This design comes from an exercise in tuning for small area and a short achievable clock period on the open sky130 flow, not from production work. RTL that was checked went through simulation tests only; none was proved equivalent to the original. Not every run is shown, and edits may drop behaviour that the tests do not exercise. Only the layout flow was run in runs 2 to 7 and 10 to 12; the RTL was not checked for function there. The clock port is modelled as an ideal driver; clocking choices that lean on that would not hold on a real chip.

==> run_1/congestion.png <==
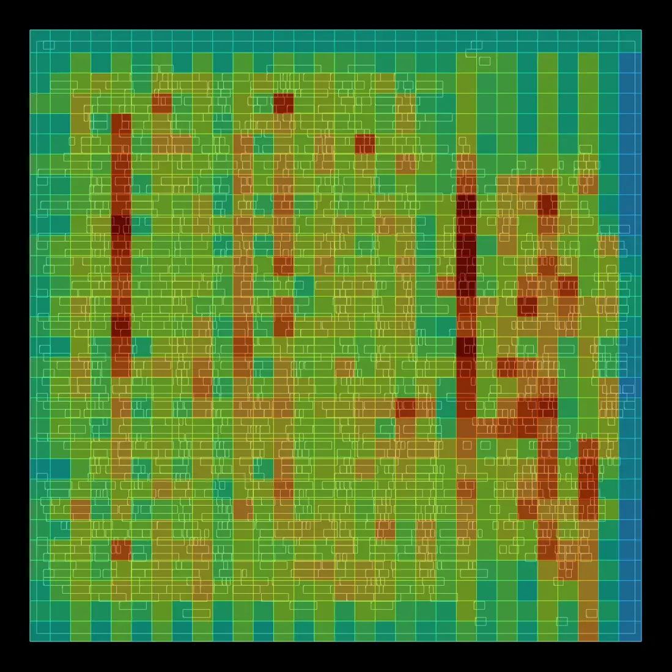
==> run_1/placement_by_type.png <==
Fill, decap, tap and diode cells in grey.
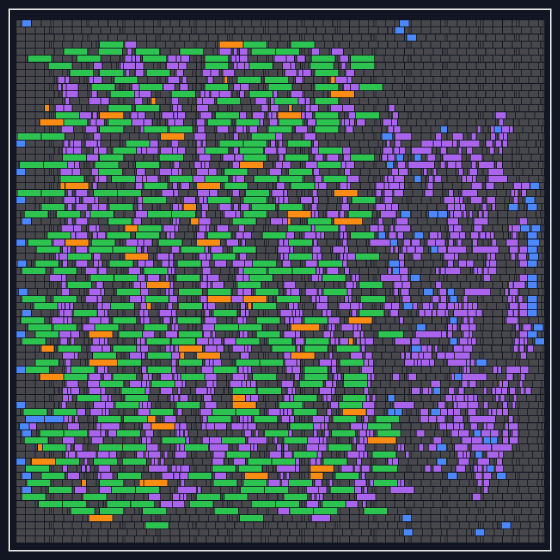
==> run_1/detail.png <==
Bar = 10 µm. Region (32, 136) to (72, 176) µm. Cells in grey, sequential cells in the stronger grey; small squares are vias.
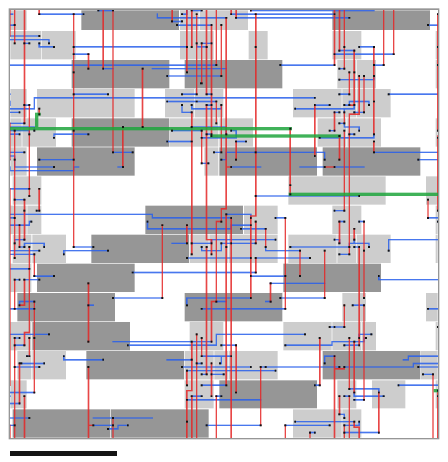
$ cat design/flow/config.mk
export PLATFORM = sky130hd
export DESIGN_NAME = fir_filter_top
export DESIGN_NICKNAME = fir_filter_top
export VERILOG_FILES = /design/flow/design.v
export SDC_FILE = /design/flow/constraint.sdc
export NUM_CORES = 4
export LEC_CHECK = 0
export CAP_MARGIN = 20
export CORE_MARGIN = 2
export CORE_UTILIZATION = 40
export SLEW_MARGIN = 20
$ cat design/flow/constraint.sdc
create_clock -name core_clock -period 10.0 [get_ports {clk}]
set_input_delay 2.0000 -clock core_clock [delete_from_list [all_inputs] [get_ports {clk}]]
set_output_delay 2.0000 -clock core_clock [all_outputs]
set_load 0.01 [all_outputs]
$ cat design/flow/design.v
module shift_register_8 #(parameter WIDTH = 16) (
    input wire clk,
    input wire rst,
    input wire [WIDTH-1:0] data_in,
    output wire [WIDTH*8-1:0] taps_flat  
);
    reg [WIDTH-1:0] taps [7:0];   
    integer i;
    always @(posedge clk or posedge rst) begin
        if (rst) begin
            for (i = 0; i < 8; i = i + 1)
                taps[i] <= 0;
        end else begin
            for (i = 7; i > 0; i = i - 1)
                taps[i] <= taps[i-1];
            taps[0] <= data_in;
        end
    end
    genvar j;
    generate
        for (j = 0; j < 8; j = j + 1) begin : flatten_loop
            assign taps_flat[WIDTH*(j+1)-1 -: WIDTH] = taps[j];
        end
    endgenerate
endmodule
module fir_multiply_array #(parameter WIDTH = 16, parameter TAPS = 8) (
    input wire signed [TAPS*WIDTH-1:0] taps_flat,
    input wire signed [TAPS*WIDTH-1:0] coeffs_flat,
    output wire signed [TAPS*2*WIDTH-1:0] products_flat
);
    wire signed [WIDTH-1:0] taps     [TAPS-1:0];
    wire signed [WIDTH-1:0] coeffs   [TAPS-1:0];
    wire signed [2*WIDTH-1:0] products [TAPS-1:0];
    genvar i;
    generate
        for (i = 0; i < TAPS; i = i + 1) begin : slice_inputs
            assign taps[i]   = taps_flat[WIDTH*(i+1)-1 -: WIDTH];
            assign coeffs[i] = coeffs_flat[WIDTH*(i+1)-1 -: WIDTH];
        end
    endgenerate
    generate
        for (i = 0; i < TAPS; i = i + 1) begin : multiply_loop
            assign products[i] = taps[i] * coeffs[i];
        end
    endgenerate
    generate
        for (i = 0; i < TAPS; i = i + 1) begin : flatten_output
            assign products_flat[2*WIDTH*(i+1)-1 -: 2*WIDTH] = products[i];
        end
    endgenerate
endmodule
module pipeline_register_array #(parameter WIDTH = 32, parameter STAGES = 8) (
    input wire clk,
    input wire rst,
    input wire signed [WIDTH*STAGES-1:0] data_in_flat,
    output reg signed [WIDTH*STAGES-1:0] data_out_flat
);
    reg signed [WIDTH-1:0] stage_regs [STAGES-1:0];
    integer i;
    wire signed [WIDTH-1:0] input_array [STAGES-1:0];
    genvar j;
    generate
        for (j = 0; j < STAGES; j = j + 1) begin : unpack_input
            assign input_array[j] = data_in_flat[WIDTH*(j+1)-1 -: WIDTH];
        end
    endgenerate
    always @(posedge clk or posedge rst) begin
        if (rst) begin
            for (i = 0; i < STAGES; i = i + 1)
                stage_regs[i] <= 0;
        end else begin
            for (i = 0; i < STAGES; i = i + 1)
                stage_regs[i] <= input_array[i];
        end
    end
    generate
        for (j = 0; j < STAGES; j = j + 1) begin : flatten_output
            always @(*) begin
                data_out_flat[WIDTH*(j+1)-1 -: WIDTH] = stage_regs[j];
            end
        end
    endgenerate
endmodule
module fir_sum_tree_pipelined #(parameter WIDTH = 32) (
    input wire clk,
    input wire rst,
    input wire signed [WIDTH*8-1:0] data_in_flat,
    output reg signed [WIDTH+3:0] sum_out
);
    wire signed [WIDTH-1:0] data_in [7:0];
    genvar i;
    generate
        for (i = 0; i < 8; i = i + 1) begin : unpack
            assign data_in[i] = data_in_flat[WIDTH*(i+1)-1 -: WIDTH];
        end
    endgenerate
    reg signed [WIDTH:0] stage1 [3:0];   
    always @(posedge clk or posedge rst) begin
        if (rst) begin
            stage1[0] <= 0; stage1[1] <= 0;
            stage1[2] <= 0; stage1[3] <= 0;
        end else begin
            stage1[0] <= data_in[0] + data_in[1];
            stage1[1] <= data_in[2] + data_in[3];
            stage1[2] <= data_in[4] + data_in[5];
            stage1[3] <= data_in[6] + data_in[7];
        end
    end
    reg signed [WIDTH+1:0] stage2 [1:0];
    always @(posedge clk or posedge rst) begin
        if (rst) begin
            stage2[0] <= 0; stage2[1] <= 0;
        end else begin
            stage2[0] <= stage1[0] + stage1[1];
            stage2[1] <= stage1[2] + stage1[3];
        end
    end
    always @(posedge clk or posedge rst) begin
        if (rst)
            sum_out <= 0;
        else
            sum_out <= stage2[0] + stage2[1];
    end
endmodule
module fir_filter_top #(
    parameter WIDTH = 16,
    parameter TAPS = 8, 
    parameter COEFF_SUM = 20
) (
    input wire clk,
    input wire rst,
    input wire signed [WIDTH-1:0] x_in,
    output wire signed [WIDTH+3:0] y_out_raw,
    output wire signed [WIDTH+3:0] y_out   
);
    wire signed [WIDTH*8-1:0] taps_flat;
    wire signed [WIDTH*8-1:0] coeffs_flat;
    wire signed [2*WIDTH*8-1:0] products_flat;
    wire signed [2*WIDTH*8-1:0] products_pipeline_out;
    shift_register_8 #(.WIDTH(WIDTH)) shift_reg_inst (
        .clk(clk),
        .rst(rst),
        .data_in(x_in),
        .taps_flat(taps_flat)
    );
    assign coeffs_flat = {
        16'd1, 16'd2, 16'd3, 16'd4, 16'd4, 16'd3, 16'd2, 16'd1
    };  
    fir_multiply_array #(.WIDTH(WIDTH), .TAPS(TAPS)) mults_inst (
        .taps_flat(taps_flat),
        .coeffs_flat(coeffs_flat),
        .products_flat(products_flat)
    );
    pipeline_register_array #(.WIDTH(2*WIDTH), .STAGES(8)) pipe_regs_inst (
        .clk(clk),
        .rst(rst),
        .data_in_flat(products_flat),
        .data_out_flat(products_pipeline_out)
    );
    fir_sum_tree_pipelined #(.WIDTH(2*WIDTH)) sum_tree_inst (
        .clk(clk),
        .rst(rst),
        .data_in_flat(products_pipeline_out),
        .sum_out(y_out_raw)
    );
    assign y_out = y_out_raw / COEFF_SUM;
endmodule
$ cat design/flow/run.sh
#!/bin/bash
# synth_recipe.tcl (not shown) runs the flow's synth.tcl, then flattens the netlist and writes it again
# the make line also repeats each setting of config.mk as NAME=value (left out here)
make -C /OpenROAD-flow-scripts/flow DESIGN_CONFIG=/design/flow/config.mk WORK_HOME=/design/flow/orfs CLKGATE_MAP_FILE= SYNTH_SCRIPT=/design/flow/synth_recipe.tcl finish
==> flow_metrics.py, run 1 <==
metrics = {
    "sta": {
        "rsz0062_at_grt": "no",
        "final-setup-viol-count": 0,
        "min_period_ns": 9.68,
        "hold_slack_ns": 0.345,
        "tightest_slew_ns": 1.11,
        "hold_violations": 0,
        "timing.final.crit_share": 0.968,
        "slew_viol_final": 0,
        "max_freq_mhz": 103,
        "tns_ns": 0,
        "fin_skew_ns": 0.0167,
        "relSlewSlack": 0.252,
    },
    "floorplan": {
        "core_area_um2": 40900,
        "floorplan.io_pins": 58,
        "die_x_um": 208,
        "dieArea_um2": 43200,
        "die_h_um": 208,
        "rows": 74,
        "start_util": 0.406,
    },
    "routing": {
        "ant_nets": 0,
        "viasPerCell": 5.15,
        "vias": 11200,
        "first_pass_iters": 5,
        "drt-total-wl_mm": 31.0,
        "route.detailed.drc": 0,
        "drt_iter0_drc": 480,
        "wl_per_cell_um": 14.3,
    },
    "min_path": {
        "hp-class": "flop to flop",
    },
    "cells_and_area": {
        "antenna_cells": 0,
        "drive_above_1_share": 0.0970,
        "final_area_um2": 19300,
        "area_delta_synth_final_pct": 16.2,
        "instances_no_fill": 2172,
        "layout_commonest_cell": "dfrtp_1",
        "final_cell_mix": "dfrtp_1, ha_1, inv_1",
        "layout.nets": 1827,
    },
    "place": {
        "placed_area_um2": 17800,
        "port-buffer-count": 57,
        "dp_hpwl_mm": 22.6,
        "dp.cells": 2098,
        "globalplace.congestion": 0.845,
    },
    "critical_path": {
        "cp_common_cell": "buf_4",
        "critPathLaunchType": "flop",
        "worst_setup_path_end_kind": "output port",
        "critPathBufInv": 3,
        "critPathTopFamily": "compound AO/OA/AOI/OAI gates",
        "slowest_delay_ns": 0.56,
        "cp.required_ns": 8.00,
        "critical_path_class": "flop to output port",
        "cp.arrival_ns": 7.68,
        "critical_path.slowest_cell": "or4_1",
        "path_max_fanout": 13,
    },
    "synthesis": {
        "ys_async_sr_fraction": 1.00,
        "syn_inst": 1526,
        "syn_area_um2": 16600,
        "yosys_warnings": 9,
        "synth_edf_count": 0,
        "synthFlopType": "dfrtp_1",
        "yosysSeqAreaShare": 0.471,
        "synth_cell_type_count": 92,
        "synth_compound_area_frac": 0.164,
        "ys_ff_latch": 313,
        "syn-num-nets": 1736,
        "synthAdderAreaFrac": 0.149,
        "synth-xor-area-share": 0.0859,
        "syn_avg_cell_area_um2": 10.9,
        "yosys.area_share.simple": 0.0876,
        "synth_top_family_by_area": "compound AO/OA/AOI/OAI gates",
        "synth_mux_area_frac": 0.00279,
    },
    "cts": {
        "clkLatencyLatePin_ns": 0.56,
        "cts.clk_slew.worst_paths_ns": 0.06,
        "cts_buffers": 31,
        "cts.path.max_buffers": 3,
        "cts_max_level": 1,
        "cts_sinks": 313,
        "clock-root-buffer": "clkbuf_16",
        "cts_tree": "done",
        "cts_hold_buf": 0,
    },
    "global_routing": {
        "grt_max_degree": 164,
        "antenna_found_initial": 0,
        "grt_pass1_vias": 11500,
        "grt_pass1_wl_mm": 53.0,
        "overflow": 0,
    },
    "outcome": {
        "status": "complete, no violations",
    },
    "job": {
        "cap_viol_max_count": 0,
    },
}
## Picture notes: congestion.png
met2 track demand over resource: 0.261
routing usage on met1: 0.185
grt met3 use: 0.0171
Tot GR Track Use: 0.145
final core utilization: 0.472

## Picture notes: placement_by_type.png
class	colour	cells	share of their area
combinational and other logic	purple	1185	48%
clock drivers and dummy loads	orange	56	5.6%
flops	green	313	42%
other buffers and delay cells	blue	86	4.4%

## Picture notes: detail.png
layer	colour
metal 1	blue
metal 2	red
metal 3	green
netlist names of flops here include	shift_reg_inst.taps (10), sum_tree_inst.stage1 (6), pipe_regs_inst.stage_regs (4)
cells with their middle in the window	73
most frequent	dfrtp_1 (20), a21oi_1 (9), ha_1 (9)
sequential cells in the window	20

-- run 1: cells by family (layout without fill, tap and decap cells) --
family,after synthesis,after routing
adders and majority gates,193,193
AOI/OAI and AO/OA,408,408
xor gates and xnor gates,163,163
buffers and inverters,159,273
DFF,313,313
and+or+nand+nor,286,286
muxes,4,4
-- run 1: cells in the mapped netlist, types with 16 or more instances --
library cell	n	area share
a21boi_0	16	0.0072
o211ai_1	16	0.0072
dfrtp_1	313	0.47
nand2_1	68	0.015
o21bai_1	34	0.015
nand2b_1	20	0.0075
xor2_1	42	0.022
inv_1	131	0.030
a21oi_1	110	0.033
nor3_1	19	0.0057
ha_1	183	0.14
nor2_1	86	0.019
o21ai_0	97	0.029
xnor2_1	121	0.064
a21o_1	31	0.014
-- run 1: final timing paths --
path                                             from                     endpoint  slack [ns]  cells after the start
max reg2reg                sum_tree_inst.stage1[0][0]  sum_tree_inst.stage2[0][18]        5.65                     22
max in group asynchronous                         rst   shift_reg_inst.taps[6][13]        6.68                      4
min                         shift_reg_inst.taps[3][7]    shift_reg_inst.taps[4][7]        0.34                      0
min in group asynchronous                         rst    shift_reg_inst.taps[0][4]        2.05                      3
max                          sum_tree_inst.sum_out[2]                     y_out[8]        0.32                     26
min reg2reg                 shift_reg_inst.taps[3][7]    shift_reg_inst.taps[4][7]        0.34                      0
-- run 1: metrics by stage --
stage | worst slack, ns
floorplan | 1.74
global placement | 0.433
detailed placement | 0.320
CTS | 0.0118
global route | 0.0318
finish | 0.322
-- run 1: state kept, by name (all words and copies together) (netlist names) --
register                   flops
sum_tree_inst.stage1          76
sum_tree_inst.sum_out         20
pipe_regs_inst.stage_regs     74
sum_tree_inst.stage2          40
shift_reg_inst.taps          103
-- run 1: repair_timing --
| action | in CTS | in global routing |
|---|---|---|
| gates cloned | 0 | 1 |
| resized for setup | 5 | 52 |
| setup endpoints to repair | 9 | 10 |
| pin swaps | 4 | 9 |
| setup buffers | 8 | 9 |
| endpoints found under the hold margin | 0 | 0 |
-- run 1: layout make-up --
cell class / instances / area, µm²
fillers: 3753 / 21600
flip-flops and latches: 313 / 7840
well taps: 532 / 666
repair buffers: 86 / 827
clock buffers: 40 / 860
inverters: 131 / 495
multi-input cells: 1054 / 8430
clock inverters: 16 / 188
-- run 1: routing by layer --
layer | track usage | routed length [µm] | share of wire
met2 | 0.261 | 15500 | 0.50
met5 | 0 | 0 | 0
met1 | 0.185 | 13700 | 0.44
met4 | 0.0337 | 743 | 0.024
met3 | 0.0171 | 1100 | 0.036
==> run 2: changes to the inputs <==
==> design/flow/design.v (replaced) <==
module fir_filter_top #(
    parameter WIDTH = 16,
    parameter TAPS = 8,
    parameter COEFF_SUM = 20
) (
    input wire clk,
    input wire rst,
    input wire signed [WIDTH-1:0] x_in,
    output wire signed [WIDTH+3:0] y_out_raw,
    output wire signed [WIDTH+3:0] y_out
);
    reg signed [15:0] h [0:9];
    integer i;
    always @(posedge clk or posedge rst) begin
        if (rst) begin
            for (i = 0; i < 10; i = i + 1) h[i] <= 16'sd0;
        end else begin
            h[0] <= x_in;
            for (i = 1; i < 10; i = i + 1) h[i] <= h[i-1];
        end
    end
    wire signed [16:0] p0 = h[2] + h[9];
    wire signed [16:0] p1 = h[3] + h[8];
    wire signed [16:0] p2 = h[4] + h[7];
    wire signed [16:0] p3 = h[5] + h[6];
    wire signed [19:0] s = p0 + (p1 <<< 1) + p2 + (p2 <<< 1) + (p3 <<< 2);
    reg signed [19:0] sreg;
    always @(posedge clk or posedge rst) begin
        if (rst) sreg <= 20'sd0;
        else     sreg <= s;
    end
    wire signed [39:0] prod = sreg * 40'sd419431;
    wire signed [15:0] q = prod[38:23] + {15'd0, sreg[19]};
    reg signed [19:0] yraw;
    reg signed [15:0] ydiv;
    always @(posedge clk or posedge rst) begin
        if (rst) begin
            yraw <= 20'sd0;
            ydiv <= 16'sd0;
        end else begin
            yraw <= sreg;
            ydiv <= q;
        end
    end
    assign y_out_raw = yraw;
    assign y_out = {{4{ydiv[15]}}, ydiv};
endmodule
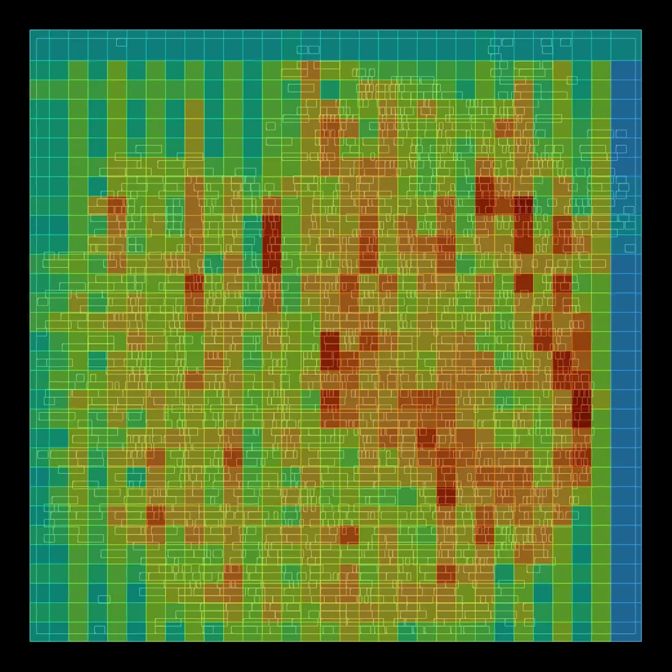
(run_2/congestion.png)
GR peak layer: met2
final core utilization: 0.451
grt met3 use: 0.0190
Avg WL per Cell: 15.9 µm

==> run 2 against run 1 <==
  * Final area is 5.8% higher
  * Final cell count rose by 9.6%
  * Maximum frequency grew 30%
  * Critical path depth shrank 4
  * Non-clock buffer count shrank 25
  * Clock skew is 0.00066 ns higher
  * First-iteration DRC count is 0.83% lower
  * Area after synthesis up 10%
  * Worst hold slack worse by 0.0055 ns
==> flow_metrics.py, run 2 <==
metrics = {
    "outcome": {
        "status": "complete, no violations",
    },
    "floorplan": {
        "rows": 78,
        "floorplan.io_pins": 58,
        "dieArea_um2": 47500,
        "core_area_um2": 45300,
        "die_x_um": 218,
        "start_util": 0.404,
        "die_h_um": 218,
    },
    "global_routing": {
        "grt_pass1_vias": 12500,
        "grt_max_degree": 83,
        "antenna_found_initial": 0,
        "grtUsageTotal": 0.167,
        "grt_pass1_wl_mm": 63.3,
        "overflow": 0,
    },
    "cells_and_area": {
        "fillCellCount": 4271,
        "antenna_cells": 0,
        "final_cell_mix": "inv_1, fa_1, ha_1",
        "layout_commonest_cell": "inv_1",
        "area_delta_synth_final_pct": 11.6,
        "drive_above_1_share": 0.0365,
        "largest_reg_flops": 160,
        "top_register": "h",
        "register_area_um2": 5410,
        "biggestRegsByFlops": "h (160), sreg (20), yraw (20)",
        "multi_input_area_um2": 11300,
        "layout.nets": 2225,
    },
    "synthesis": {
        "syn-num-nets": 2157,
        "syn_inst": 1693,
        "ys_async_sr_fraction": 1.00,
        "syn_avg_cell_area_um2": 10.8,
        "synthTopCellsByArea": "dfrtp_1, fa_1, ha_1, inv_1, xnor2_1",
        "synth_top_area_frac": 0.295,
        "synth.largest_area_cell": "dfrtp_1",
        "synth_edf_count": 0,
        "synth_cell_type_count": 73,
        "synth.most_common_cell": "inv_1",
        "yosysSeqAreaShare": 0.295,
        "synthFlopType": "dfrtp_1",
        "yosys_warnings": 2,
        "ys_ff_latch": 216,
        "synth_common_cells": "inv_1, fa_1, ha_1",
        "syn_area_um2": 18300,
    },
    "cts": {
        "cts_sinks": 216,
        "cts_hold_buf": 0,
        "clkLatencyLatePin_ns": 0.57,
        "postCtsSetupRepairBufs": 0,
        "cts_tree": "done",
        "cts_buffers": 26,
        "cts.path.max_buffers": 3,
        "clock-root-buffer": "clkbuf_16",
        "cts_resized": 0,
        "cts.clk_slew.worst_paths_ns": 0.06,
        "cts_max_level": 1,
    },
    "sta": {
        "hold_violations": 0,
        "worst_slack_ns": 2.54,
        "fin_skew_ns": 0.0174,
        "timing.final.crit_share": 0.746,
        "tns_ns": 0,
        "min_period_ns": 7.46,
        "slew_viol_final": 0,
        "hold_slack_ns": 0.339,
        "final-setup-viol-count": 0,
        "tightest_slew_ns": 0.915,
        "max_freq_mhz": 134,
        "relSlewSlack": 0.390,
        "rsz0062_at_grt": "no",
    },
    "place": {
        "dp_hpwl_mm": 31.0,
        "globalplace.congestion": 0.895,
        "place_ws_ns": 2.58,
        "port-buffer-count": 57,
    },
    "critical_path": {
        "critPathLaunchType": "flop",
        "path_max_fanout": 6,
        "cp.arrival_ns": 7.90,
        "worst_setup_path_end_kind": "flop",
        "cp.required_ns": 10.44,
        "critical_path_class": "flop to flop",
    },
    "min_path": {
        "hp-class": "flop to flop",
    },
    "routing": {
        "vias": 11400,
        "ant_nets": 0,
        "first_pass_iters": 5,
        "drt-total-wl_mm": 37.8,
        "route.detailed.drc": 0,
        "drt_iter0_drc": 476,
        "viasPerCell": 4.79,
    },
    "job": {
        "cap_viol_max_count": 0,
    },
}
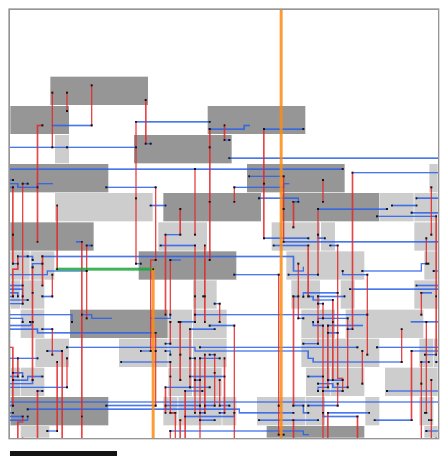
(run_2/detail.png)
Bar = 10 µm. Region (34, 143) to (74, 183) µm. Cells in grey, sequential cells in the stronger grey; small squares are vias.
layer	colour
metal 3	green
metal 1	blue
metal 4	orange
metal 2	red
most frequent	dfrtp_1 (12), inv_1 (6)
sequential cells in the window	12
netlist names of flops here include	h (12)
cells with their middle in the window	51

-- run 2: kinds of logic after synthesis --
group                      count (synthesis)  synth area share
and+or+nand+nor                          255            0.0697
adders and majority gates                447             0.398
xor gates and xnor gates                 130            0.0622
muxes                                      8           0.00444
AOI/OAI and AO/OA                        232            0.0840
buffers and inverters                    405            0.0861
DFF                                      216             0.295
-- run 2: area by class of cell --
cell class / instances / share of cell area
inverters: 384 / 0.0709
repair buffers: 61 / 0.0294
clock inverters: 13 / 0.00809
clock buffers: 35 / 0.0360
well taps: 600 / 0.0368
flip-flops and latches: 216 / 0.265
multi-input cells: 1072 / 0.554
-- run 2: worst paths after layout --
path	start	to	slack, ns	cells after the start
worst max-delay path	sreg[2]	ydiv[15]	2.54	22
worst min-delay path	h[1][4]	h[2][4]	0.34	0
worst max register to register	sreg[2]	ydiv[15]	2.54	22
worst min register to register	h[1][4]	h[2][4]	0.34	0
max in group asynchronous	rst	h[6][3]	6.72	3
min in group asynchronous	rst	h[1][5]	1.93	2
-- run 2: metrics by stage --
step	instances	util	instance area, µm²
3_5_place_dp	2333	0.431	19500
6_report	2381	0.451	20400
5_1_grt	2381	0.451	20400
3_3_place_gp	2333	0.431	19500
4_1_cts	2381	0.451	20400
2_1_floorplan	1693	-	18300
-- run 2: critical path, cell delays in order (launching register included) --
cell      delay (ns)
dfrtp_1         0.45
ha_1            0.39
xor2_1          0.46
ha_1            0.35
fa_1            0.54
fa_1            0.53
fa_1            0.52
fa_1            0.56
inv_1           0.06
fa_1            0.49
inv_1           0.04
ha_1            0.36
nand4_1         0.21
nor4b_2         0.33
o21ai_0         0.26
o21ai_1         0.22
nor2_1          0.08
xnor2_1         0.29
nand4_1         0.29
nor4_4          0.45
a31oi_1         0.14
nand3b_1        0.19
xnor2_1         0.13
-- run 2: per-layer routing --
layer / wire (µm) / vias up / part of all wire / GRT usage
met3: 1080 / 47 / 0.029 / 0.0190
li1: - / 5542 / - / -
met5: 0 / - / 0 / 0
met2: 18300 / 134 / 0.48 / 0.292
met4: 889 / 0 / 0.024 / 0.0392
met1: 17500 / 5677 / 0.46 / 0.223
==> run 3: changes to the inputs <==
==> design/flow/design.v (replaced) <==
module fir_filter_top #(
    parameter WIDTH = 16,
    parameter TAPS = 8,
    parameter COEFF_SUM = 20
) (
    input wire clk,
    input wire rst,
    input wire signed [WIDTH-1:0] x_in,
    output wire signed [WIDTH+3:0] y_out_raw,
    output wire signed [WIDTH+3:0] y_out
);
    function [5:0] dstep(input [4:0] r, input b);
        begin
            dstep[5] = r[3] | r[4] | (r[2] & b);
            dstep[0] = b ? r[2] : r[0];
            dstep[1] = b ? r[0] : r[3];
            dstep[2] = b ? r[3] : r[1];
            dstep[3] = b ? r[1] : r[4];
            dstep[4] = b ? r[4] : r[2];
        end
    endfunction
    reg signed [15:0] xh [0:3];
    reg signed [17:0] bh [0:5];
    wire [15:0] u0 = {~xh[0][15], xh[0][14:0]};
    wire [15:0] u1 = {~xh[1][15], xh[1][14:0]};
    wire [15:0] u2 = {~xh[2][15], xh[2][14:0]};
    wire [15:0] u3 = {~xh[3][15], xh[3][14:0]};
    wire [15:0] ba_s = u0 ^ u1 ^ u2;
    wire [15:0] ba_c = (u0 & u1) | (u0 & u2) | (u1 & u2);
    wire [16:0] bb_x = {1'b0, ba_s};
    wire [16:0] bb_y = {ba_c, 1'b0};
    wire [16:0] bb_z = {1'b0, u3};
    wire [16:0] bb_s = bb_x ^ bb_y ^ bb_z;
    wire [16:0] bb_c = (bb_x & bb_y) | (bb_x & bb_z) | (bb_y & bb_z);
    wire [17:0] bu = {1'b0, bb_s} + {bb_c, 1'b0};
    wire [17:0] bsum = {~bu[17], bu[16:0]};
    integer i;
    always @(posedge clk or posedge rst) begin
        if (rst) begin
            for (i = 0; i < 4; i = i + 1) xh[i] <= 16'sd0;
            for (i = 0; i < 6; i = i + 1) bh[i] <= 18'sd0;
        end else begin
            xh[0] <= x_in;
            for (i = 1; i < 4; i = i + 1) xh[i] <= xh[i-1];
            bh[0] <= bsum;
            for (i = 1; i < 6; i = i + 1) bh[i] <= bh[i-1];
        end
    end
    reg signed [19:0] s2, s1, yraw;
    wire [19:0] sa_x = s2;
    wire [19:0] sa_y = {{2{bh[0][17]}}, bh[0]};
    wire [19:0] sa_z = ~{{2{bh[5][17]}}, bh[5]};
    wire [19:0] sa_s = sa_x ^ sa_y ^ sa_z;
    wire [19:0] sa_c = (sa_x & sa_y) | (sa_x & sa_z) | (sa_y & sa_z);
    wire [19:0] snext = sa_s + {sa_c[18:0], 1'b1};
    always @(posedge clk or posedge rst) begin
        if (rst) begin
            s2 <= 20'sd0;
            s1 <= 20'sd0;
            yraw <= 20'sd0;
        end else begin
            s2 <= snext;
            s1 <= s2;
            yraw <= s1;
        end
    end
    localparam SPLIT = 8;
    reg [4:0] ra [0:SPLIT];
    reg [SPLIT-1:0] qa;
    reg [5:0] ta;
    integer ka;
    always @(*) begin
        case (s2[19:18])
            2'b00:   ra[0] = 5'b00001;   
            2'b01:   ra[0] = 5'b00010;   
            2'b10:   ra[0] = 5'b01000;   
            default: ra[0] = 5'b10000;   
        endcase
        for (ka = 0; ka < SPLIT; ka = ka + 1) begin
            ta = dstep(ra[ka], s2[17-ka]);
            qa[SPLIT-1-ka] = ta[5];
            ra[ka+1] = ta[4:0];
        end
    end
    reg [SPLIT-1:0] qh;
    reg [4:0] rh;
    always @(posedge clk or posedge rst) begin
        if (rst) begin
            qh <= {SPLIT{1'b0}};
            rh <= 5'b00001;
        end else begin
            qh <= qa;
            rh <= ra[SPLIT];
        end
    end
    reg [4:0] rb [SPLIT:16];
    reg [15-SPLIT:0] qb;
    reg [5:0] tb;
    integer kb;
    always @(*) begin
        rb[SPLIT] = rh;
        for (kb = SPLIT; kb < 16; kb = kb + 1) begin
            tb = dstep(rb[kb], s1[17-kb]);
            qb[15-kb] = tb[5];
            rb[kb+1] = tb[4:0];
        end
    end
    wire inc = s1[19] & ((|s1[1:0]) | ~rb[16][0]);
    wire [15:0] q = {qh, qb} + {15'd0, inc};
    reg [15:0] ydiv;
    always @(posedge clk or posedge rst) begin
        if (rst) ydiv <= 16'd0;
        else     ydiv <= q;
    end
    assign y_out_raw = yraw;
    assign y_out = {{4{ydiv[15]}}, ydiv};
endmodule
--- a/design/flow/config.mk
+++ b/design/flow/config.mk
@@ -5,6 +5,7 @@
 export SDC_FILE = /design/flow/constraint.sdc
 export NUM_CORES = 4
 export LEC_CHECK = 0
+export ABC_AREA = 1
 export CAP_MARGIN = 20
 export CORE_MARGIN = 2
 export CORE_UTILIZATION = 40
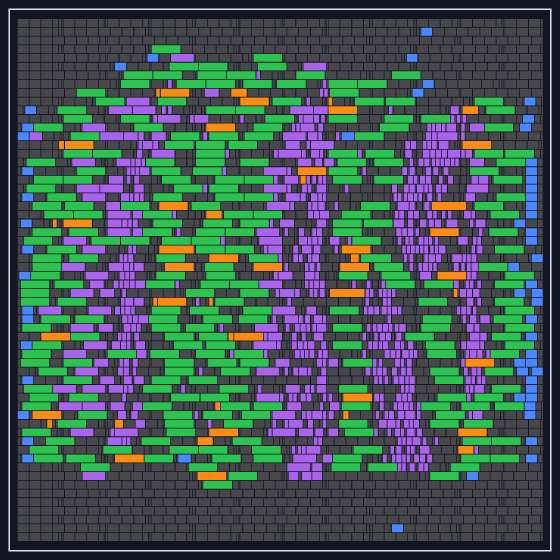
(run_3/placement_by_type.png)
Fill, decap, tap and diode cells in grey.
class	colour	cells	share of their area
flops	green	261	53%
combinational and other logic	purple	653	35%
clock drivers and dummy loads	orange	48	7.1%
other buffers and delay cells	blue	59	4.8%

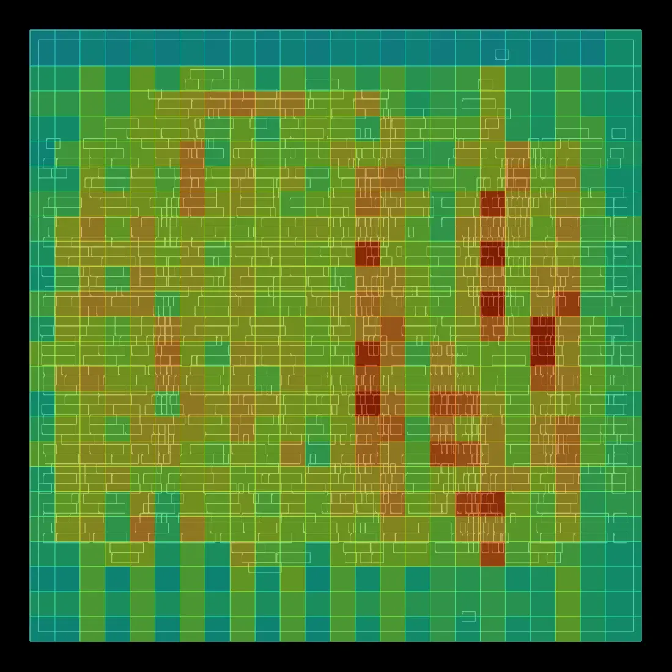
(run_3/congestion.png)
final core utilization: 0.474
routing usage on met1: 0.171

==> run 3 against run 2 <==
  * Still clean
  * Critical path type unchanged
  * Utilization grew 2.3 points
  * Highest routed layer unchanged
  * Final area shrank 38%
  * Largest cell class is now sequential cells
  * Setup slack gained 3.9 ns
  * Synthesized cell count shrank 46%
  * Count of clock-buffer cells in the layout grew 2
  * Flip-flop and latch count grew 45
==> flow_metrics.py, run 3 <==
metrics = {
    "synthesis": {
        "synth_top_area_frac": 0.600,
        "syn-num-nets": 1027,
        "synth.largest_area_cell": "dfrtp_1",
        "synth_cell_type_count": 41,
        "syn_area_um2": 10800,
        "yosys_warnings": 5,
        "ys_async_sr_fraction": 1.00,
        "syn_avg_cell_area_um2": 11.8,
        "synthTopCellsByArea": "dfrtp_1, fa_1, nand2_1, nand3_1, ha_1",
        "synth_edf_count": 0,
        "syn_inst": 920,
        "synth_common_cells": "dfrtp_1, nand2_1, inv_1",
        "ys_ff_latch": 261,
        "yosysSeqAreaShare": 0.603,
        "synthFlopType": "dfrtp_1",
        "synth.most_common_cell": "dfrtp_1",
    },
    "place": {
        "globalplace.congestion": 0.848,
        "place_ws_ns": 5.91,
        "dp.cells": 1314,
        "dp_hpwl_mm": 12.2,
        "port-buffer-count": 57,
    },
    "global_routing": {
        "grt_max_degree": 94,
        "grt_pass1_wl_mm": 29.7,
        "grtUsageTotal": 0.126,
        "overflow": 0,
        "grt_pass1_vias": 6620,
        "antenna_found_initial": 0,
    },
    "min_path": {
        "hp-class": "flop to flop",
    },
    "cells_and_area": {
        "instances_no_fill": 1362,
        "antenna_cells": 0,
        "layout.nets": 1108,
        "top_register": "bh",
        "area_delta_synth_final_pct": 17.2,
        "largest_reg_flops": 108,
        "final_cell_mix": "dfrtp_1, nand2_1, inv_1",
        "drive_above_1_share": 0.0676,
        "biggestRegsByFlops": "bh (108), xh (64)",
        "layout_commonest_cell": "dfrtp_1",
    },
    "floorplan": {
        "die_x_um": 169,
        "start_util": 0.405,
        "dieArea_um2": 28400,
        "rows": 60,
        "floorplan.io_pins": 58,
        "die_h_um": 169,
        "core_area_um2": 26800,
    },
    "critical_path": {
        "critPathBufInv": 3,
        "crit_chain": "fa_1 -> inv_1 -> fa_1 -> inv_1 -> ha_1 -> fa_1 -> nand3_1 -> nand2_1 -> a21oi_1 -> inv_1 -> nand2_1 -> nand2_1 -> a21oi_1 -> o21ai_0 -> a21oi_1 -> xnor2_1",
        "critPathLaunchType": "flop",
        "worst_setup_path_end_kind": "flop",
        "critical_path_class": "flop to flop",
        "cp.arrival_ns": 3.98,
        "slowest_delay_ns": 0.54,
        "cp.required_ns": 10.46,
        "critPathTopFamily": "adder cells",
        "critical_path.slowest_cell": "fa_1",
        "path_max_fanout": 2,
    },
    "cts": {
        "cts.path.max_buffers": 3,
        "cts_tree": "done",
        "clock-root-buffer": "clkbuf_16",
        "postCtsSetupRepairBufs": 0,
        "clkLatencyLatePin_ns": 0.54,
        "cts_max_level": 1,
        "cts.clk_slew.worst_paths_ns": 0.07,
        "cts_buffers": 26,
        "cts_resized": 0,
        "cts_hold_buf": 0,
        "cts_sinks": 261,
    },
    "routing": {
        "viasPerCell": 4.64,
        "vias": 6318,
        "drt_iter0_drc": 379,
        "first_pass_iters": 5,
        "drt-total-wl_mm": 16.7,
        "wl_per_cell_um": 12.3,
        "route.detailed.drc": 0,
        "ant_nets": 0,
    },
    "sta": {
        "min_period_ns": 3.52,
        "tightest_slew_ns": 0.717,
        "final-setup-viol-count": 0,
        "max_freq_mhz": 284,
        "hold_slack_ns": 0.346,
        "slew_viol_final": 0,
        "worst_slack_ns": 6.48,
        "rsz0062_at_grt": "no",
        "tns_ns": 0,
        "timing.final.crit_share": 0.352,
        "fin_skew_ns": 0.0252,
        "relSlewSlack": 0.522,
        "hold_violations": 0,
    },
    "job": {
        "cap_viol_max_count": 0,
    },
    "outcome": {
        "status": "complete, no violations",
    },
}
## run 3: kinds of logic (layout without fill, tap and decap cells)
group	Yosys count	count (layout)	share of synthesized area
XOR/XNOR	44	44	0.0355
adder cells (fa/ha/maj)	89	89	0.139
flip-flops	261	261	0.603
buffers and inverters	134	235	0.0479
AO/OA/AOI/OAI	88	88	0.0480
AND/OR/NAND/NOR	304	304	0.127
## run 3: worst paths after layout
| kind | endpoint | cells past startpoint | slack [ns] | from |
|---|---|---|---|---|
| worst max-delay path | bh[0][13] | 16 | 6.48 | xh[0][1] |
| min in group asynchronous | xh[0][3] | 2 | 1.96 | rst |
| max in group asynchronous | bh[5][6] | 3 | 6.89 | rst |
| worst max register to register | bh[0][13] | 16 | 6.48 | xh[0][1] |
| worst min-delay path | bh[5][10] | 0 | 0.35 | bh[4][10] |
| worst min register to register | bh[5][10] | 0 | 0.35 | bh[4][10] |
## run 3: layout make-up
type	instances	area, µm²
clock inverter	11	135
inverter	128	488
fill	2417	14100
timing repair buffer	59	593
sequential	261	6530
multi-input combinational	525	3790
clock buffer	37	742
tap	341	427
## run 3: through the flow
stage                     utilization  area (µm²)
after floorplan                     -       10800
after global placement          0.441       11800
after detailed placement        0.441       11800
after CTS                       0.474       12700
after global routing            0.474       12700
final                           0.474       12700
## run 3: layer usage
metal	vias up	routed length [µm]	global-route usage
met5	-	0	0
met4	0	632	0.0457
met3	40	515	0.0199
met2	129	7750	0.207
met1	3028	7820	0.171
li1	3121	-	-
==> run 4: changes to the inputs <==
--- a/design/flow/design.v
+++ b/design/flow/design.v
@@ -20,7 +20,6 @@
         end
     endfunction
     reg signed [15:0] xh [0:3];
-    reg signed [17:0] bh [0:5];
     wire [15:0] u0 = {~xh[0][15], xh[0][14:0]};
     wire [15:0] u1 = {~xh[1][15], xh[1][14:0]};
     wire [15:0] u2 = {~xh[2][15], xh[2][14:0]};
@@ -32,27 +31,32 @@
     wire [16:0] bb_z = {1'b0, u3};
     wire [16:0] bb_s = bb_x ^ bb_y ^ bb_z;
     wire [16:0] bb_c = (bb_x & bb_y) | (bb_x & bb_z) | (bb_y & bb_z);
-    wire [17:0] bu = {1'b0, bb_s} + {bb_c, 1'b0};
-    wire [17:0] bsum = {~bu[17], bu[16:0]};
+    wire [9:0] b_lo = {1'b0, bb_s[8:0]} + {1'b0, bb_c[7:0], 1'b0};
+    wire [8:0] b_hi = {1'b0, bb_s[16:9]} + bb_c[16:8];
+    reg [17:0] bh [0:5];
+    reg bc;
     integer i;
     always @(posedge clk or posedge rst) begin
         if (rst) begin
             for (i = 0; i < 4; i = i + 1) xh[i] <= 16'sd0;
-            for (i = 0; i < 6; i = i + 1) bh[i] <= 18'sd0;
+            for (i = 0; i < 6; i = i + 1) bh[i] <= 18'd0;
+            bc <= 1'b0;
         end else begin
             xh[0] <= x_in;
             for (i = 1; i < 4; i = i + 1) xh[i] <= xh[i-1];
-            bh[0] <= bsum;
-            for (i = 1; i < 6; i = i + 1) bh[i] <= bh[i-1];
+            bh[0] <= {b_hi[8] ^ 1'b1, b_hi[7:0], b_lo[8:0]};
+            bc <= b_lo[9];
+            bh[1] <= {bh[0][17:9] + {8'd0, bc}, bh[0][8:0]};
+            for (i = 2; i < 6; i = i + 1) bh[i] <= bh[i-1];
         end
     end
     reg signed [19:0] s2, s1, yraw;
     wire [19:0] sa_x = s2;
-    wire [19:0] sa_y = {{2{bh[0][17]}}, bh[0]};
-    wire [19:0] sa_z = ~{{2{bh[5][17]}}, bh[5]};
+    wire [19:0] sa_y = {2'b00, ~bh[0][17], bh[0][16:0]};
+    wire [19:0] sa_z = ~{2'b00, ~bh[5][17], bh[5][16:0]};
     wire [19:0] sa_s = sa_x ^ sa_y ^ sa_z;
     wire [19:0] sa_c = (sa_x & sa_y) | (sa_x & sa_z) | (sa_y & sa_z);
-    wire [19:0] snext = sa_s + {sa_c[18:0], 1'b1};
+    wire [19:0] snext = sa_s + {sa_c[18:0], 1'b1} + {10'd0, bc, 9'd0};
     always @(posedge clk or posedge rst) begin
         if (rst) begin
             s2 <= 20'sd0;
@@ -64,7 +68,7 @@
             yraw <= s1;
         end
     end
-    localparam SPLIT = 8;
+    localparam SPLIT = 9;
     reg [4:0] ra [0:SPLIT];
     reg [SPLIT-1:0] qa;
     reg [5:0] ta;
==> design/flow/flow/run.sh (new file) <==
#!/bin/bash
# The standard layout flow, with the port buffers made of a small buffer cell.
set -euo pipefail
bash standard.sh "BUFFER_PORTS_ARGS=-buffer_cell sky130_fd_sc_hd__buf_2" finish > standard.log 2>&1
==> design/flow/standard.sh (new file) <==
#!/bin/bash
# synth_recipe.tcl (not shown) runs the flow's synth.tcl, then flattens the netlist and writes it again
# the make line also repeats each setting of config.mk as NAME=value (left out here)
make -C /OpenROAD-flow-scripts/flow DESIGN_CONFIG=/design/flow/config.mk WORK_HOME=/design/flow/orfs CLKGATE_MAP_FILE= SYNTH_SCRIPT=/design/flow/synth_recipe.tcl "${@:-finish}"
--- a/design/flow/config.mk
+++ b/design/flow/config.mk
@@ -9,4 +9,5 @@
 export CAP_MARGIN = 20
 export CORE_MARGIN = 2
 export CORE_UTILIZATION = 40
+export CTS_BUF_LIST = sky130_fd_sc_hd__clkbuf_8
 export SLEW_MARGIN = 20
removed: design/flow/run.sh
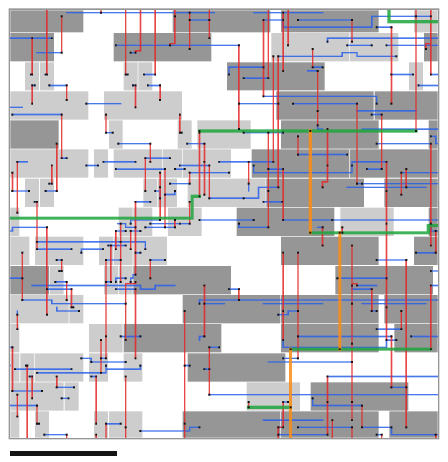
(run_4/detail.png)
Bar = 10 µm. Region (23, 109) to (63, 149) µm. Cells in grey, sequential cells in the stronger grey; small squares are vias.
layer	colour
metal 4	orange
metal 3	green
metal 1	blue
metal 2	red
sequential cells in the window	26
most frequent	dfrtp_1 (26), inv_1 (17), fa_1 (7)
netlist names of flops here include	bh (21), xh (5)
cells with their middle in the window	73

==> run 4 against run 3 <==
  * Flip-flop and latch count up 2
  * Worst hold slack worse by 0.0029 ns
  * Clock skew down 0.010 ns
  * Critical path type unchanged
==> flow_metrics.py, run 4 <==
metrics = {
    "place": {
        "place_ws_ns": 6.30,
        "globalplace.congestion": 0.865,
        "dp.cells": 1386,
        "dp_hpwl_mm": 12.5,
        "port-buffer-count": 57,
    },
    "critical_path": {
        "slowest_delay_ns": 0.56,
        "critical_path_class": "flop to flop",
        "cp.arrival_ns": 3.78,
        "path_max_fanout": 7,
        "cp.required_ns": 10.43,
        "critPathLaunchType": "flop",
        "critPathTopFamily": "adder cells",
        "critical_path.slowest_cell": "fa_1",
        "worst_setup_path_end_kind": "flop",
        "crit_chain": "inv_1 -> fa_1 -> inv_1 -> fa_1 -> ha_1 -> nand2_1 -> nor2_1 -> o21ai_0 -> o211ai_1 -> a31oi_1 -> o21ai_0 -> nand2_1 -> nand3_1 -> nand2_1",
        "critPathBufInv": 2,
        "cp_common_cell": "nand2_1",
    },
    "global_routing": {
        "grt_pass1_wl_mm": 29.9,
        "overflow": 0,
        "grt_max_degree": 105,
        "grt_pass1_vias": 6579,
        "antenna_found_initial": 0,
    },
    "synthesis": {
        "synth_cell_type_count": 38,
        "syn_inst": 953,
        "synthTopCellsByArea": "dfrtp_1, fa_1, ha_1, nand2_1, nand3_1",
        "ys_async_sr_fraction": 1.00,
        "synth_top_area_frac": 0.585,
        "ys_ff_latch": 263,
        "yosys_warnings": 5,
        "syn_area_um2": 11200,
        "synth.largest_area_cell": "dfrtp_1",
        "synth.most_common_cell": "dfrtp_1",
        "syn_avg_cell_area_um2": 11.8,
        "syn-num-nets": 1084,
        "yosysSeqAreaShare": 0.587,
        "synth_edf_count": 0,
        "synth_common_cells": "dfrtp_1, nand2_1, inv_1",
        "synthFlopType": "dfrtp_1",
    },
    "cts": {
        "cts.clk_slew.worst_paths_ns": 0.07,
        "cts.path.max_buffers": 3,
        "cts_resized": 0,
        "cts_sinks": 263,
        "cts_tree": "done",
        "clock-root-buffer": "clkbuf_8",
        "postCtsSetupRepairBufs": 0,
        "cts_hold_buf": 0,
        "cts_buffers": 42,
        "cts_max_level": 2,
        "clkLatencyLatePin_ns": 0.54,
    },
    "routing": {
        "drt_iter0_drc": 266,
        "top_layer_used": "met4",
        "drt-total-wl_mm": 17.1,
        "route.detailed.drc": 0,
        "first_pass_iters": 4,
        "ant_nets": 0,
        "vias": 6461,
        "dr_wl_met3_um": 799,
        "wl_met1_mm": 8.13,
        "viasPerCell": 4.42,
        "wl_met2_mm": 7.70,
    },
    "cells_and_area": {
        "drive_above_1_share": 0.146,
        "biggestRegsByFlops": "bh (108), xh (64)",
        "antenna_cells": 0,
        "area_delta_synth_final_pct": 15.0,
        "final_cell_mix": "dfrtp_1, nand2_1, inv_1",
        "layout_commonest_cell": "dfrtp_1",
        "largest_reg_flops": 108,
        "layout.nets": 1183,
        "top_register": "bh",
        "instances_no_fill": 1462,
    },
    "floorplan": {
        "core_area_um2": 27700,
        "start_util": 0.404,
        "floorplan.io_pins": 58,
        "die_x_um": 171,
        "die_h_um": 171,
        "rows": 61,
        "dieArea_um2": 29400,
    },
    "sta": {
        "min_period_ns": 3.35,
        "tns_ns": 0,
        "timing.final.crit_share": 0.335,
        "hold_violations": 0,
        "relSlewSlack": 0.363,
        "slew_viol_final": 0,
        "final-setup-viol-count": 0,
        "fin_skew_ns": 0.0152,
        "max_freq_mhz": 298,
        "tightest_slew_ns": 0.956,
        "rsz0062_at_grt": "no",
        "worst_slack_ns": 6.65,
    },
    "outcome": {
        "status": "complete, no violations",
    },
    "job": {
        "cap_viol_max_count": 0,
    },
    "min_path": {
        "hp-class": "flop to flop",
    },
}
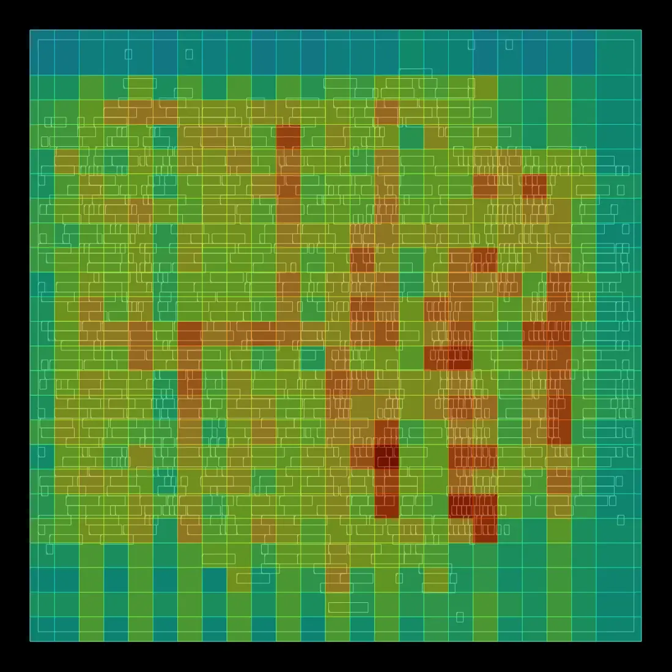
(run_4/congestion.png)
met2 track demand over resource: 0.199
final core utilization: 0.465
Avg WL per Cell: 11.7 µm
Tot GR Track Use: 0.127
routing usage on met1: 0.170

run 4: cell count changes after synthesis, moves of 3 or more:
cell	previous run	this run
a21oi_1	34	26
ha_1	37	60
inv_1	123	129
nand2_1	150	167
nand2_2	6	11
nand3_2	3	8
nand3b_1	0	3
nand4_1	9	13
o211ai_1	5	1
o21ai_0	23	15
o21ai_1	4	1
xnor2_1	15	8
xor2_1	29	34
run 4: area by class of cell:
cell class | instances | area [µm²]
sequential | 263 | 6580
tap | 378 | 473
multi-input combinational | 552 | 4090
clock buffer | 52 | 716
inverter | 134 | 513
timing repair buffer | 59 | 300
clock inverter | 24 | 218
fill | 2534 | 14800
run 4: kinds of logic (layout without fill, tap and decap cells):
| group | count (synthesis) | after routing | synth area share |
|---|---|---|---|
| buf+inv | 138 | 269 | 0.0478 |
| xor+xnor | 42 | 42 | 0.0328 |
| simple gates | 338 | 338 | 0.140 |
| fa+ha+maj | 113 | 113 | 0.162 |
| flops | 263 | 263 | 0.587 |
| compound gates | 59 | 59 | 0.0303 |
run 4: metrics by stage:
step | hold slack (ns) | area [µm²]
2_1_floorplan | 0.331 | 11200
3_3_place_gp | 0.331 | 12000
3_5_place_dp | 0.335 | 12000
4_1_cts | 0.348 | 12900
5_1_grt | 0.350 | 12900
6_report | 0.343 | 12900
run 4: final timing paths:
kind | startpoint | end | slack (ns) | depth (start not counted)
min in group asynchronous | rst | xh[3][3] | 1.58 | 2
max in group asynchronous | rst | bh[0][9] | 6.98 | 3
worst max-delay path | s2[9] | s2[14] | 6.65 | 14
worst max register to register | s2[9] | s2[14] | 6.65 | 14
worst min register to register | bh[1][12] | bh[2][12] | 0.34 | 0
worst min-delay path | bh[1][12] | bh[2][12] | 0.34 | 0
run 4: per-layer routing:
metal / GRT usage / up-vias
met5: 0 / -
met4: 0.0523 / 0
met1: 0.170 / 3057
met3: 0.0295 / 35
li1: - / 3253
met2: 0.199 / 116
==> run 5: changes to the inputs <==
==> design/flow/flow/run.sh (replaced) <==
#!/bin/bash
# The standard layout flow, with the port buffers made of a small buffer cell.
set -euo pipefail
bash standard.sh "BUFFER_PORTS_ARGS=-buffer_cell sky130_fd_sc_hd__buf_1" finish > standard.log 2>&1
--- a/design/flow/config.mk
+++ b/design/flow/config.mk
@@ -9,5 +9,5 @@
 export CAP_MARGIN = 20
 export CORE_MARGIN = 2
 export CORE_UTILIZATION = 40
-export CTS_BUF_LIST = sky130_fd_sc_hd__clkbuf_8
+export CTS_BUF_LIST = sky130_fd_sc_hd__clkbuf_4
 export SLEW_MARGIN = 20
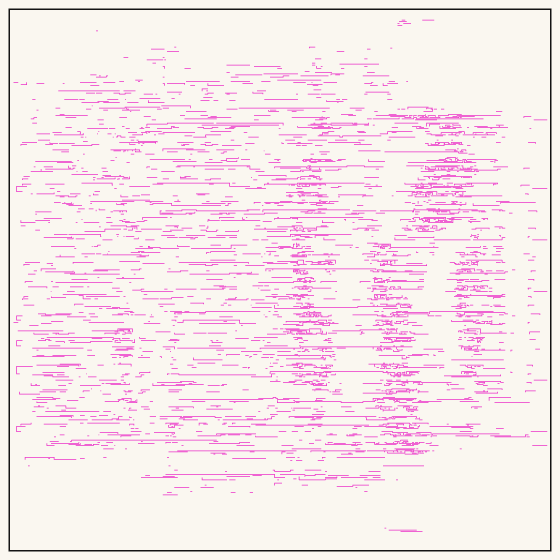
(run_5/layer_met1.png)
main direction	horizontal
share of all routed wire	46%
routing usage on met1: 0.164
Vias: 6697
Post-Route WL: 17.4 mm

==> run 5 against run 4 <==
  * Non-clock buffer count is the same
  * Critical endpoint is now s2[17]
  * Setup slack gained 0.051 ns
  * First-iteration DRC count increased by 7.1%
  * Utilization down 0.59 points
  * Critical path type unchanged
  * Flip-flop and latch count is the same
==> flow_metrics.py, run 5 <==
metrics = {
    "cts": {
        "cts_max_level": 3,
        "cts.path.max_buffers": 3,
        "cts_tree": "done",
        "cts_hold_buf": 0,
        "cts_sinks": 263,
        "postCtsSetupRepairBufs": 0,
        "cts_buffers": 68,
        "cts.clk_slew.worst_paths_ns": 0.06,
        "clkLatencyLatePin_ns": 0.67,
    },
    "floorplan": {
        "die_h_um": 171,
        "rows": 61,
        "floorplan.io_pins": 58,
        "die_x_um": 171,
        "core_area_um2": 27700,
    },
    "synthesis": {
        "ys_ff_latch": 263,
        "synth_top_area_frac": 0.585,
        "synth_edf_count": 0,
        "syn_inst": 953,
        "synth_cell_type_count": 38,
        "ys_async_sr_fraction": 1.00,
        "synth.largest_area_cell": "dfrtp_1",
        "synth_common_cells": "dfrtp_1, nand2_1, inv_1",
        "syn-num-nets": 1084,
        "yosysSeqAreaShare": 0.587,
        "yosys_warnings": 5,
        "syn_avg_cell_area_um2": 11.8,
        "syn_area_um2": 11200,
        "synth.most_common_cell": "dfrtp_1",
    },
    "min_path": {
        "hp-class": "flop to flop",
        "min_delay_path_depth": 0,
    },
    "routing": {
        "first_pass_iters": 5,
        "route.detailed.drc": 0,
        "viasPerCell": 4.46,
        "drt_iter0_drc": 285,
    },
    "sta": {
        "fin_skew_ns": 0.0539,
        "final-setup-viol-count": 0,
        "max_freq_mhz": 303,
        "rsz0062_at_grt": "no",
        "relSlewSlack": 0.436,
        "tns_ns": 0,
        "min_period_ns": 3.30,
        "tightest_slew_ns": 0.846,
        "slew_viol_final": 0,
        "hold_violations": 0,
    },
    "cells_and_area": {
        "area_delta_synth_final_pct": 13.6,
        "top_register": "bh",
        "layout_commonest_cell": "dfrtp_1",
        "layout.nets": 1209,
    },
    "global_routing": {
        "antenna_found_initial": 1,
        "grt_pass1_vias": 7017,
        "grt_max_degree": 123,
        "overflow": 0,
    },
    "place": {
        "port-buffer-count": 57,
        "globalplace.congestion": 0.869,
        "placed_area_um2": 11900,
        "dp_hpwl_mm": 12.5,
    },
    "critical_path": {
        "ff2ff_path_depth": 13,
        "cp.arrival_ns": 3.81,
        "cp.required_ns": 10.51,
        "critical_path_class": "flop to flop",
        "worst_setup_path_end_kind": "flop",
        "path_max_fanout": 7,
        "critPathLaunchType": "flop",
    },
    "outcome": {
        "status": "complete, no violations",
    },
    "job": {
        "cap_viol_max_count": 0,
    },
}
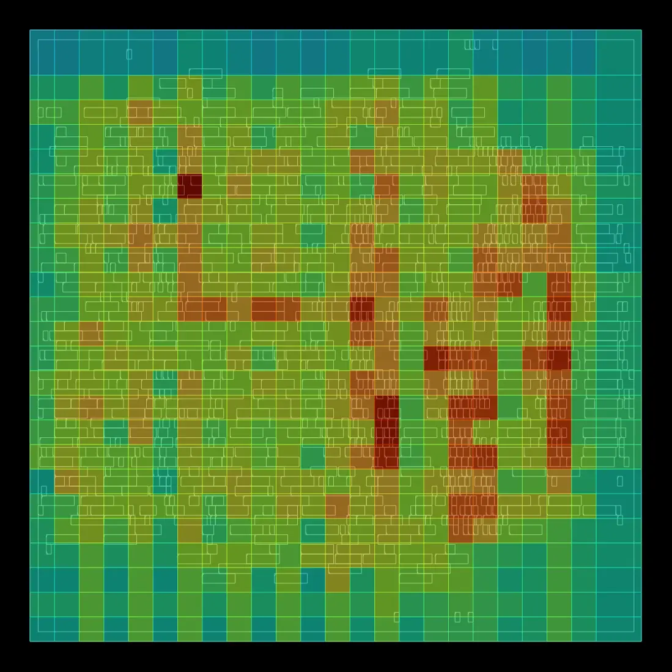
(run_5/congestion.png)
Tot GR Track Use: 0.130
grt met3 use: 0.0345
final core utilization: 0.459
met2 track demand over resource: 0.206
Avg WL per Cell: 11.6 µm

-- run 5: cell types whose count changed in the layout (fill, tap and decap cells not counted), sizes merged --
| cell | delta |
|---|---|
| clkbuf | +47 |
| inv | -10 |
| bufinv | -3 |
| clkinv | +3 |
| clkinvlp | +1 |
| diode | +1 |
-- run 5: critical path, cell delays in order, from the launching register on --
cell and delay (ns):
dfrtp_1 0.45, inv_1 0.18, fa_1 0.55, inv_1 0.05, fa_1 0.45, ha_1 0.36, nand2_1 0.09, nor2_1 0.12
inv_1 0.06, o21bai_1 0.18, a21oi_1 0.11, o21ai_0 0.30, a21oi_1 0.13, xor2_1 0.15
-- run 5: area by class of cell --
cell class                 count  area [µm²]
inverter                     134         513
clock buffer                  99         743
clock inverter                15        96.3
antenna                        1        2.50
timing repair buffer          59         229
sequential                   263        6580
multi-input combinational    552        4090
fill                        2646       15000
tap                          378         473
-- run 5: kinds of logic after synthesis --
logic type,share of synthesized area
xor gates and xnor gates,0.0328
AOI/OAI and AO/OA,0.0303
and+or+nand+nor,0.140
adders and majority gates,0.162
DFF,0.587
buffers and inverters,0.0478
-- run 5: metrics by stage --
| stage | instances | setup slack, ns | utilization | hold slack, ns |
|---|---|---|---|---|
| after floorplan | 953 | 0.761 | - | 0.331 |
| after global placement | 1386 | 6.30 | 0.429 | 0.331 |
| after detailed placement | 1386 | 6.26 | 0.429 | 0.335 |
| after CTS | 1500 | 6.71 | 0.459 | 0.323 |
| after global routing | 1501 | 6.43 | 0.459 | 0.339 |
| final | 1501 | 6.70 | 0.459 | 0.316 |
-- run 5: worst paths after layout --
| kind | slack, ns | startpoint | end |
|---|---|---|---|
| max | 6.70 | s2[9] | s2[17] |
| min | 0.32 | bh[3][0] | bh[4][0] |
| max reg2reg | 6.70 | s2[9] | s2[17] |
| min reg2reg | 0.32 | bh[3][0] | bh[4][0] |
| max in group asynchronous | 7.05 | rst | bh[4][2] |
| min in group asynchronous | 1.54 | rst | xh[3][3] |
-- run 5: layer usage --
metal | share of wire | track usage | wire length, µm | vias to the layer above
met5 | 0 | 0 | 0 | -
met4 | 0.031 | 0.0671 | 539 | 0
met3 | 0.045 | 0.0345 | 791 | 48
met2 | 0.46 | 0.206 | 8030 | 140
met1 | 0.46 | 0.164 | 8050 | 3175
li1 | - | - | - | 3334
==> run 6: changes to the inputs <==
--- a/design/flow/design.v
+++ b/design/flow/design.v
@@ -19,44 +19,37 @@
             dstep[4] = b ? r[4] : r[2];
         end
     endfunction
-    reg signed [15:0] xh [0:3];
-    wire [15:0] u0 = {~xh[0][15], xh[0][14:0]};
-    wire [15:0] u1 = {~xh[1][15], xh[1][14:0]};
-    wire [15:0] u2 = {~xh[2][15], xh[2][14:0]};
-    wire [15:0] u3 = {~xh[3][15], xh[3][14:0]};
-    wire [15:0] ba_s = u0 ^ u1 ^ u2;
-    wire [15:0] ba_c = (u0 & u1) | (u0 & u2) | (u1 & u2);
-    wire [16:0] bb_x = {1'b0, ba_s};
-    wire [16:0] bb_y = {ba_c, 1'b0};
-    wire [16:0] bb_z = {1'b0, u3};
-    wire [16:0] bb_s = bb_x ^ bb_y ^ bb_z;
-    wire [16:0] bb_c = (bb_x & bb_y) | (bb_x & bb_z) | (bb_y & bb_z);
-    wire [9:0] b_lo = {1'b0, bb_s[8:0]} + {1'b0, bb_c[7:0], 1'b0};
-    wire [8:0] b_hi = {1'b0, bb_s[16:9]} + bb_c[16:8];
-    reg [17:0] bh [0:5];
-    reg bc;
+    reg signed [15:0] xh [0:2];    
+    reg signed [17:0] t;           
+    reg signed [17:0] bh [0:5];    
+    wire [17:0] tx0 = {{2{xh[0][15]}}, xh[0]};
+    wire [17:0] tx1 = {{2{xh[1][15]}}, xh[1]};
+    wire [17:0] tx2 = {{2{xh[2][15]}}, xh[2]};
+    wire [17:0] ta_s = tx0 ^ tx1 ^ tx2;
+    wire [17:0] ta_c = (tx0 & tx1) | (tx0 & tx2) | (tx1 & tx2);
+    wire [17:0] tsum = ta_s + {ta_c[16:0], 1'b0};
+    wire [17:0] bsum = tx0 + t;
     integer i;
     always @(posedge clk or posedge rst) begin
         if (rst) begin
-            for (i = 0; i < 4; i = i + 1) xh[i] <= 16'sd0;
+            for (i = 0; i < 3; i = i + 1) xh[i] <= 16'sd0;
+            t <= 18'd0;
             for (i = 0; i < 6; i = i + 1) bh[i] <= 18'd0;
-            bc <= 1'b0;
         end else begin
             xh[0] <= x_in;
-            for (i = 1; i < 4; i = i + 1) xh[i] <= xh[i-1];
-            bh[0] <= {b_hi[8] ^ 1'b1, b_hi[7:0], b_lo[8:0]};
-            bc <= b_lo[9];
-            bh[1] <= {bh[0][17:9] + {8'd0, bc}, bh[0][8:0]};
-            for (i = 2; i < 6; i = i + 1) bh[i] <= bh[i-1];
+            for (i = 1; i < 3; i = i + 1) xh[i] <= xh[i-1];
+            t <= tsum;
+            bh[0] <= bsum;
+            for (i = 1; i < 6; i = i + 1) bh[i] <= bh[i-1];
         end
     end
     reg signed [19:0] s2, s1, yraw;
     wire [19:0] sa_x = s2;
-    wire [19:0] sa_y = {2'b00, ~bh[0][17], bh[0][16:0]};
-    wire [19:0] sa_z = ~{2'b00, ~bh[5][17], bh[5][16:0]};
+    wire [19:0] sa_y = {{2{bh[0][17]}}, bh[0]};
+    wire [19:0] sa_z = ~{{2{bh[5][17]}}, bh[5]};
     wire [19:0] sa_s = sa_x ^ sa_y ^ sa_z;
     wire [19:0] sa_c = (sa_x & sa_y) | (sa_x & sa_z) | (sa_y & sa_z);
-    wire [19:0] snext = sa_s + {sa_c[18:0], 1'b1} + {10'd0, bc, 9'd0};
+    wire [19:0] snext = sa_s + {sa_c[18:0], 1'b1};
     always @(posedge clk or posedge rst) begin
         if (rst) begin
             s2 <= 20'sd0;
@@ -68,7 +61,7 @@
             yraw <= s1;
         end
     end
-    localparam SPLIT = 9;
+    localparam SPLIT = 8;
     reg [4:0] ra [0:SPLIT];
     reg [SPLIT-1:0] qa;
     reg [5:0] ta;
==> design/flow/flow/run.sh (replaced) <==
#!/bin/bash
# The standard layout flow, with small port buffers and a clock tree
# built from one buffer type, without dummy loads.
set -euo pipefail
bash standard.sh \
  "BUFFER_PORTS_ARGS=-buffer_cell sky130_fd_sc_hd__buf_1" \
  "CTS_ARGS=-sink_clustering_enable -repair_clock_nets -buf_list sky130_fd_sc_hd__clkbuf_16 -dont_use_dummy_load" \
  finish > standard.log 2>&1
--- a/design/flow/config.mk
+++ b/design/flow/config.mk
@@ -9,5 +9,4 @@
 export CAP_MARGIN = 20
 export CORE_MARGIN = 2
 export CORE_UTILIZATION = 40
-export CTS_BUF_LIST = sky130_fd_sc_hd__clkbuf_4
 export SLEW_MARGIN = 20
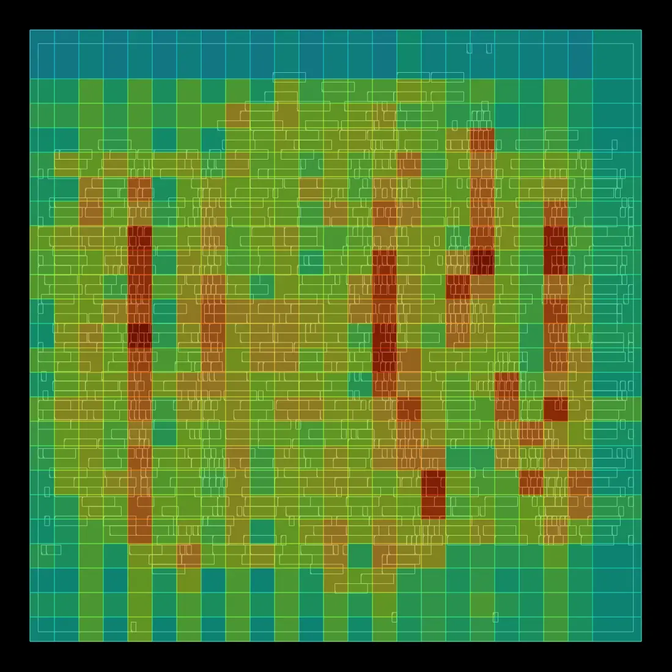
(run_6/congestion.png)
grt met3 use: 0.0224
routing usage on met1: 0.168
Tot GR Track Use: 0.129
final core utilization: 0.456
Avg WL per Cell: 12.1 µm

==> run 6 against run 5 <==
  * Still clean on timing, DRC and antenna
  * Clock skew shrank 0.031 ns
  * Flip-flop and latch count is the same
  * Global-route usage shrank 0.071 points
  * Largest cell class unchanged
==> flow_metrics.py, run 6 <==
metrics = {
    "outcome": {
        "status": "complete, no violations",
    },
    "routing": {
        "first_pass_iters": 4,
        "viasPerCell": 4.62,
        "ant_nets": 0,
        "drt-total-wl_mm": 17.7,
        "vias": 6791,
        "route.detailed.drc": 0,
        "drt_iter0_drc": 363,
    },
    "critical_path": {
        "worst_setup_path_end_kind": "async pin",
        "ff2ff_path_depth": 18,
        "critical_path_class": "input pin to async pin",
        "rr_startpoint": "s1[9]",
        "r2r_slack_ns": 6.99,
        "cp.arrival_ns": 3.63,
        "critPathLaunchType": "input pin",
        "r2r_end": "ydiv[14]",
        "path_max_fanout": 115,
        "cp.required_ns": 10.50,
    },
    "job": {
        "cap_viol_max_count": 0,
    },
    "sta": {
        "hold_violations": 0,
        "min_period_ns": 3.13,
        "max_freq_mhz": 319,
        "tightest_slew_ns": 0.961,
        "timing.final.crit_share": 0.313,
        "relSlewSlack": 0.359,
        "tns_ns": 0,
        "final-setup-viol-count": 0,
        "fin_skew_ns": 0.0227,
        "slew_viol_final": 0,
        "rsz0062_at_grt": "no",
    },
    "place": {
        "globalplace.congestion": 0.846,
        "port-buffer-count": 57,
        "dp_hpwl_mm": 13.2,
    },
    "synthesis": {
        "synth_common_cells": "dfrtp_1, nand2_1, inv_1",
        "synth_top_area_frac": 0.577,
        "syn_inst": 1011,
        "synth_edf_count": 0,
        "synthFlopType": "dfrtp_1",
        "yosysSeqAreaShare": 0.580,
        "synthTopCellsByArea": "dfrtp_1, fa_1, ha_1, nand2_1, inv_1",
        "synth.largest_area_cell": "dfrtp_1",
        "syn_area_um2": 11400,
        "syn_avg_cell_area_um2": 11.2,
        "synth.most_common_cell": "dfrtp_1",
        "ys_async_sr_fraction": 1.00,
        "ys_ff_latch": 263,
        "synth_cell_type_count": 45,
        "syn-num-nets": 1120,
        "yosys_warnings": 5,
    },
    "cells_and_area": {
        "area_delta_synth_final_pct": 11.9,
        "top_register": "bh",
        "layout_commonest_cell": "dfrtp_1",
        "biggestRegsByFlops": "bh (108), xh (48)",
        "antenna_cells": 0,
        "layout.nets": 1202,
        "drive_above_1_share": 0.0577,
        "final_cell_mix": "dfrtp_1, nand2_1, inv_1",
        "largest_reg_flops": 108,
    },
    "cts": {
        "cts_buffers": 27,
        "cts_resized": 0,
        "clkLatencyLatePin_ns": 0.52,
        "cts_sinks": 263,
        "cts.clk_slew.worst_paths_ns": 0.06,
        "cts.path.max_buffers": 3,
        "cts_max_level": 1,
        "cts_hold_buf": 0,
        "clock-root-buffer": "clkbuf_16",
        "cts_tree": "done",
        "postCtsSetupRepairBufs": 0,
    },
    "floorplan": {
        "rows": 61,
        "floorplan.io_pins": 58,
        "dieArea_um2": 29700,
        "start_util": 0.408,
        "die_x_um": 172,
        "die_h_um": 172,
        "core_area_um2": 27900,
    },
    "global_routing": {
        "overflow": 0,
        "grt_max_degree": 116,
        "antenna_found_initial": 0,
        "grt_pass1_vias": 6902,
        "grt_pass1_wl_mm": 31.1,
    },
    "min_path": {
        "hp-class": "flop to flop",
        "hold_end": "bh[5][3]",
        "min_delay_path_depth": 0,
        "hp-start": "bh[4][3]",
    },
}
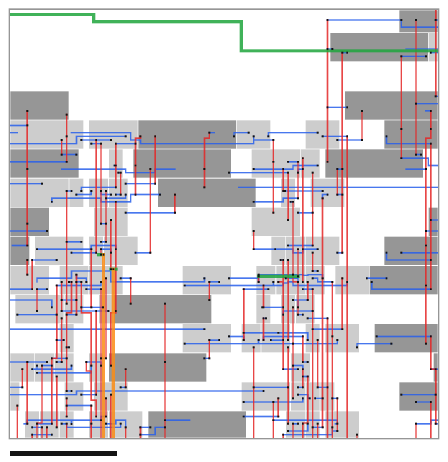
(run_6/detail.png)
Bar = 10 µm. Region (23, 109) to (63, 149) µm. Cells in grey, sequential cells in the stronger grey; small squares are vias.
layer	colour
metal 4	orange
metal 1	blue
metal 2	red
metal 3	green
sequential cells in the window	15
cells with their middle in the window	75
most frequent	dfrtp_1 (15), xor2_1 (10)
netlist names of flops here include	bh (7), t (6), xh (2)

## run 6: cell count changes after synthesis, sizes merged, moves of 4 or more
| cell | previous run | this run |
|---|---|---|
| a21oi | 26 | 53 |
| fa | 53 | 38 |
| ha | 60 | 53 |
| nand2 | 180 | 176 |
| nor2 | 24 | 31 |
| o211ai | 1 | 6 |
| o21ai | 17 | 38 |
| xnor2 | 8 | 24 |
| xor2 | 34 | 38 |
## run 6: worst max-delay path, cell delays in order
cell and delay, ns:
buf_1 0.13, inv_8 0.53, buf_4 0.84
## run 6: stage by stage
step | instance area [µm²] | util | setup slack [ns] | hold WS (ns) | std cells
floorplan | 11400 | - | 0.761 | 0.331 | 1011
finish | 12700 | 0.456 | 6.87 | 0.338 | 1469
global route | 12700 | 0.456 | 6.54 | 0.351 | 1469
detailed placement | 12000 | 0.432 | 6.22 | 0.335 | 1442
global placement | 12000 | 0.432 | 6.24 | 0.331 | 1442
CTS | 12700 | 0.456 | 6.77 | 0.346 | 1469
## run 6: layout make-up
cell class	instances	area [µm²]
Clock buffer	27	676
Sequential cell	263	6580
Tap cell	378	473
Timing Repair Buffer	59	229
Inverter	134	510
Fill cell	2571	15200
Multi-Input combinational cell	608	4230
## run 6: worst max-delay path by stage
stage                     endpoint  cells past startpoint  from  slack, ns
after detailed placement  yraw[17]                      3   rst       6.22
after floorplan           bh[0][0]                      1   rst       0.76
after CTS                    qh[2]                      3   rst       6.77
after global routing       ydiv[1]                      3   rst       6.54
final                     yraw[19]                      3   rst       6.87
after global placement    ydiv[15]                      3   rst       6.24
## run 6: logic make-up after synthesis
logic type / share of synthesized area
AND/OR/NAND/NOR: 0.136
flip-flops: 0.580
buffers and inverters: 0.0477
AO/OA/AOI/OAI: 0.0631
adder cells (fa/ha/maj): 0.125
XOR/XNOR: 0.0478
## run 6: per-layer routing
layer | up-vias | track usage | wire, µm
met2 | 119 | 0.217 | 8270
li1 | 3432 | - | -
met3 | 43 | 0.0224 | 670
met5 | - | 0 | 0
met1 | 3197 | 0.168 | 8190
met4 | 0 | 0.0460 | 576
==> run 7: changes to the inputs <==
==> design/flow/flow/run.sh (replaced) <==
#!/bin/bash
# The standard layout flow, with small port buffers and a clock tree
# built from one buffer type, without dummy loads.
set -euo pipefail
bash standard.sh \
  "BUFFER_PORTS_ARGS=-buffer_cell sky130_fd_sc_hd__buf_1" \
  "CTS_ARGS=-sink_clustering_enable -repair_clock_nets -buf_list sky130_fd_sc_hd__clkbuf_8 -sink_clustering_size 20 -sink_clustering_max_diameter 80 -dont_use_dummy_load" \
  finish > standard.log 2>&1
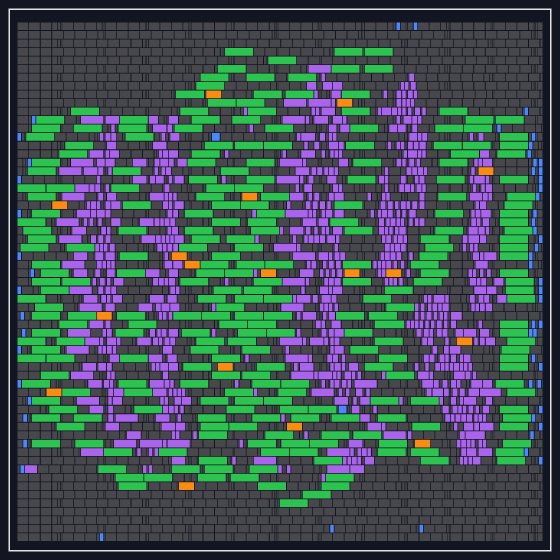
(run_7/placement_by_type.png)
Fill, decap, tap and diode cells in grey.
class	colour	cells	share of their area
flops	green	263	56%
combinational and other logic	purple	742	40%
other buffers and delay cells	blue	59	1.9%
clock drivers	orange	17	2.0%

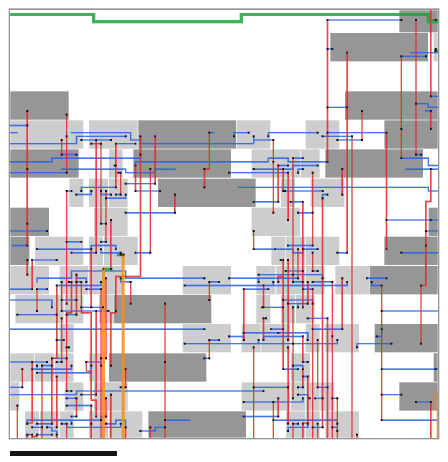
(run_7/detail.png)
Bar = 10 µm. Region (23, 109) to (63, 149) µm. Cells in grey, sequential cells in the stronger grey; small squares are vias.
layer	colour
metal 1	blue
metal 3	green
metal 2	red
metal 4	orange
netlist names of flops here include	bh (7), t (6), xh (2)
sequential cells in the window	15
most frequent	dfrtp_1 (15), xor2_1 (10)
cells with their middle in the window	74

==> run 7 against run 6 <==
  * Synthesized cell count stayed put
  * Critical path type unchanged
  * Largest cell class unchanged
  * Setup slack better by 0.022 ns
  * Utilization is 1.6 points lower
==> flow_metrics.py, run 7 <==
metrics = {
    "routing": {
        "drt_iter0_drc": 365,
        "drt-total-wl_mm": 17.7,
        "viasPerCell": 4.61,
        "ant_nets": 0,
        "route.detailed.drc": 0,
        "first_pass_iters": 5,
        "wl_per_cell_um": 12.1,
        "vias": 6732,
    },
    "sta": {
        "timing.final.crit_share": 0.311,
        "min_period_ns": 3.11,
        "hold_violations": 0,
        "max_freq_mhz": 322,
        "slew_viol_final": 0,
        "final-setup-viol-count": 0,
        "tightest_slew_ns": 0.948,
        "tns_ns": 0,
        "rsz0062_at_grt": "no",
        "fin_skew_ns": 0.0361,
        "relSlewSlack": 0.368,
    },
    "cts": {
        "cts_buffers": 17,
        "cts.clk_slew.worst_paths_ns": 0.12,
        "cts_max_level": 1,
        "cts_sinks": 263,
        "clock-root-buffer": "clkbuf_8",
        "cts_hold_buf": 0,
        "cts_resized": 0,
        "cts.path.max_buffers": 3,
        "clkLatencyLatePin_ns": 0.54,
        "cts_tree": "done",
        "postCtsSetupRepairBufs": 0,
    },
    "critical_path": {
        "worst_setup_path_end_kind": "async pin",
        "startpoint": "rst",
        "cp.arrival_ns": 3.62,
        "critPathLaunchType": "input pin",
        "path_max_fanout": 115,
        "cp-endpoint": "ydiv[0]",
        "r2r_end": "ydiv[14]",
        "ff2ff_path_depth": 18,
        "critical_path_class": "input pin to async pin",
        "r2r_slack_ns": 6.96,
        "rr_startpoint": "s1[9]",
        "cp.required_ns": 10.51,
    },
    "synthesis": {
        "synth_top_area_frac": 0.577,
        "yosysSeqAreaShare": 0.580,
        "yosys_warnings": 5,
        "syn_area_um2": 11400,
        "synth.largest_area_cell": "dfrtp_1",
        "syn-num-nets": 1120,
        "synthTopCellsByArea": "dfrtp_1, fa_1, ha_1, nand2_1, inv_1",
        "synth_cell_type_count": 45,
        "syn_avg_cell_area_um2": 11.2,
        "ys_async_sr_fraction": 1.00,
        "synthFlopType": "dfrtp_1",
        "ys_ff_latch": 263,
        "synth_edf_count": 0,
        "syn_inst": 1011,
        "synth.most_common_cell": "dfrtp_1",
        "synth_common_cells": "dfrtp_1, nand2_1, inv_1",
    },
    "cells_and_area": {
        "drive_above_1_share": 0.0490,
        "top_register": "bh",
        "final_util": 0.440,
        "antenna_cells": 0,
        "layout.nets": 1192,
        "layout_commonest_cell": "dfrtp_1",
        "biggestRegsByFlops": "bh (108), xh (48)",
        "final_cell_mix": "dfrtp_1, nand2_1, inv_1",
        "fillCellCount": 2616,
        "largest_reg_flops": 108,
        "area_delta_synth_final_pct": 7.97,
    },
    "floorplan": {
        "dieArea_um2": 29700,
        "die_h_um": 172,
        "start_util": 0.408,
        "rows": 61,
        "die_x_um": 172,
        "core_area_um2": 27900,
        "floorplan.io_pins": 58,
    },
    "global_routing": {
        "grt_pass1_wl_mm": 30.8,
        "overflow": 0,
        "grtUsageTotal": 0.128,
        "grt_max_degree": 116,
        "antenna_found_initial": 0,
        "grt_pass1_vias": 6812,
    },
    "place": {
        "dp_hpwl_mm": 13.2,
        "globalplace.congestion": 0.846,
        "port-buffer-count": 57,
    },
    "min_path": {
        "hp-class": "flop to flop",
    },
    "job": {
        "cap_viol_max_count": 0,
    },
    "outcome": {
        "status": "complete, no violations",
    },
}
run 7: cell counts after synthesis:
No cell type changed its count.
run 7: worst max-delay path: stages:
cell and delay [ns]:
buf_1 0.13, inv_8 0.53, buf_4 0.84
run 7: logic make-up after synthesis:
group / after synthesis / synth area share
AO/OA/AOI/OAI: 123 / 0.0631
XOR/XNOR: 62 / 0.0478
adder cells (fa/ha/maj): 91 / 0.125
buffers and inverters: 140 / 0.0477
flip-flops: 263 / 0.580
AND/OR/NAND/NOR: 332 / 0.136
run 7: worst min-delay path by stage:
| stage | from | to | slack [ns] | cells past startpoint |
|---|---|---|---|---|
| floorplan | bh[1][0] | bh[2][0] | 0.33 | 0 |
| global placement | bh[4][3] | bh[5][3] | 0.33 | 0 |
| detailed placement | bh[3][1] | bh[4][1] | 0.33 | 0 |
| CTS | bh[4][2] | bh[5][2] | 0.36 | 0 |
| global route | bh[4][0] | bh[5][0] | 0.37 | 0 |
| finish | bh[1][8] | bh[2][8] | 0.35 | 0 |
run 7: area by class of cell:
cell class                      count  area (µm²)  area share
Multi-Input combinational cell    608        4230       0.345
Inverter                          134         510      0.0416
Clock buffer                       17         234      0.0191
Timing Repair Buffer               59         229      0.0187
Sequential cell                   263        6580       0.537
Tap cell                          378         473      0.0386
run 7: layer usage:
layer,routed length [µm],track usage,vias up
li1,-,-,3402
met4,592,0.0438,0
met3,609,0.0183,37
met5,0,0,-
met2,8060,0.215,123
met1,8380,0.170,3170
run 7: per-stage QoR:
stage | instances | instance area, µm² | hold WS [ns] | setup slack (ns)
floorplan | 1011 | 11400 | 0.331 | 0.761
finish | 1459 | 12300 | 0.350 | 6.89
detailed placement | 1442 | 12000 | 0.335 | 6.22
global placement | 1442 | 12000 | 0.331 | 6.24
CTS | 1459 | 12300 | 0.359 | 6.79
global route | 1459 | 12300 | 0.366 | 6.55
==> run 8: changes to the inputs <==
--- a/design/flow/design.v
+++ b/design/flow/design.v
@@ -21,7 +21,8 @@
     endfunction
     reg signed [15:0] xh [0:2];    
     reg signed [17:0] t;           
-    reg signed [17:0] bh [0:5];    
+    reg signed [17:0] bh [0:4];    
+    reg [17:0] bn5;                
     wire [17:0] tx0 = {{2{xh[0][15]}}, xh[0]};
     wire [17:0] tx1 = {{2{xh[1][15]}}, xh[1]};
     wire [17:0] tx2 = {{2{xh[2][15]}}, xh[2]};
@@ -34,19 +35,21 @@
         if (rst) begin
             for (i = 0; i < 3; i = i + 1) xh[i] <= 16'sd0;
             t <= 18'd0;
-            for (i = 0; i < 6; i = i + 1) bh[i] <= 18'd0;
+            for (i = 0; i < 5; i = i + 1) bh[i] <= 18'd0;
+            bn5 <= {18{1'b1}};
         end else begin
             xh[0] <= x_in;
             for (i = 1; i < 3; i = i + 1) xh[i] <= xh[i-1];
             t <= tsum;
             bh[0] <= bsum;
-            for (i = 1; i < 6; i = i + 1) bh[i] <= bh[i-1];
+            for (i = 1; i < 5; i = i + 1) bh[i] <= bh[i-1];
+            bn5 <= ~bh[4];
         end
     end
     reg signed [19:0] s2, s1, yraw;
     wire [19:0] sa_x = s2;
     wire [19:0] sa_y = {{2{bh[0][17]}}, bh[0]};
-    wire [19:0] sa_z = ~{{2{bh[5][17]}}, bh[5]};
+    wire [19:0] sa_z = {{2{bn5[17]}}, bn5};
     wire [19:0] sa_s = sa_x ^ sa_y ^ sa_z;
     wire [19:0] sa_c = (sa_x & sa_y) | (sa_x & sa_z) | (sa_y & sa_z);
     wire [19:0] snext = sa_s + {sa_c[18:0], 1'b1};
==> design/flow/flow/run.sh (replaced) <==
#!/bin/bash
# The standard layout flow, with small port buffers and a clock tree
# built from one buffer type, without dummy loads.
set -euo pipefail
bash standard.sh \
  "BUFFER_PORTS_ARGS=-buffer_cell sky130_fd_sc_hd__buf_1" \
  "CTS_ARGS=-sink_clustering_enable -repair_clock_nets -buf_list sky130_fd_sc_hd__clkbuf_8 -sink_clustering_size 16 -sink_clustering_max_diameter 80 -dont_use_dummy_load" \
  finish > standard.log 2>&1
==> run 8 against run 7 <==
  * Count of clock-buffer cells in the layout rose by 3
  * Worst hold slack got worse by 0.0057 ns
  * Critical path depth fell by 2
  * Die area fell by 1.2%
==> flow_metrics.py, run 8 <==
metrics = {
    "outcome": {
        "status": "complete, no violations",
    },
    "cts": {
        "clkLatencyLatePin_ns": 0.53,
        "cts.path.max_buffers": 3,
        "cts_resized": 0,
        "cts.clk_slew.worst_paths_ns": 0.09,
        "cts_sinks": 263,
        "clock-root-buffer": "clkbuf_8",
        "postCtsSetupRepairBufs": 0,
        "cts_hold_buf": 0,
        "cts_tree": "done",
        "cts_buffers": 20,
        "cts_max_level": 1,
    },
    "critical_path": {
        "startpoint": "ydiv[15]",
        "worst_setup_path_end_kind": "output port",
        "critPathTopFamily": "flip-flops",
        "crit_chain": "buf_1",
        "slowest_delay_ns": 0.39,
        "cp.required_ns": 8.00,
        "critPathBufInv": 1,
        "critical_path_class": "flop to output port",
        "rr_startpoint": "s1[9]",
        "cp.arrival_ns": 1.05,
        "ff2ff_path_depth": 20,
        "r2r_end": "ydiv[14]",
        "critPathLaunchType": "flop",
    },
    "cells_and_area": {
        "area_delta_synth_final_pct": 8.48,
        "antenna_cells": 0,
        "layout.nets": 1151,
        "biggestRegsByFlops": "bh (90), xh (48)",
        "top_register": "bh",
        "drive_above_1_share": 0.0692,
        "final_cell_mix": "dfrtp_1, nand2_1, nand3_1",
        "final_area_um2": 12200,
        "largest_reg_flops": 90,
    },
    "routing": {
        "first_pass_iters": 5,
        "viasPerCell": 4.69,
        "ant_nets": 0,
        "wl_per_cell_um": 12.2,
        "drt_iter0_drc": 279,
        "route.detailed.drc": 0,
        "drt-total-wl_mm": 17.3,
        "vias": 6657,
    },
    "floorplan": {
        "start_util": 0.405,
        "floorplan.io_pins": 58,
        "dieArea_um2": 29400,
        "die_h_um": 171,
        "core_area_um2": 27700,
        "die_x_um": 171,
    },
    "global_routing": {
        "grt_max_degree": 125,
        "grt_pass1_wl_mm": 30.0,
        "antenna_found_initial": 0,
        "top_usage_layer": "met2",
        "grt_pass1_vias": 6601,
        "overflow": 0,
    },
    "synthesis": {
        "synth_edf_count": 0,
        "syn_area_um2": 11200,
        "yosys_warnings": 5,
        "ys_ff_latch": 263,
        "synth_top_area_frac": 0.544,
        "ys_async_sr_fraction": 1.00,
        "synth.most_common_cell": "dfrtp_1",
        "yosysSeqAreaShare": 0.589,
        "syn_avg_cell_area_um2": 11.6,
        "synthTopCellsByArea": "dfrtp_1, fa_1, ha_1, nand2_1, dfstp_2",
        "syn-num-nets": 1076,
        "synth.largest_area_cell": "dfrtp_1",
        "synth_common_cells": "dfrtp_1, nand2_1, nand3_1",
        "synthFlopType": "dfrtp_1",
        "syn_inst": 967,
        "synth_cell_type_count": 43,
    },
    "place": {
        "dp_hpwl_mm": 12.8,
        "globalplace.congestion": 0.865,
        "placed_area_um2": 11900,
        "port-buffer-count": 57,
    },
    "job": {
        "cap_viol_max_count": 0,
    },
    "sta": {
        "timing.final.crit_share": 0.305,
        "rsz0062_at_grt": "no",
        "hold_violations": 0,
        "tns_ns": 0,
        "final-setup-viol-count": 0,
        "hold_slack_ns": 0.345,
        "relSlewSlack": 0.477,
        "tightest_slew_ns": 0.784,
        "slew_viol_final": 0,
        "fin_skew_ns": 0.0224,
        "min_period_ns": 3.05,
    },
    "min_path": {
        "min_delay_path_depth": 0,
        "hp-class": "flop to flop",
        "hp-start": "bh[2][0]",
        "hold_end": "bh[3][0]",
    },
}
==> run 8: stage by stage <==
stage	cells	setup slack (ns)
global route	1418	6.60
finish	1418	6.95
floorplan	967	0.791
CTS	1418	6.68
detailed placement	1398	6.11
global placement	1398	6.15
==> run 8: metal layers <==
metal | share of wire | vias up
met1 | 0.46 | 3156
met3 | 0.033 | 39
met2 | 0.46 | 133
met5 | 0 | -
li1 | - | 3329
met4 | 0.040 | 0
==> run 8: final cells by class <==
class / count / area, µm² / area share
clock buffer: 20 / 275 / 0.0226
inverter: 86 / 330 / 0.0271
multi-input combinational: 612 / 4250 / 0.349
sequential: 263 / 6610 / 0.543
tap: 378 / 473 / 0.0389
timing repair buffer: 59 / 233 / 0.0191
==> run 8: cells by family (layout without fill, tap and decap cells) <==
family / Yosys count / after routing / share of synthesized area
adders and majority gates: 91 / 91 / 0.127
AOI/OAI and AO/OA: 115 / 115 / 0.0607
buffers and inverters: 92 / 165 / 0.0321
and+or+nand+nor: 344 / 344 / 0.143
xor gates and xnor gates: 62 / 62 / 0.0484
DFF: 263 / 263 / 0.589
==> run 8: worst max path at each step <==
stage | to | slack, ns | cells past startpoint
global placement | yraw[17] | 6.15 | 3
detailed placement | yraw[17] | 6.11 | 3
finish | y_out[18] | 6.95 | 1
CTS | qh[5] | 6.68 | 3
global route | ydiv[6] | 6.60 | 19
floorplan | bh[0][0] | 0.79 | 1
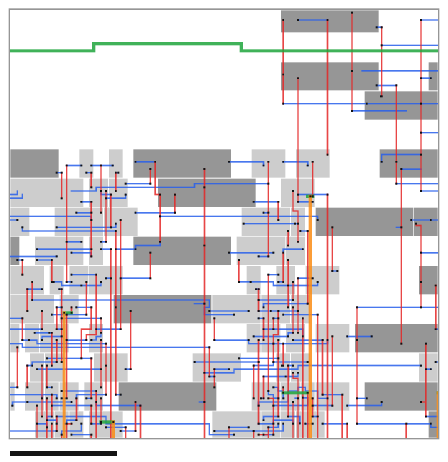
(run_8/detail.png)
Bar = 10 µm. Region (23, 109) to (63, 149) µm. Cells in grey, sequential cells in the stronger grey; small squares are vias.
layer	colour
metal 2	red
metal 3	green
metal 4	orange
metal 1	blue
sequential cells in the window	13
most frequent	dfrtp_1 (13)
cells with their middle in the window	71
netlist names of flops here include	bh (7), t (5)

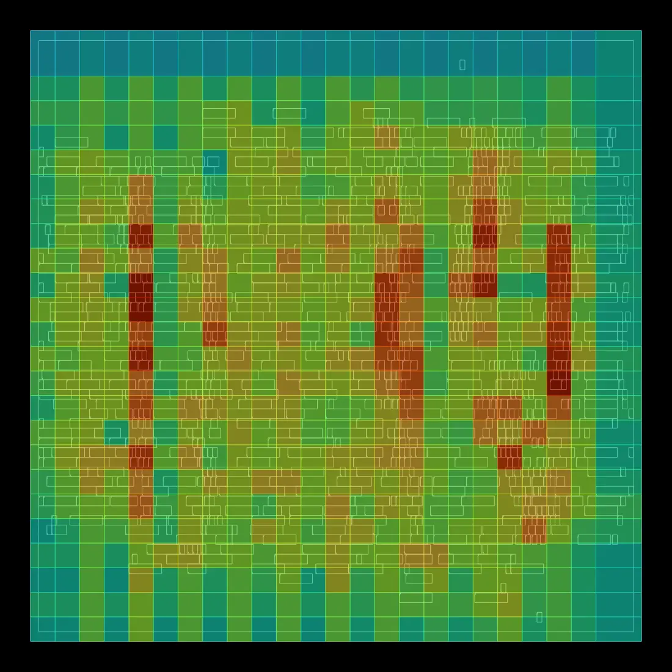
(run_8/congestion.png)
Tot GR Track Use: 0.125
final core utilization: 0.439
routing usage on met1: 0.164
grt met3 use: 0.0184
met2 track demand over resource: 0.211

==> run 9: changes to the inputs <==
==> design/flow/flow/run.sh (replaced) <==
#!/bin/bash
# The standard layout flow, with small port buffers, a clock tree built
# from one buffer type without dummy loads, and after CTS a setup repair that
# aims for a 3.05 ns period (the SDC keeps the design's 10 ns clock).
set -euo pipefail
bash standard.sh \
  "BUFFER_PORTS_ARGS=-buffer_cell sky130_fd_sc_hd__buf_1" \
  "CTS_ARGS=-sink_clustering_enable -repair_clock_nets -buf_list sky130_fd_sc_hd__clkbuf_8 -sink_clustering_size 16 -sink_clustering_max_diameter 80 -dont_use_dummy_load" \
  "POST_CTS_TCL=$PWD/flow/post_cts.tcl" \
  finish > standard.log 2>&1
==> design/flow/flow/post_cts.tcl (new file) <==
estimate_parasitics -placement
repair_timing -setup -setup_margin 6.95 -repair_tns 100
detailed_placement
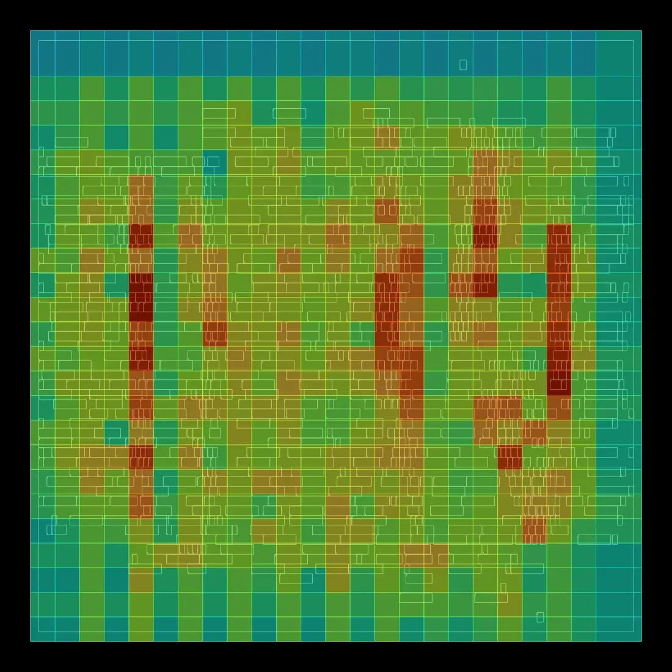
(run_9/congestion.png)
Tot GR Track Use: 0.125
final core utilization: 0.439

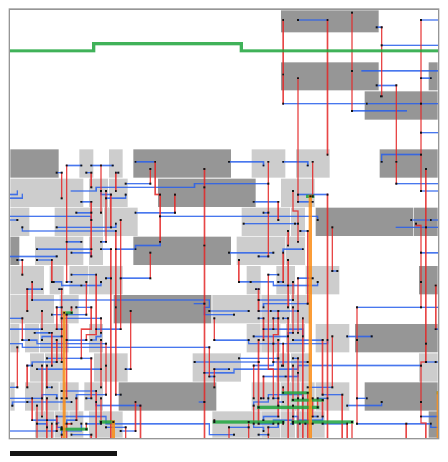
(run_9/detail.png)
Bar = 10 µm. Region (23, 109) to (63, 149) µm. Cells in grey, sequential cells in the stronger grey; small squares are vias.
layer	colour
metal 2	red
metal 1	blue
metal 4	orange
metal 3	green
sequential cells in the window	13
most frequent	dfrtp_1 (13)
cells with their middle in the window	71
netlist names of flops here include	bh (7), t (5)

==> run 9 against run 8 <==
  * Utilization about the same
  * First-iteration DRC count increased by 5.0%
  * Area after synthesis unchanged
  * Global-route usage barely moved
  * Final area about the same
  * Worst hold slack barely moved
  * Synthesized cell count unchanged
  * Sequential share of layout area about the same
  * Register-to-register slack about the same
  * Setup slack got worse by 0.0011 ns
  * Flip-flop and latch count is the same
==> flow_metrics.py, run 9 <==
metrics = {
    "cells_and_area": {
        "final_area_um2": 12200,
        "biggestRegsByFlops": "bh (90), xh (48)",
        "largest_reg_flops": 90,
        "drive_above_1_share": 0.0740,
        "antenna_cells": 0,
        "layout_commonest_cell": "dfrtp_1",
        "area_delta_synth_final_pct": 8.53,
        "instances_no_fill": 1418,
        "final_cell_mix": "dfrtp_1, nand2_1, nand3_1",
        "top_register": "bh",
        "layout.nets": 1151,
    },
    "sta": {
        "hold_violations": 0,
        "slew_viol_final": 0,
        "fin_skew_ns": 0.0229,
        "tns_ns": 0,
        "worst_slack_ns": 6.94,
        "final-setup-viol-count": 0,
        "min_period_ns": 3.06,
        "timing.final.crit_share": 0.306,
        "relSlewSlack": 0.477,
        "rsz0062_at_grt": "no",
        "max_freq_mhz": 327,
        "tightest_slew_ns": 0.784,
    },
    "critical_path": {
        "cp.arrival_ns": 1.06,
        "cp.required_ns": 8.00,
        "slowest_delay_ns": 0.40,
        "critical_path.slowest_cell": "dfrtp_1",
        "critPathBufInv": 1,
        "critPathTopFamily": "flip-flops",
        "crit_chain": "buf_1",
        "critPathLaunchType": "flop",
        "critical_path_class": "flop to output port",
        "worst_setup_path_end_kind": "output port",
        "path_max_fanout": 5,
    },
    "min_path": {
        "hp-class": "flop to flop",
    },
    "synthesis": {
        "synth.most_common_cell": "dfrtp_1",
        "syn_inst": 967,
        "synth_common_cells": "dfrtp_1, nand2_1, nand3_1",
        "synth_top_area_frac": 0.544,
        "ys_async_sr_fraction": 1.00,
        "ys_ff_latch": 263,
        "syn-num-nets": 1076,
        "synthAdderAreaFrac": 0.127,
        "synth_top_family_by_area": "simple AND/OR/NAND/NOR gates",
        "synth_compound_area_frac": 0.0607,
        "synthFlopType": "dfrtp_1",
        "synth.largest_area_cell": "dfrtp_1",
        "synth_cell_type_count": 43,
        "synth_edf_count": 0,
        "yosys.area_share.simple": 0.143,
        "syn_area_um2": 11200,
        "yosysSeqAreaShare": 0.589,
        "syn_avg_cell_area_um2": 11.6,
        "synthTopCellsByArea": "dfrtp_1, fa_1, ha_1, nand2_1, dfstp_2",
        "synth-xor-area-share": 0.0484,
        "synth_mux_area_frac": 0,
        "yosys_warnings": 5,
    },
    "global_routing": {
        "grt_pass1_wl_mm": 30.0,
        "overflow": 0,
        "grt_max_degree": 125,
        "grt_pass1_vias": 6593,
        "antenna_found_initial": 0,
    },
    "place": {
        "placed_area_um2": 11900,
        "port-buffer-count": 57,
        "dp_hpwl_mm": 12.8,
        "place_ws_ns": 6.11,
        "globalplace.congestion": 0.865,
        "dp.cells": 1398,
    },
    "cts": {
        "cts.clk_slew.worst_paths_ns": 0.09,
        "cts_sinks": 263,
        "cts_tree": "done",
        "clkLatencyLatePin_ns": 0.53,
    },
    "routing": {
        "first_pass_iters": 5,
        "drt_iter0_drc": 293,
        "route.detailed.drc": 0,
        "viasPerCell": 4.71,
        "ant_nets": 0,
        "wl_per_cell_um": 12.2,
        "drt-total-wl_mm": 17.3,
        "vias": 6676,
    },
    "outcome": {
        "status": "complete, no violations",
    },
    "floorplan": {
        "rows": 61,
        "die_x_um": 171,
        "core_area_um2": 27700,
        "floorplan.io_pins": 58,
        "start_util": 0.405,
        "dieArea_um2": 29400,
        "die_h_um": 171,
    },
    "job": {
        "cap_viol_max_count": 0,
    },
}
run 9: through the flow:
step / hold WS [ns] / util
2_1_floorplan: 0.331 / -
3_3_place_gp: 0.331 / 0.429
3_5_place_dp: 0.335 / 0.429
5_1_grt: 0.353 / 0.439
6_report: 0.345 / 0.439
run 9: final timing paths:
path | start | endpoint | slack, ns | cells after the start
max in group asynchronous | rst | yraw[10] | 7.09 | 3
setup / recovery | ydiv[15] | y_out[15] | 6.94 | 1
min in group asynchronous | rst | xh[2][4] | 1.66 | 2
setup reg to reg | s1[9] | ydiv[14] | 7.04 | 20
hold / removal | bh[2][0] | bh[3][0] | 0.34 | 0
hold reg to reg | bh[2][0] | bh[3][0] | 0.34 | 0
run 9: cells by family (layout without fill, tap and decap cells):
family,after synthesis,in the layout
and+or+nand+nor,344,344
DFF,263,263
AOI/OAI and AO/OA,115,115
buffers and inverters,92,165
adders and majority gates,91,91
xor gates and xnor gates,62,62
run 9: layer usage:
layer / track usage / routed length, µm / up-vias
li1: - / - / 3326
met1: 0.165 / 7970 / 3161
met2: 0.211 / 8020 / 148
met3: 0.0184 / 620 / 41
met4: 0.0486 / 692 / 0
met5: 0 / 0 / -
run 9: layout make-up:
| class | count | area (µm²) |
|---|---|---|
| inverters | 86 | 330 |
| well taps | 378 | 473 |
| repair buffers | 59 | 239 |
| fillers | 2557 | 15500 |
| multi-input cells | 612 | 4250 |
| clock buffers | 20 | 275 |
| flip-flops and latches | 263 | 6610 |
==> run 10: changes to the inputs <==
--- a/design/flow/design.v
+++ b/design/flow/design.v
@@ -1,3 +1,45 @@
+module fir_cpa #(parameter N = 18) (
+    input wire [N-1:0] a,
+    input wire [N-1:0] b,
+    output wire [N-1:0] s
+);
+    localparam integer M = (N + 1) / 2;                  
+    localparam integer TOP = (M > 1) ? (1 << ($clog2(M) - 1)) : 1;
+    reg [N-1:0] g, p;
+    reg [M-1:0] pg, pp;   
+    reg [N:0] c;          
+    integer d, i, k;
+    always @(*) begin
+        g = a & b;
+        p = a ^ b;
+        for (k = 0; k < M; k = k + 1)
+            if (2 * k + 1 < N) begin
+                pg[k] = g[2*k+1] | (p[2*k+1] & g[2*k]);
+                pp[k] = p[2*k+1] & p[2*k];
+            end else begin
+                pg[k] = g[2*k];
+                pp[k] = p[2*k];
+            end
+        for (d = 1; d < M; d = d * 2)
+            for (k = 2 * d - 1; k < M; k = k + 2 * d) begin
+                pg[k] = pg[k] | (pp[k] & pg[k-d]);
+                pp[k] = pp[k] & pp[k-d];
+            end
+        for (d = TOP; d >= 1; d = d / 2)
+            for (k = 3 * d - 1; k < M; k = k + 2 * d) begin
+                pg[k] = pg[k] | (pp[k] & pg[k-d]);
+                pp[k] = pp[k] & pp[k-d];
+            end
+        c = {(N+1){1'b0}};
+        c[1] = g[0];
+        for (k = 0; 2 * k + 2 <= N; k = k + 1)
+            c[2*k+2] = pg[k];
+        for (i = 2; i < N; i = i + 2)
+            c[i+1] = g[i] | (p[i] & (g[i-1] | (p[i-1] & g[i-2])))
+                   | (p[i] & p[i-1] & p[i-2] & c[i-2]);
+    end
+    assign s = p ^ c[N-1:0];
+endmodule
 module fir_filter_top #(
     parameter WIDTH = 16,
     parameter TAPS = 8,
@@ -28,8 +70,9 @@
     wire [17:0] tx2 = {{2{xh[2][15]}}, xh[2]};
     wire [17:0] ta_s = tx0 ^ tx1 ^ tx2;
     wire [17:0] ta_c = (tx0 & tx1) | (tx0 & tx2) | (tx1 & tx2);
-    wire [17:0] tsum = ta_s + {ta_c[16:0], 1'b0};
-    wire [17:0] bsum = tx0 + t;
+    wire [17:0] tsum, bsum;
+    fir_cpa #(.N(18)) t_add (.a(ta_s), .b({ta_c[16:0], 1'b0}), .s(tsum));
+    fir_cpa #(.N(18)) b_add (.a(tx0), .b(t), .s(bsum));
     integer i;
     always @(posedge clk or posedge rst) begin
         if (rst) begin
@@ -52,7 +95,8 @@
     wire [19:0] sa_z = {{2{bn5[17]}}, bn5};
     wire [19:0] sa_s = sa_x ^ sa_y ^ sa_z;
     wire [19:0] sa_c = (sa_x & sa_y) | (sa_x & sa_z) | (sa_y & sa_z);
-    wire [19:0] snext = sa_s + {sa_c[18:0], 1'b1};
+    wire [19:0] snext;
+    fir_cpa #(.N(20)) s_add (.a(sa_s), .b({sa_c[18:0], 1'b1}), .s(snext));
     always @(posedge clk or posedge rst) begin
         if (rst) begin
             s2 <= 20'sd0;
==> design/flow/flow/post_cts.tcl (replaced) <==
estimate_parasitics -placement
repair_timing -setup -setup_margin 7.0 -repair_tns 100
detailed_placement
==> run 10 against run 9 <==
  * Maximum frequency increased by 0.64%
  * Die area shrank 3.1%
  * Worst hold slack about the same
  * Largest cell class unchanged
==> flow_metrics.py, run 10 <==
metrics = {
    "critical_path": {
        "critPathTopFamily": "flip-flops",
        "path_max_fanout": 5,
        "rr_startpoint": "s1[9]",
        "startpoint": "ydiv[15]",
        "critPathLaunchType": "flop",
        "critical_path.slowest_cell": "dfrtp_1",
        "worst_setup_path_end_kind": "output port",
        "cp.arrival_ns": 1.04,
        "r2r_slack_ns": 7.08,
        "critPathBufInv": 1,
        "critical_path_class": "flop to output port",
        "crit_chain": "buf_1",
        "r2r_end": "ydiv[10]",
        "slowest_delay_ns": 0.40,
        "cp.required_ns": 8.00,
        "ff2ff_path_depth": 19,
    },
    "sta": {
        "fin_skew_ns": 0.0664,
        "min_period_ns": 3.04,
        "tightest_slew_ns": 0.746,
        "final-setup-viol-count": 0,
        "relSlewSlack": 0.503,
        "rsz0062_at_grt": "no",
        "timing.final.crit_share": 0.304,
        "slew_viol_final": 0,
        "hold_slack_ns": 0.344,
        "max_freq_mhz": 329,
        "hold_violations": 0,
        "tns_ns": 0,
    },
    "global_routing": {
        "grtUsageTotal": 0.117,
        "antenna_found_initial": 0,
        "grt_pass1_wl_mm": 27.8,
        "grt_pass1_vias": 6166,
        "overflow": 0,
        "grt_max_degree": 111,
    },
    "synthesis": {
        "syn_inst": 914,
        "synth_top_area_frac": 0.562,
        "syn-num-nets": 1023,
        "synth.largest_area_cell": "dfrtp_1",
        "syn_area_um2": 10900,
        "yosysSeqAreaShare": 0.608,
        "ys_ff_latch": 263,
        "synth_common_cells": "dfrtp_1, nand2_1, inv_1",
        "synthFlopType": "dfrtp_1",
        "synthTopCellsByArea": "dfrtp_1, fa_1, ha_1, nand2_1, dfstp_2",
        "yosys_warnings": 7,
        "synth_cell_type_count": 39,
        "syn_avg_cell_area_um2": 11.9,
        "synth_edf_count": 0,
        "ys_async_sr_fraction": 1.00,
        "synth.most_common_cell": "dfrtp_1",
    },
    "floorplan": {
        "floorplan.io_pins": 58,
        "start_util": 0.405,
        "dieArea_um2": 28500,
        "die_x_um": 169,
        "die_h_um": 169,
    },
    "place": {
        "dp.cells": 1307,
        "dp_hpwl_mm": 11.3,
        "port-buffer-count": 57,
        "globalplace.congestion": 0.811,
    },
    "cts": {
        "cts_tree": "done",
        "cts_sinks": 263,
        "cts.clk_slew.worst_paths_ns": 0.09,
        "clkLatencyLatePin_ns": 0.54,
    },
    "cells_and_area": {
        "biggestRegsByFlops": "bh (90), xh (48)",
        "top_register": "bh",
        "largest_reg_flops": 90,
        "register_area_um2": 6610,
        "final_cell_mix": "dfrtp_1, nand2_1, inv_1",
        "layout.nets": 1097,
        "drive_above_1_share": 0.0882,
        "area_delta_synth_final_pct": 8.50,
        "instances_no_fill": 1327,
        "fillCellCount": 2450,
        "layout_commonest_cell": "dfrtp_1",
        "antenna_cells": 0,
        "multi_input_area_um2": 3830,
        "final_util": 0.440,
    },
    "routing": {
        "first_pass_iters": 4,
        "drt_iter0_drc": 247,
        "viasPerCell": 4.66,
        "ant_nets": 0,
        "wl_per_cell_um": 11.8,
        "route.detailed.drc": 0,
    },
    "min_path": {
        "hp-start": "bh[1][16]",
        "min_delay_path_depth": 0,
        "hold_end": "bh[2][16]",
        "hp-class": "flop to flop",
    },
    "outcome": {
        "status": "complete, no violations",
    },
    "job": {
        "cap_viol_max_count": 0,
    },
}
## run 10: cell types whose count changed after synthesis, sizes merged, moves of 7 or more
cell | previous run | this run
o21ai | 32 | 17
a21oi | 50 | 37
nand2 | 183 | 175
xor2 | 39 | 27
inv | 86 | 102
nor2 | 32 | 25
## run 10: layout make-up
class                           count  share of cell area
Clock buffer                       20              0.0234
Multi-Input combinational cell    542               0.325
Timing Repair Buffer               59              0.0218
Inverter                          102              0.0331
Sequential cell                   263               0.561
Tap cell                          341              0.0362
## run 10: how the worst max path moves through the flow
stage,slack [ns],depth (start not counted),to
after global placement,6.28,3,bh[1][5]
after global routing,6.72,19,ydiv[10]
after floorplan,0.79,1,bh[0][0]
final,6.96,1,y_out[15]
after detailed placement,6.25,3,bh[0][4]
## run 10: through the flow
stage	area, µm²	setup WS [ns]
after floorplan	10900	0.791
after global placement	11500	6.28
after detailed placement	11500	6.25
after global routing	11800	6.72
final	11800	6.96
## run 10: cells by family after synthesis
group,after synthesis,share of synthesized area
xor gates and xnor gates,52,0.0419
and+or+nand+nor,333,0.143
adders and majority gates,91,0.133
AOI/OAI and AO/OA,66,0.0347
buffers and inverters,109,0.0393
DFF,263,0.608
## run 10: layer usage
layer | track usage | vias to the layer above | wire length (µm)
li1 | - | 3073 | -
met1 | 0.162 | 2963 | 7540
met2 | 0.188 | 122 | 7010
met3 | 0.0206 | 30 | 630
met4 | 0.0427 | 0 | 442
met5 | 0 | - | 0
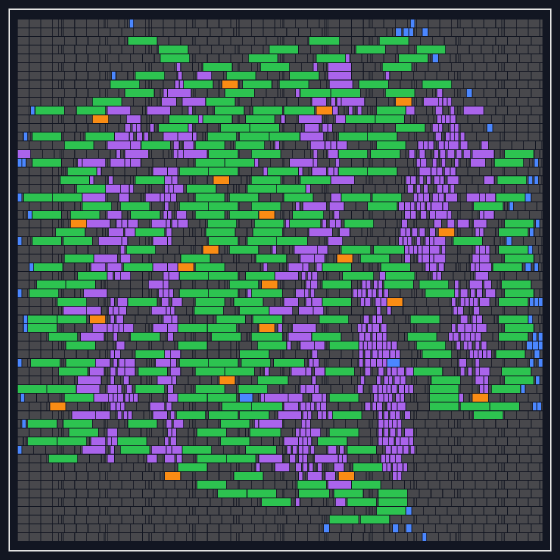
(run_10/placement_by_type.png)
Fill, decap, tap and diode cells in grey.
class	colour	cells	share of their area
combinational and other logic	purple	644	37%
clock drivers	orange	20	2.4%
flops	green	263	58%
other buffers and delay cells	blue	59	2.3%
CORE AREA: 26800 µm²
Site Rows: 60
final std cell area, no fill: 11800 µm²
fraction of area in registers: 0.561

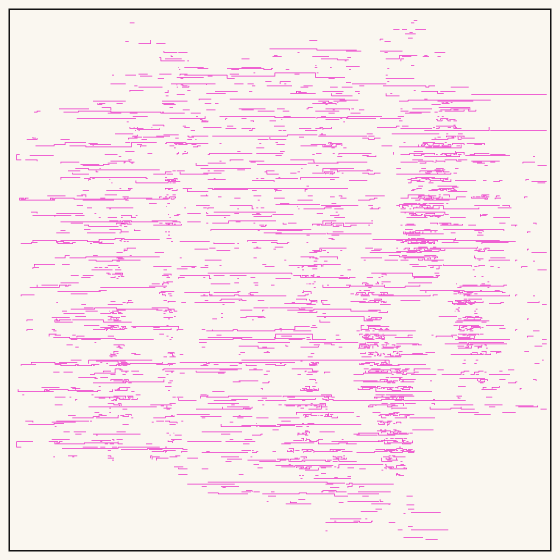
(run_10/layer_met1.png)
share of all routed wire	48%
longest straight run	46.0 µm
Vias: 6188
Post-Route WL: 15.6 mm
routing usage on met1: 0.162

==> run 11: changes to the inputs <==
==> design/flow/flow/run.sh (replaced) <==
#!/bin/bash
# The standard layout flow, with small port buffers and a clock tree
# built from one buffer type, without dummy loads.
set -euo pipefail
bash standard.sh \
  "BUFFER_PORTS_ARGS=-buffer_cell sky130_fd_sc_hd__buf_1" \
  "CTS_ARGS=-sink_clustering_enable -repair_clock_nets -buf_list sky130_fd_sc_hd__clkbuf_8 -sink_clustering_size 16 -sink_clustering_max_diameter 80 -dont_use_dummy_load" \
  finish > standard.log 2>&1
removed: design/flow/flow/post_cts.tcl
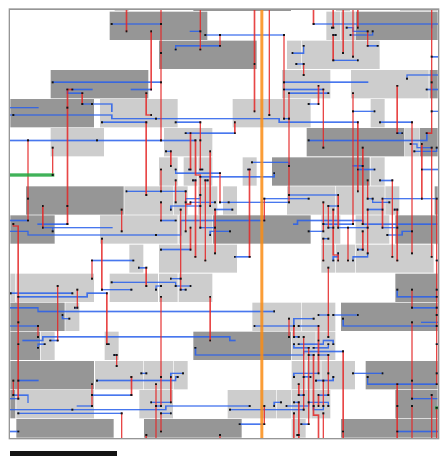
(run_11/detail.png)
Bar = 10 µm. Region (22, 107) to (62, 147) µm. Cells in grey, sequential cells in the stronger grey; small squares are vias.
layer	colour
metal 2	red
metal 1	blue
metal 3	green
metal 4	orange
most frequent	inv_1 (19), dfrtp_1 (17)
sequential cells in the window	17
cells with their middle in the window	74
netlist names of flops here include	xh (8), t (6), bh (3)

==> run 11 against run 10 <==
  * Utilization decreased by 0.11 points
  * Clock skew about the same
  * Maximum frequency decreased by 1.7%
  * Highest routed layer unchanged
==> flow_metrics.py, run 11 <==
metrics = {
    "outcome": {
        "status": "complete, no violations",
    },
    "synthesis": {
        "synthTopCellsByArea": "dfrtp_1, fa_1, ha_1, nand2_1, dfstp_2",
        "syn_avg_cell_area_um2": 11.9,
        "synth_edf_count": 0,
        "yosys_warnings": 7,
        "synthFlopType": "dfrtp_1",
        "yosysSeqAreaShare": 0.608,
        "ys_ff_latch": 263,
        "synth_cell_type_count": 39,
        "synth_common_cells": "dfrtp_1, nand2_1, inv_1",
        "syn_area_um2": 10900,
        "ys_async_sr_fraction": 1.00,
        "syn_inst": 914,
        "synth.most_common_cell": "dfrtp_1",
        "syn-num-nets": 1023,
        "synth_top_area_frac": 0.562,
        "synth.largest_area_cell": "dfrtp_1",
    },
    "cts": {
        "cts_tree": "done",
        "cts_buffers": 20,
        "cts_max_level": 1,
        "cts_sinks": 263,
        "cts.path.max_buffers": 3,
        "clkLatencyLatePin_ns": 0.54,
        "cts_hold_buf": 0,
        "clock-root-buffer": "clkbuf_8",
        "cts_resized": 0,
        "postCtsSetupRepairBufs": 0,
        "cts.clk_slew.worst_paths_ns": 0.09,
    },
    "cells_and_area": {
        "register_area_um2": 6610,
        "drive_above_1_share": 0.0710,
        "largest_reg_flops": 90,
        "antenna_cells": 0,
        "top_register": "bh",
        "layout_commonest_cell": "dfrtp_1",
        "area_delta_synth_final_pct": 8.24,
        "biggestRegsByFlops": "bh (90), xh (48)",
        "fillCellCount": 2456,
        "final_cell_mix": "dfrtp_1, nand2_1, inv_1",
        "multi_input_area_um2": 3830,
        "layout.nets": 1097,
    },
    "critical_path": {
        "slowest_delay_ns": 0.85,
        "path_max_fanout": 110,
        "cp.arrival_ns": 3.58,
        "rr_startpoint": "s1[9]",
        "r2r_end": "ydiv[10]",
        "r2r_slack_ns": 6.99,
        "cp.required_ns": 10.49,
        "critical_path.slowest_cell": "buf_4",
        "ff2ff_path_depth": 19,
        "critical_path_class": "input pin to async pin",
        "critPathLaunchType": "input pin",
        "crit_chain": "buf_1 -> inv_8 -> buf_4",
        "worst_setup_path_end_kind": "async pin",
    },
    "routing": {
        "vias": 6173,
        "viasPerCell": 4.65,
        "drt_iter0_drc": 221,
        "first_pass_iters": 4,
        "route.detailed.drc": 0,
        "wl_per_cell_um": 11.8,
        "drt-total-wl_mm": 15.6,
        "ant_nets": 0,
    },
    "floorplan": {
        "floorplan.io_pins": 58,
        "dieArea_um2": 28500,
        "core_area_um2": 26800,
        "die_x_um": 169,
        "start_util": 0.405,
        "die_h_um": 169,
        "rows": 60,
    },
    "min_path": {
        "min_delay_path_depth": 0,
        "hp-start": "bh[1][16]",
        "hold_end": "bh[2][16]",
        "hp-class": "flop to flop",
    },
    "sta": {
        "rsz0062_at_grt": "no",
        "slew_viol_final": 0,
        "max_freq_mhz": 324,
        "hold_violations": 0,
        "min_period_ns": 3.09,
        "relSlewSlack": 0.386,
        "final-setup-viol-count": 0,
        "timing.final.crit_share": 0.309,
        "tightest_slew_ns": 0.921,
        "tns_ns": 0,
        "fin_skew_ns": 0.0664,
    },
    "global_routing": {
        "grt_pass1_vias": 6166,
        "grt_max_degree": 111,
        "antenna_found_initial": 0,
        "grt_pass1_wl_mm": 27.8,
        "overflow": 0,
        "grtUsageTotal": 0.117,
    },
    "place": {
        "dp_hpwl_mm": 11.3,
        "globalplace.congestion": 0.811,
        "port-buffer-count": 57,
    },
    "job": {
        "cap_viol_max_count": 0,
    },
}
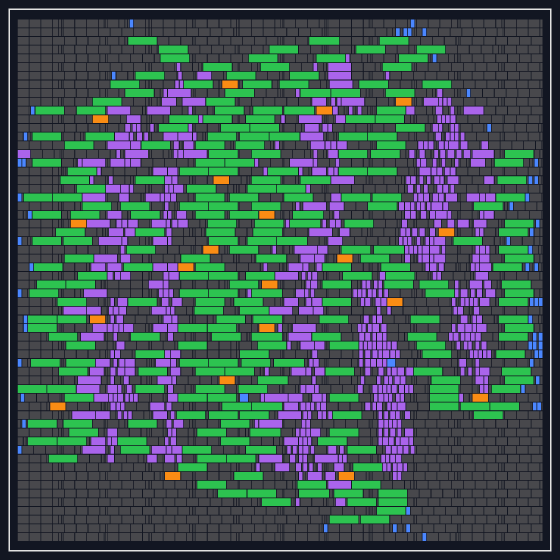
(run_11/placement_by_type.png)
Fill, decap, tap and diode cells in grey.
class	colour	cells	share of their area
other buffers and delay cells	blue	59	2.0%
clock drivers	orange	20	2.4%
flops	green	263	58%
combinational and other logic	purple	644	37%
final core utilization: 0.439
fraction of area in registers: 0.562
final std cell area, no fill: 11800 µm²

==> run 11: cell count changes in the layout (fill, tap and decap cells not counted), sizes merged <==
cell	before	now
clkbuf	36	20
buf	43	59
==> run 11: layer usage <==
| layer | GRT usage | wire [µm] | up-vias | share of wire |
|---|---|---|---|---|
| met5 | 0 | 0 | - | 0 |
| met2 | 0.188 | 7030 | 112 | 0.45 |
| met1 | 0.162 | 7530 | 2959 | 0.48 |
| met4 | 0.0427 | 447 | 0 | 0.029 |
| li1 | - | - | 3072 | - |
| met3 | 0.0206 | 622 | 30 | 0.040 |
==> run 11: how the worst max path moves through the flow <==
stage,start,to,cells after the start
2_1_floorplan,rst,bh[0][0],1
3_3_place_gp,rst,bh[1][5],3
3_5_place_dp,rst,bh[0][4],3
4_1_cts,rst,s1[15],3
5_1_grt,rst,s1[15],3
6_report,rst,s2[15],3
==> run 11: cell families (layout without fill, tap and decap cells) <==
group / Yosys count / count (layout) / share of synthesized area
AO/OA/AOI/OAI: 66 / 66 / 0.0347
XOR/XNOR: 52 / 52 / 0.0419
adder cells (fa/ha/maj): 91 / 91 / 0.133
buffers and inverters: 109 / 181 / 0.0393
flip-flops: 263 / 263 / 0.608
AND/OR/NAND/NOR: 333 / 333 / 0.143
==> run 11: final cells by class <==
| class | count | share of cell area |
|---|---|---|
| well taps | 341 | 0.0363 |
| multi-input cells | 542 | 0.326 |
| clock buffers | 20 | 0.0234 |
| repair buffers | 59 | 0.0195 |
| flip-flops and latches | 263 | 0.562 |
| inverters | 102 | 0.0332 |
==> run 11: stage by stage <==
step | hold WS, ns | area, µm² | std cells | setup slack [ns]
2_1_floorplan | 0.331 | 10900 | 914 | 0.791
3_3_place_gp | 0.332 | 11500 | 1307 | 6.28
3_5_place_dp | 0.335 | 11500 | 1307 | 6.25
4_1_cts | 0.351 | 11800 | 1327 | 6.81
5_1_grt | 0.353 | 11800 | 1327 | 6.62
6_report | 0.344 | 11800 | 1327 | 6.91
==> run 11: worst max-delay path, delay by kind of cell <==
family / cells / cell delay (ns)
buf+inv: 3 / 1.51
==> run 12: changes to the inputs <==
--- a/design/flow/design.v
+++ b/design/flow/design.v
@@ -150,7 +150,28 @@
         end
     end
     wire inc = s1[19] & ((|s1[1:0]) | ~rb[16][0]);
-    wire [15:0] q = {qh, qb} + {15'd0, inc};
+    wire [15:0] fq = {qh, qb};
+    wire [3:0] nib_ones = {&fq[15:12], &fq[11:8], &fq[7:4], &fq[3:0]};
+    wire [3:0] nib_c = {inc & nib_ones[0] & nib_ones[1] & nib_ones[2],
+                        inc & nib_ones[0] & nib_ones[1], inc & nib_ones[0], inc};
+    wire [15:0] cy;
+    assign cy[0] = nib_c[0];
+    assign cy[1] = nib_c[0] & fq[0];
+    assign cy[2] = nib_c[0] & fq[0] & fq[1];
+    assign cy[3] = nib_c[0] & fq[0] & fq[1] & fq[2];
+    assign cy[4] = nib_c[1];
+    assign cy[5] = nib_c[1] & fq[4];
+    assign cy[6] = nib_c[1] & fq[4] & fq[5];
+    assign cy[7] = nib_c[1] & fq[4] & fq[5] & fq[6];
+    assign cy[8] = nib_c[2];
+    assign cy[9] = nib_c[2] & fq[8];
+    assign cy[10] = nib_c[2] & fq[8] & fq[9];
+    assign cy[11] = nib_c[2] & fq[8] & fq[9] & fq[10];
+    assign cy[12] = nib_c[3];
+    assign cy[13] = nib_c[3] & fq[12];
+    assign cy[14] = nib_c[3] & fq[12] & fq[13];
+    assign cy[15] = nib_c[3] & fq[12] & fq[13] & fq[14];
+    wire [15:0] q = fq ^ cy;
     reg [15:0] ydiv;
     always @(posedge clk or posedge rst) begin
         if (rst) ydiv <= 16'd0;
==> design/flow/flow/run.sh (replaced) <==
#!/bin/bash
# The standard layout flow, with small port buffers, a clock tree built
# from one buffer type without dummy loads, and after CTS a setup repair that
# aims for a 3.05 ns period (the SDC keeps the design's 10 ns clock).
set -euo pipefail
bash standard.sh \
  "BUFFER_PORTS_ARGS=-buffer_cell sky130_fd_sc_hd__buf_1" \
  "CTS_ARGS=-sink_clustering_enable -repair_clock_nets -buf_list sky130_fd_sc_hd__clkbuf_8 -sink_clustering_size 16 -sink_clustering_max_diameter 80 -dont_use_dummy_load" \
  "POST_CTS_TCL=$PWD/flow/post_cts.tcl" \
  finish > standard.log 2>&1
==> design/flow/flow/post_cts.tcl (new file) <==
estimate_parasitics -placement
repair_timing -setup -setup_margin 7.0 -repair_tns 100
detailed_placement
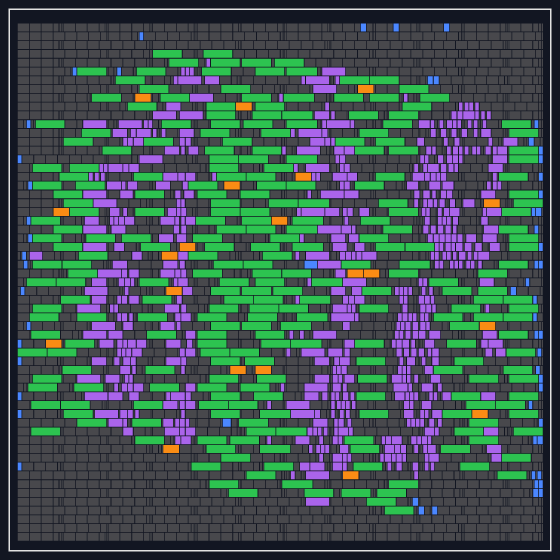
(run_12/placement_by_type.png)
Fill, decap, tap and diode cells in grey.
class	colour	cells	share of their area
other buffers and delay cells	blue	59	2.2%
flops	green	263	59%
clock drivers	orange	20	2.5%
combinational and other logic	purple	578	36%

==> run 12 against run 11 <==
  * Still clean on timing, DRC and antenna
  * Final cell count down 5.4%
  * Critical path depth fell by 2
  * Register-to-register slack improved by 0.18 ns
  * Maximum frequency grew 0.69%
  * Clock skew down 0.036 ns
  * Wire length decreased by 7.2%
  * Sequential share of layout area grew 0.89 points
  * Die area fell by 1.8%
  * Via count shrank 6.7%
  * Critical path type is now flop to output port
==> flow_metrics.py, run 12 <==
metrics = {
    "synthesis": {
        "synthFlopType": "dfrtp_1",
        "ys_async_sr_fraction": 1.00,
        "syn_avg_cell_area_um2": 12.6,
        "synth.most_common_cell": "dfrtp_1",
        "synth_cell_type_count": 35,
        "synthTopCellsByArea": "dfrtp_1, fa_1, ha_1, nand2_1, dfstp_2",
        "syn-num-nets": 966,
        "syn_inst": 847,
        "synth_top_area_frac": 0.573,
        "syn_area_um2": 10700,
        "ys_ff_latch": 263,
        "yosysSeqAreaShare": 0.619,
        "synth_edf_count": 0,
    },
    "routing": {
        "drt-total-wl_mm": 14.5,
        "first_pass_iters": 15,
        "wl_per_cell_um": 11.6,
    },
    "floorplan": {
        "start_util": 0.408,
        "floorplan.io_pins": 58,
        "core_area_um2": 26100,
        "die_h_um": 167,
        "rows": 59,
    },
    "critical_path": {
        "critical_path.slowest_cell": "dfrtp_1",
        "slowest_delay_ns": 0.40,
        "critPathBufInv": 1,
        "critPathTopFamily": "flip-flops",
        "r2r_end": "s2[18]",
        "crit_chain": "buf_1",
        "cp.arrival_ns": 1.07,
        "cp.depth": 1,
        "ff2ff_path_depth": 17,
        "rr_startpoint": "bn5[1]",
        "cp.required_ns": 8.00,
        "cp-endpoint": "y_out[18]",
        "r2r_slack_ns": 7.17,
        "startpoint": "ydiv[15]",
    },
    "global_routing": {
        "grt_max_degree": 106,
        "grtUsageTotal": 0.112,
        "grt_pass1_vias": 5590,
        "antenna_found_initial": 0,
        "grt_pass1_wl_mm": 26.1,
        "overflow": 0,
    },
    "sta": {
        "hold_slack_ns": 0.323,
        "timing.final.crit_share": 0.307,
        "hold_violations": 0,
        "slew_viol_final": 0,
        "max_freq_mhz": 326,
        "tightest_slew_ns": 0.778,
    },
    "job": {
        "cap_viol_max_count": 0,
    },
    "cts": {
        "cts_sinks": 263,
        "clkLatencyLatePin_ns": 0.53,
        "cts_tree": "done",
    },
    "cells_and_area": {
        "final_area_um2": 11600,
        "register_area_um2": 6610,
        "layout.nets": 1041,
        "drive_above_1_share": 0.105,
        "layout_commonest_cell": "dfrtp_1",
        "largest_reg_flops": 90,
        "instances_no_fill": 1255,
        "area_delta_synth_final_pct": 8.50,
        "final_cell_mix": "dfrtp_1, nand2_1, inv_1",
        "top_register": "bh",
    },
    "outcome": {
        "status": "complete, no violations",
    },
    "place": {
        "dp_hpwl_mm": 10.5,
        "placed_area_um2": 11300,
        "port-buffer-count": 57,
    },
    "min_path": {
        "hp-class": "flop to flop",
    },
}
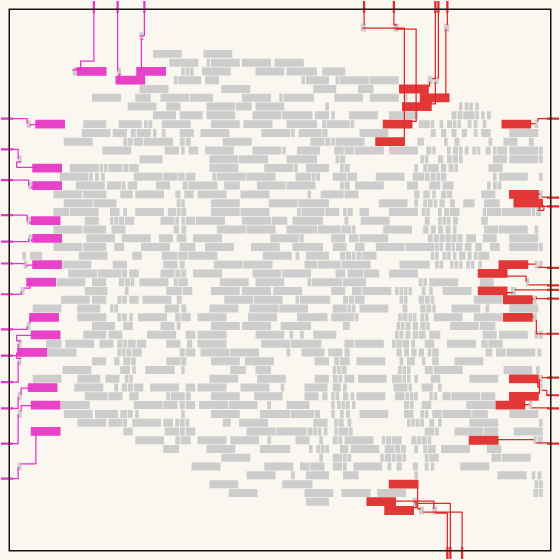
(run_12/io_fan.png)
port	colour	direction	edge	end cells	buffers	wire
y_out_raw	red	output	12 east, 5 north, 3 south	20	20	358 µm
x_in	magenta	input	13 west, 3 north	16	16	220 µm

run 12: cell count changes after synthesis, sizes merged, moves of 7 or more:
cell   change
ha        +10
inv       -17
nand2     -25
nand3     -28
nand4      -9
o21ai      +7
run 12: metrics by stage:
step	util	setup slack [ns]
2_1_floorplan	-	0.791
3_3_place_gp	0.431	6.18
3_5_place_dp	0.431	6.13
5_1_grt	0.443	6.81
6_report	0.443	6.93
run 12: metal layers:
metal,up-vias,global-route usage,part of all wire
met4,0,0.0363,0.026
li1,2882,-,-
met3,24,0.0189,0.032
met2,96,0.171,0.44
met5,-,0,0
met1,2759,0.166,0.50
run 12: kinds of logic after synthesis:
logic type | share of synthesized area
simple gates | 0.113
compound gates | 0.0444
fa+ha+maj | 0.147
xor+xnor | 0.0411
buf+inv | 0.0341
mux | 0.000939
flops | 0.619
run 12: area by class of cell:
class                   count  area share
multi-input cells         493       0.319
repair buffers             59      0.0215
clock buffers              20      0.0238
flip-flops and latches    263       0.571
inverters                  85      0.0282
well taps                 335      0.0362
run 12: worst min path at each step:
stage | endpoint | slack (ns) | cells past startpoint
after global routing | bh[4][17] | 0.33 | 0
after global placement | bh[2][7] | 0.33 | 0
final | bh[4][17] | 0.32 | 0
after detailed placement | bh[3][10] | 0.33 | 0
after floorplan | bh[2][0] | 0.33 | 0

[port drivers added, routing unchanged]
The results above use ideal ports. As a check the final layouts listed here were re-extracted and re-timed, cells and wires unchanged.
Step 1 assumes that a clkbuf_16 drives the clock port and a buf_2 every other input.
Step 2 times the ports against the registers' clock, not the clock port: input delays grow and output delays shrink by t, the midpoint of the rising clock arrivals with the driver on.
a / b / c = ideal / step 1 / step 2; a / b = the first two.
run	t (ns)	setup slack, ns	latest minus earliest clock arrival (ns)
run 1	0.603	0.322 / 0.268 / 0.872	0.016 / 0.017
run 2	0.610	2.540 / 2.540 / 2.540	0.018 / 0.018
run 3	0.569	6.481 / 6.481 / 6.342	0.026 / 0.026
run 4	0.571	6.648 / 6.648 / 6.433	0.018 / 0.017
run 5	0.677	6.700 / 6.700 / 6.390	0.055 / 0.055
run 6	0.556	6.869 / 6.893 / 6.337	0.023 / 0.023
run 7	0.557	6.890 / 6.893 / 6.351	0.036 / 0.036
run 8	0.548	6.946 / 6.908 / 6.567	0.030 / 0.031
run 9	0.548	6.945 / 6.907 / 6.561	0.030 / 0.031
run 10	0.550	6.964 / 6.922 / 6.671	0.069 / 0.068
run 11	0.550	6.913 / 6.924 / 6.384	0.069 / 0.068
run 12	0.557	6.934 / 6.893 / 6.578	0.032 / 0.031
After both steps every run listed still meets setup and hold. For run 7, which loses most, drivers alone change the setup slack by +0.003 ns; drivers and shift together by -0.539 ns. Setup slack includes reset recovery checks.
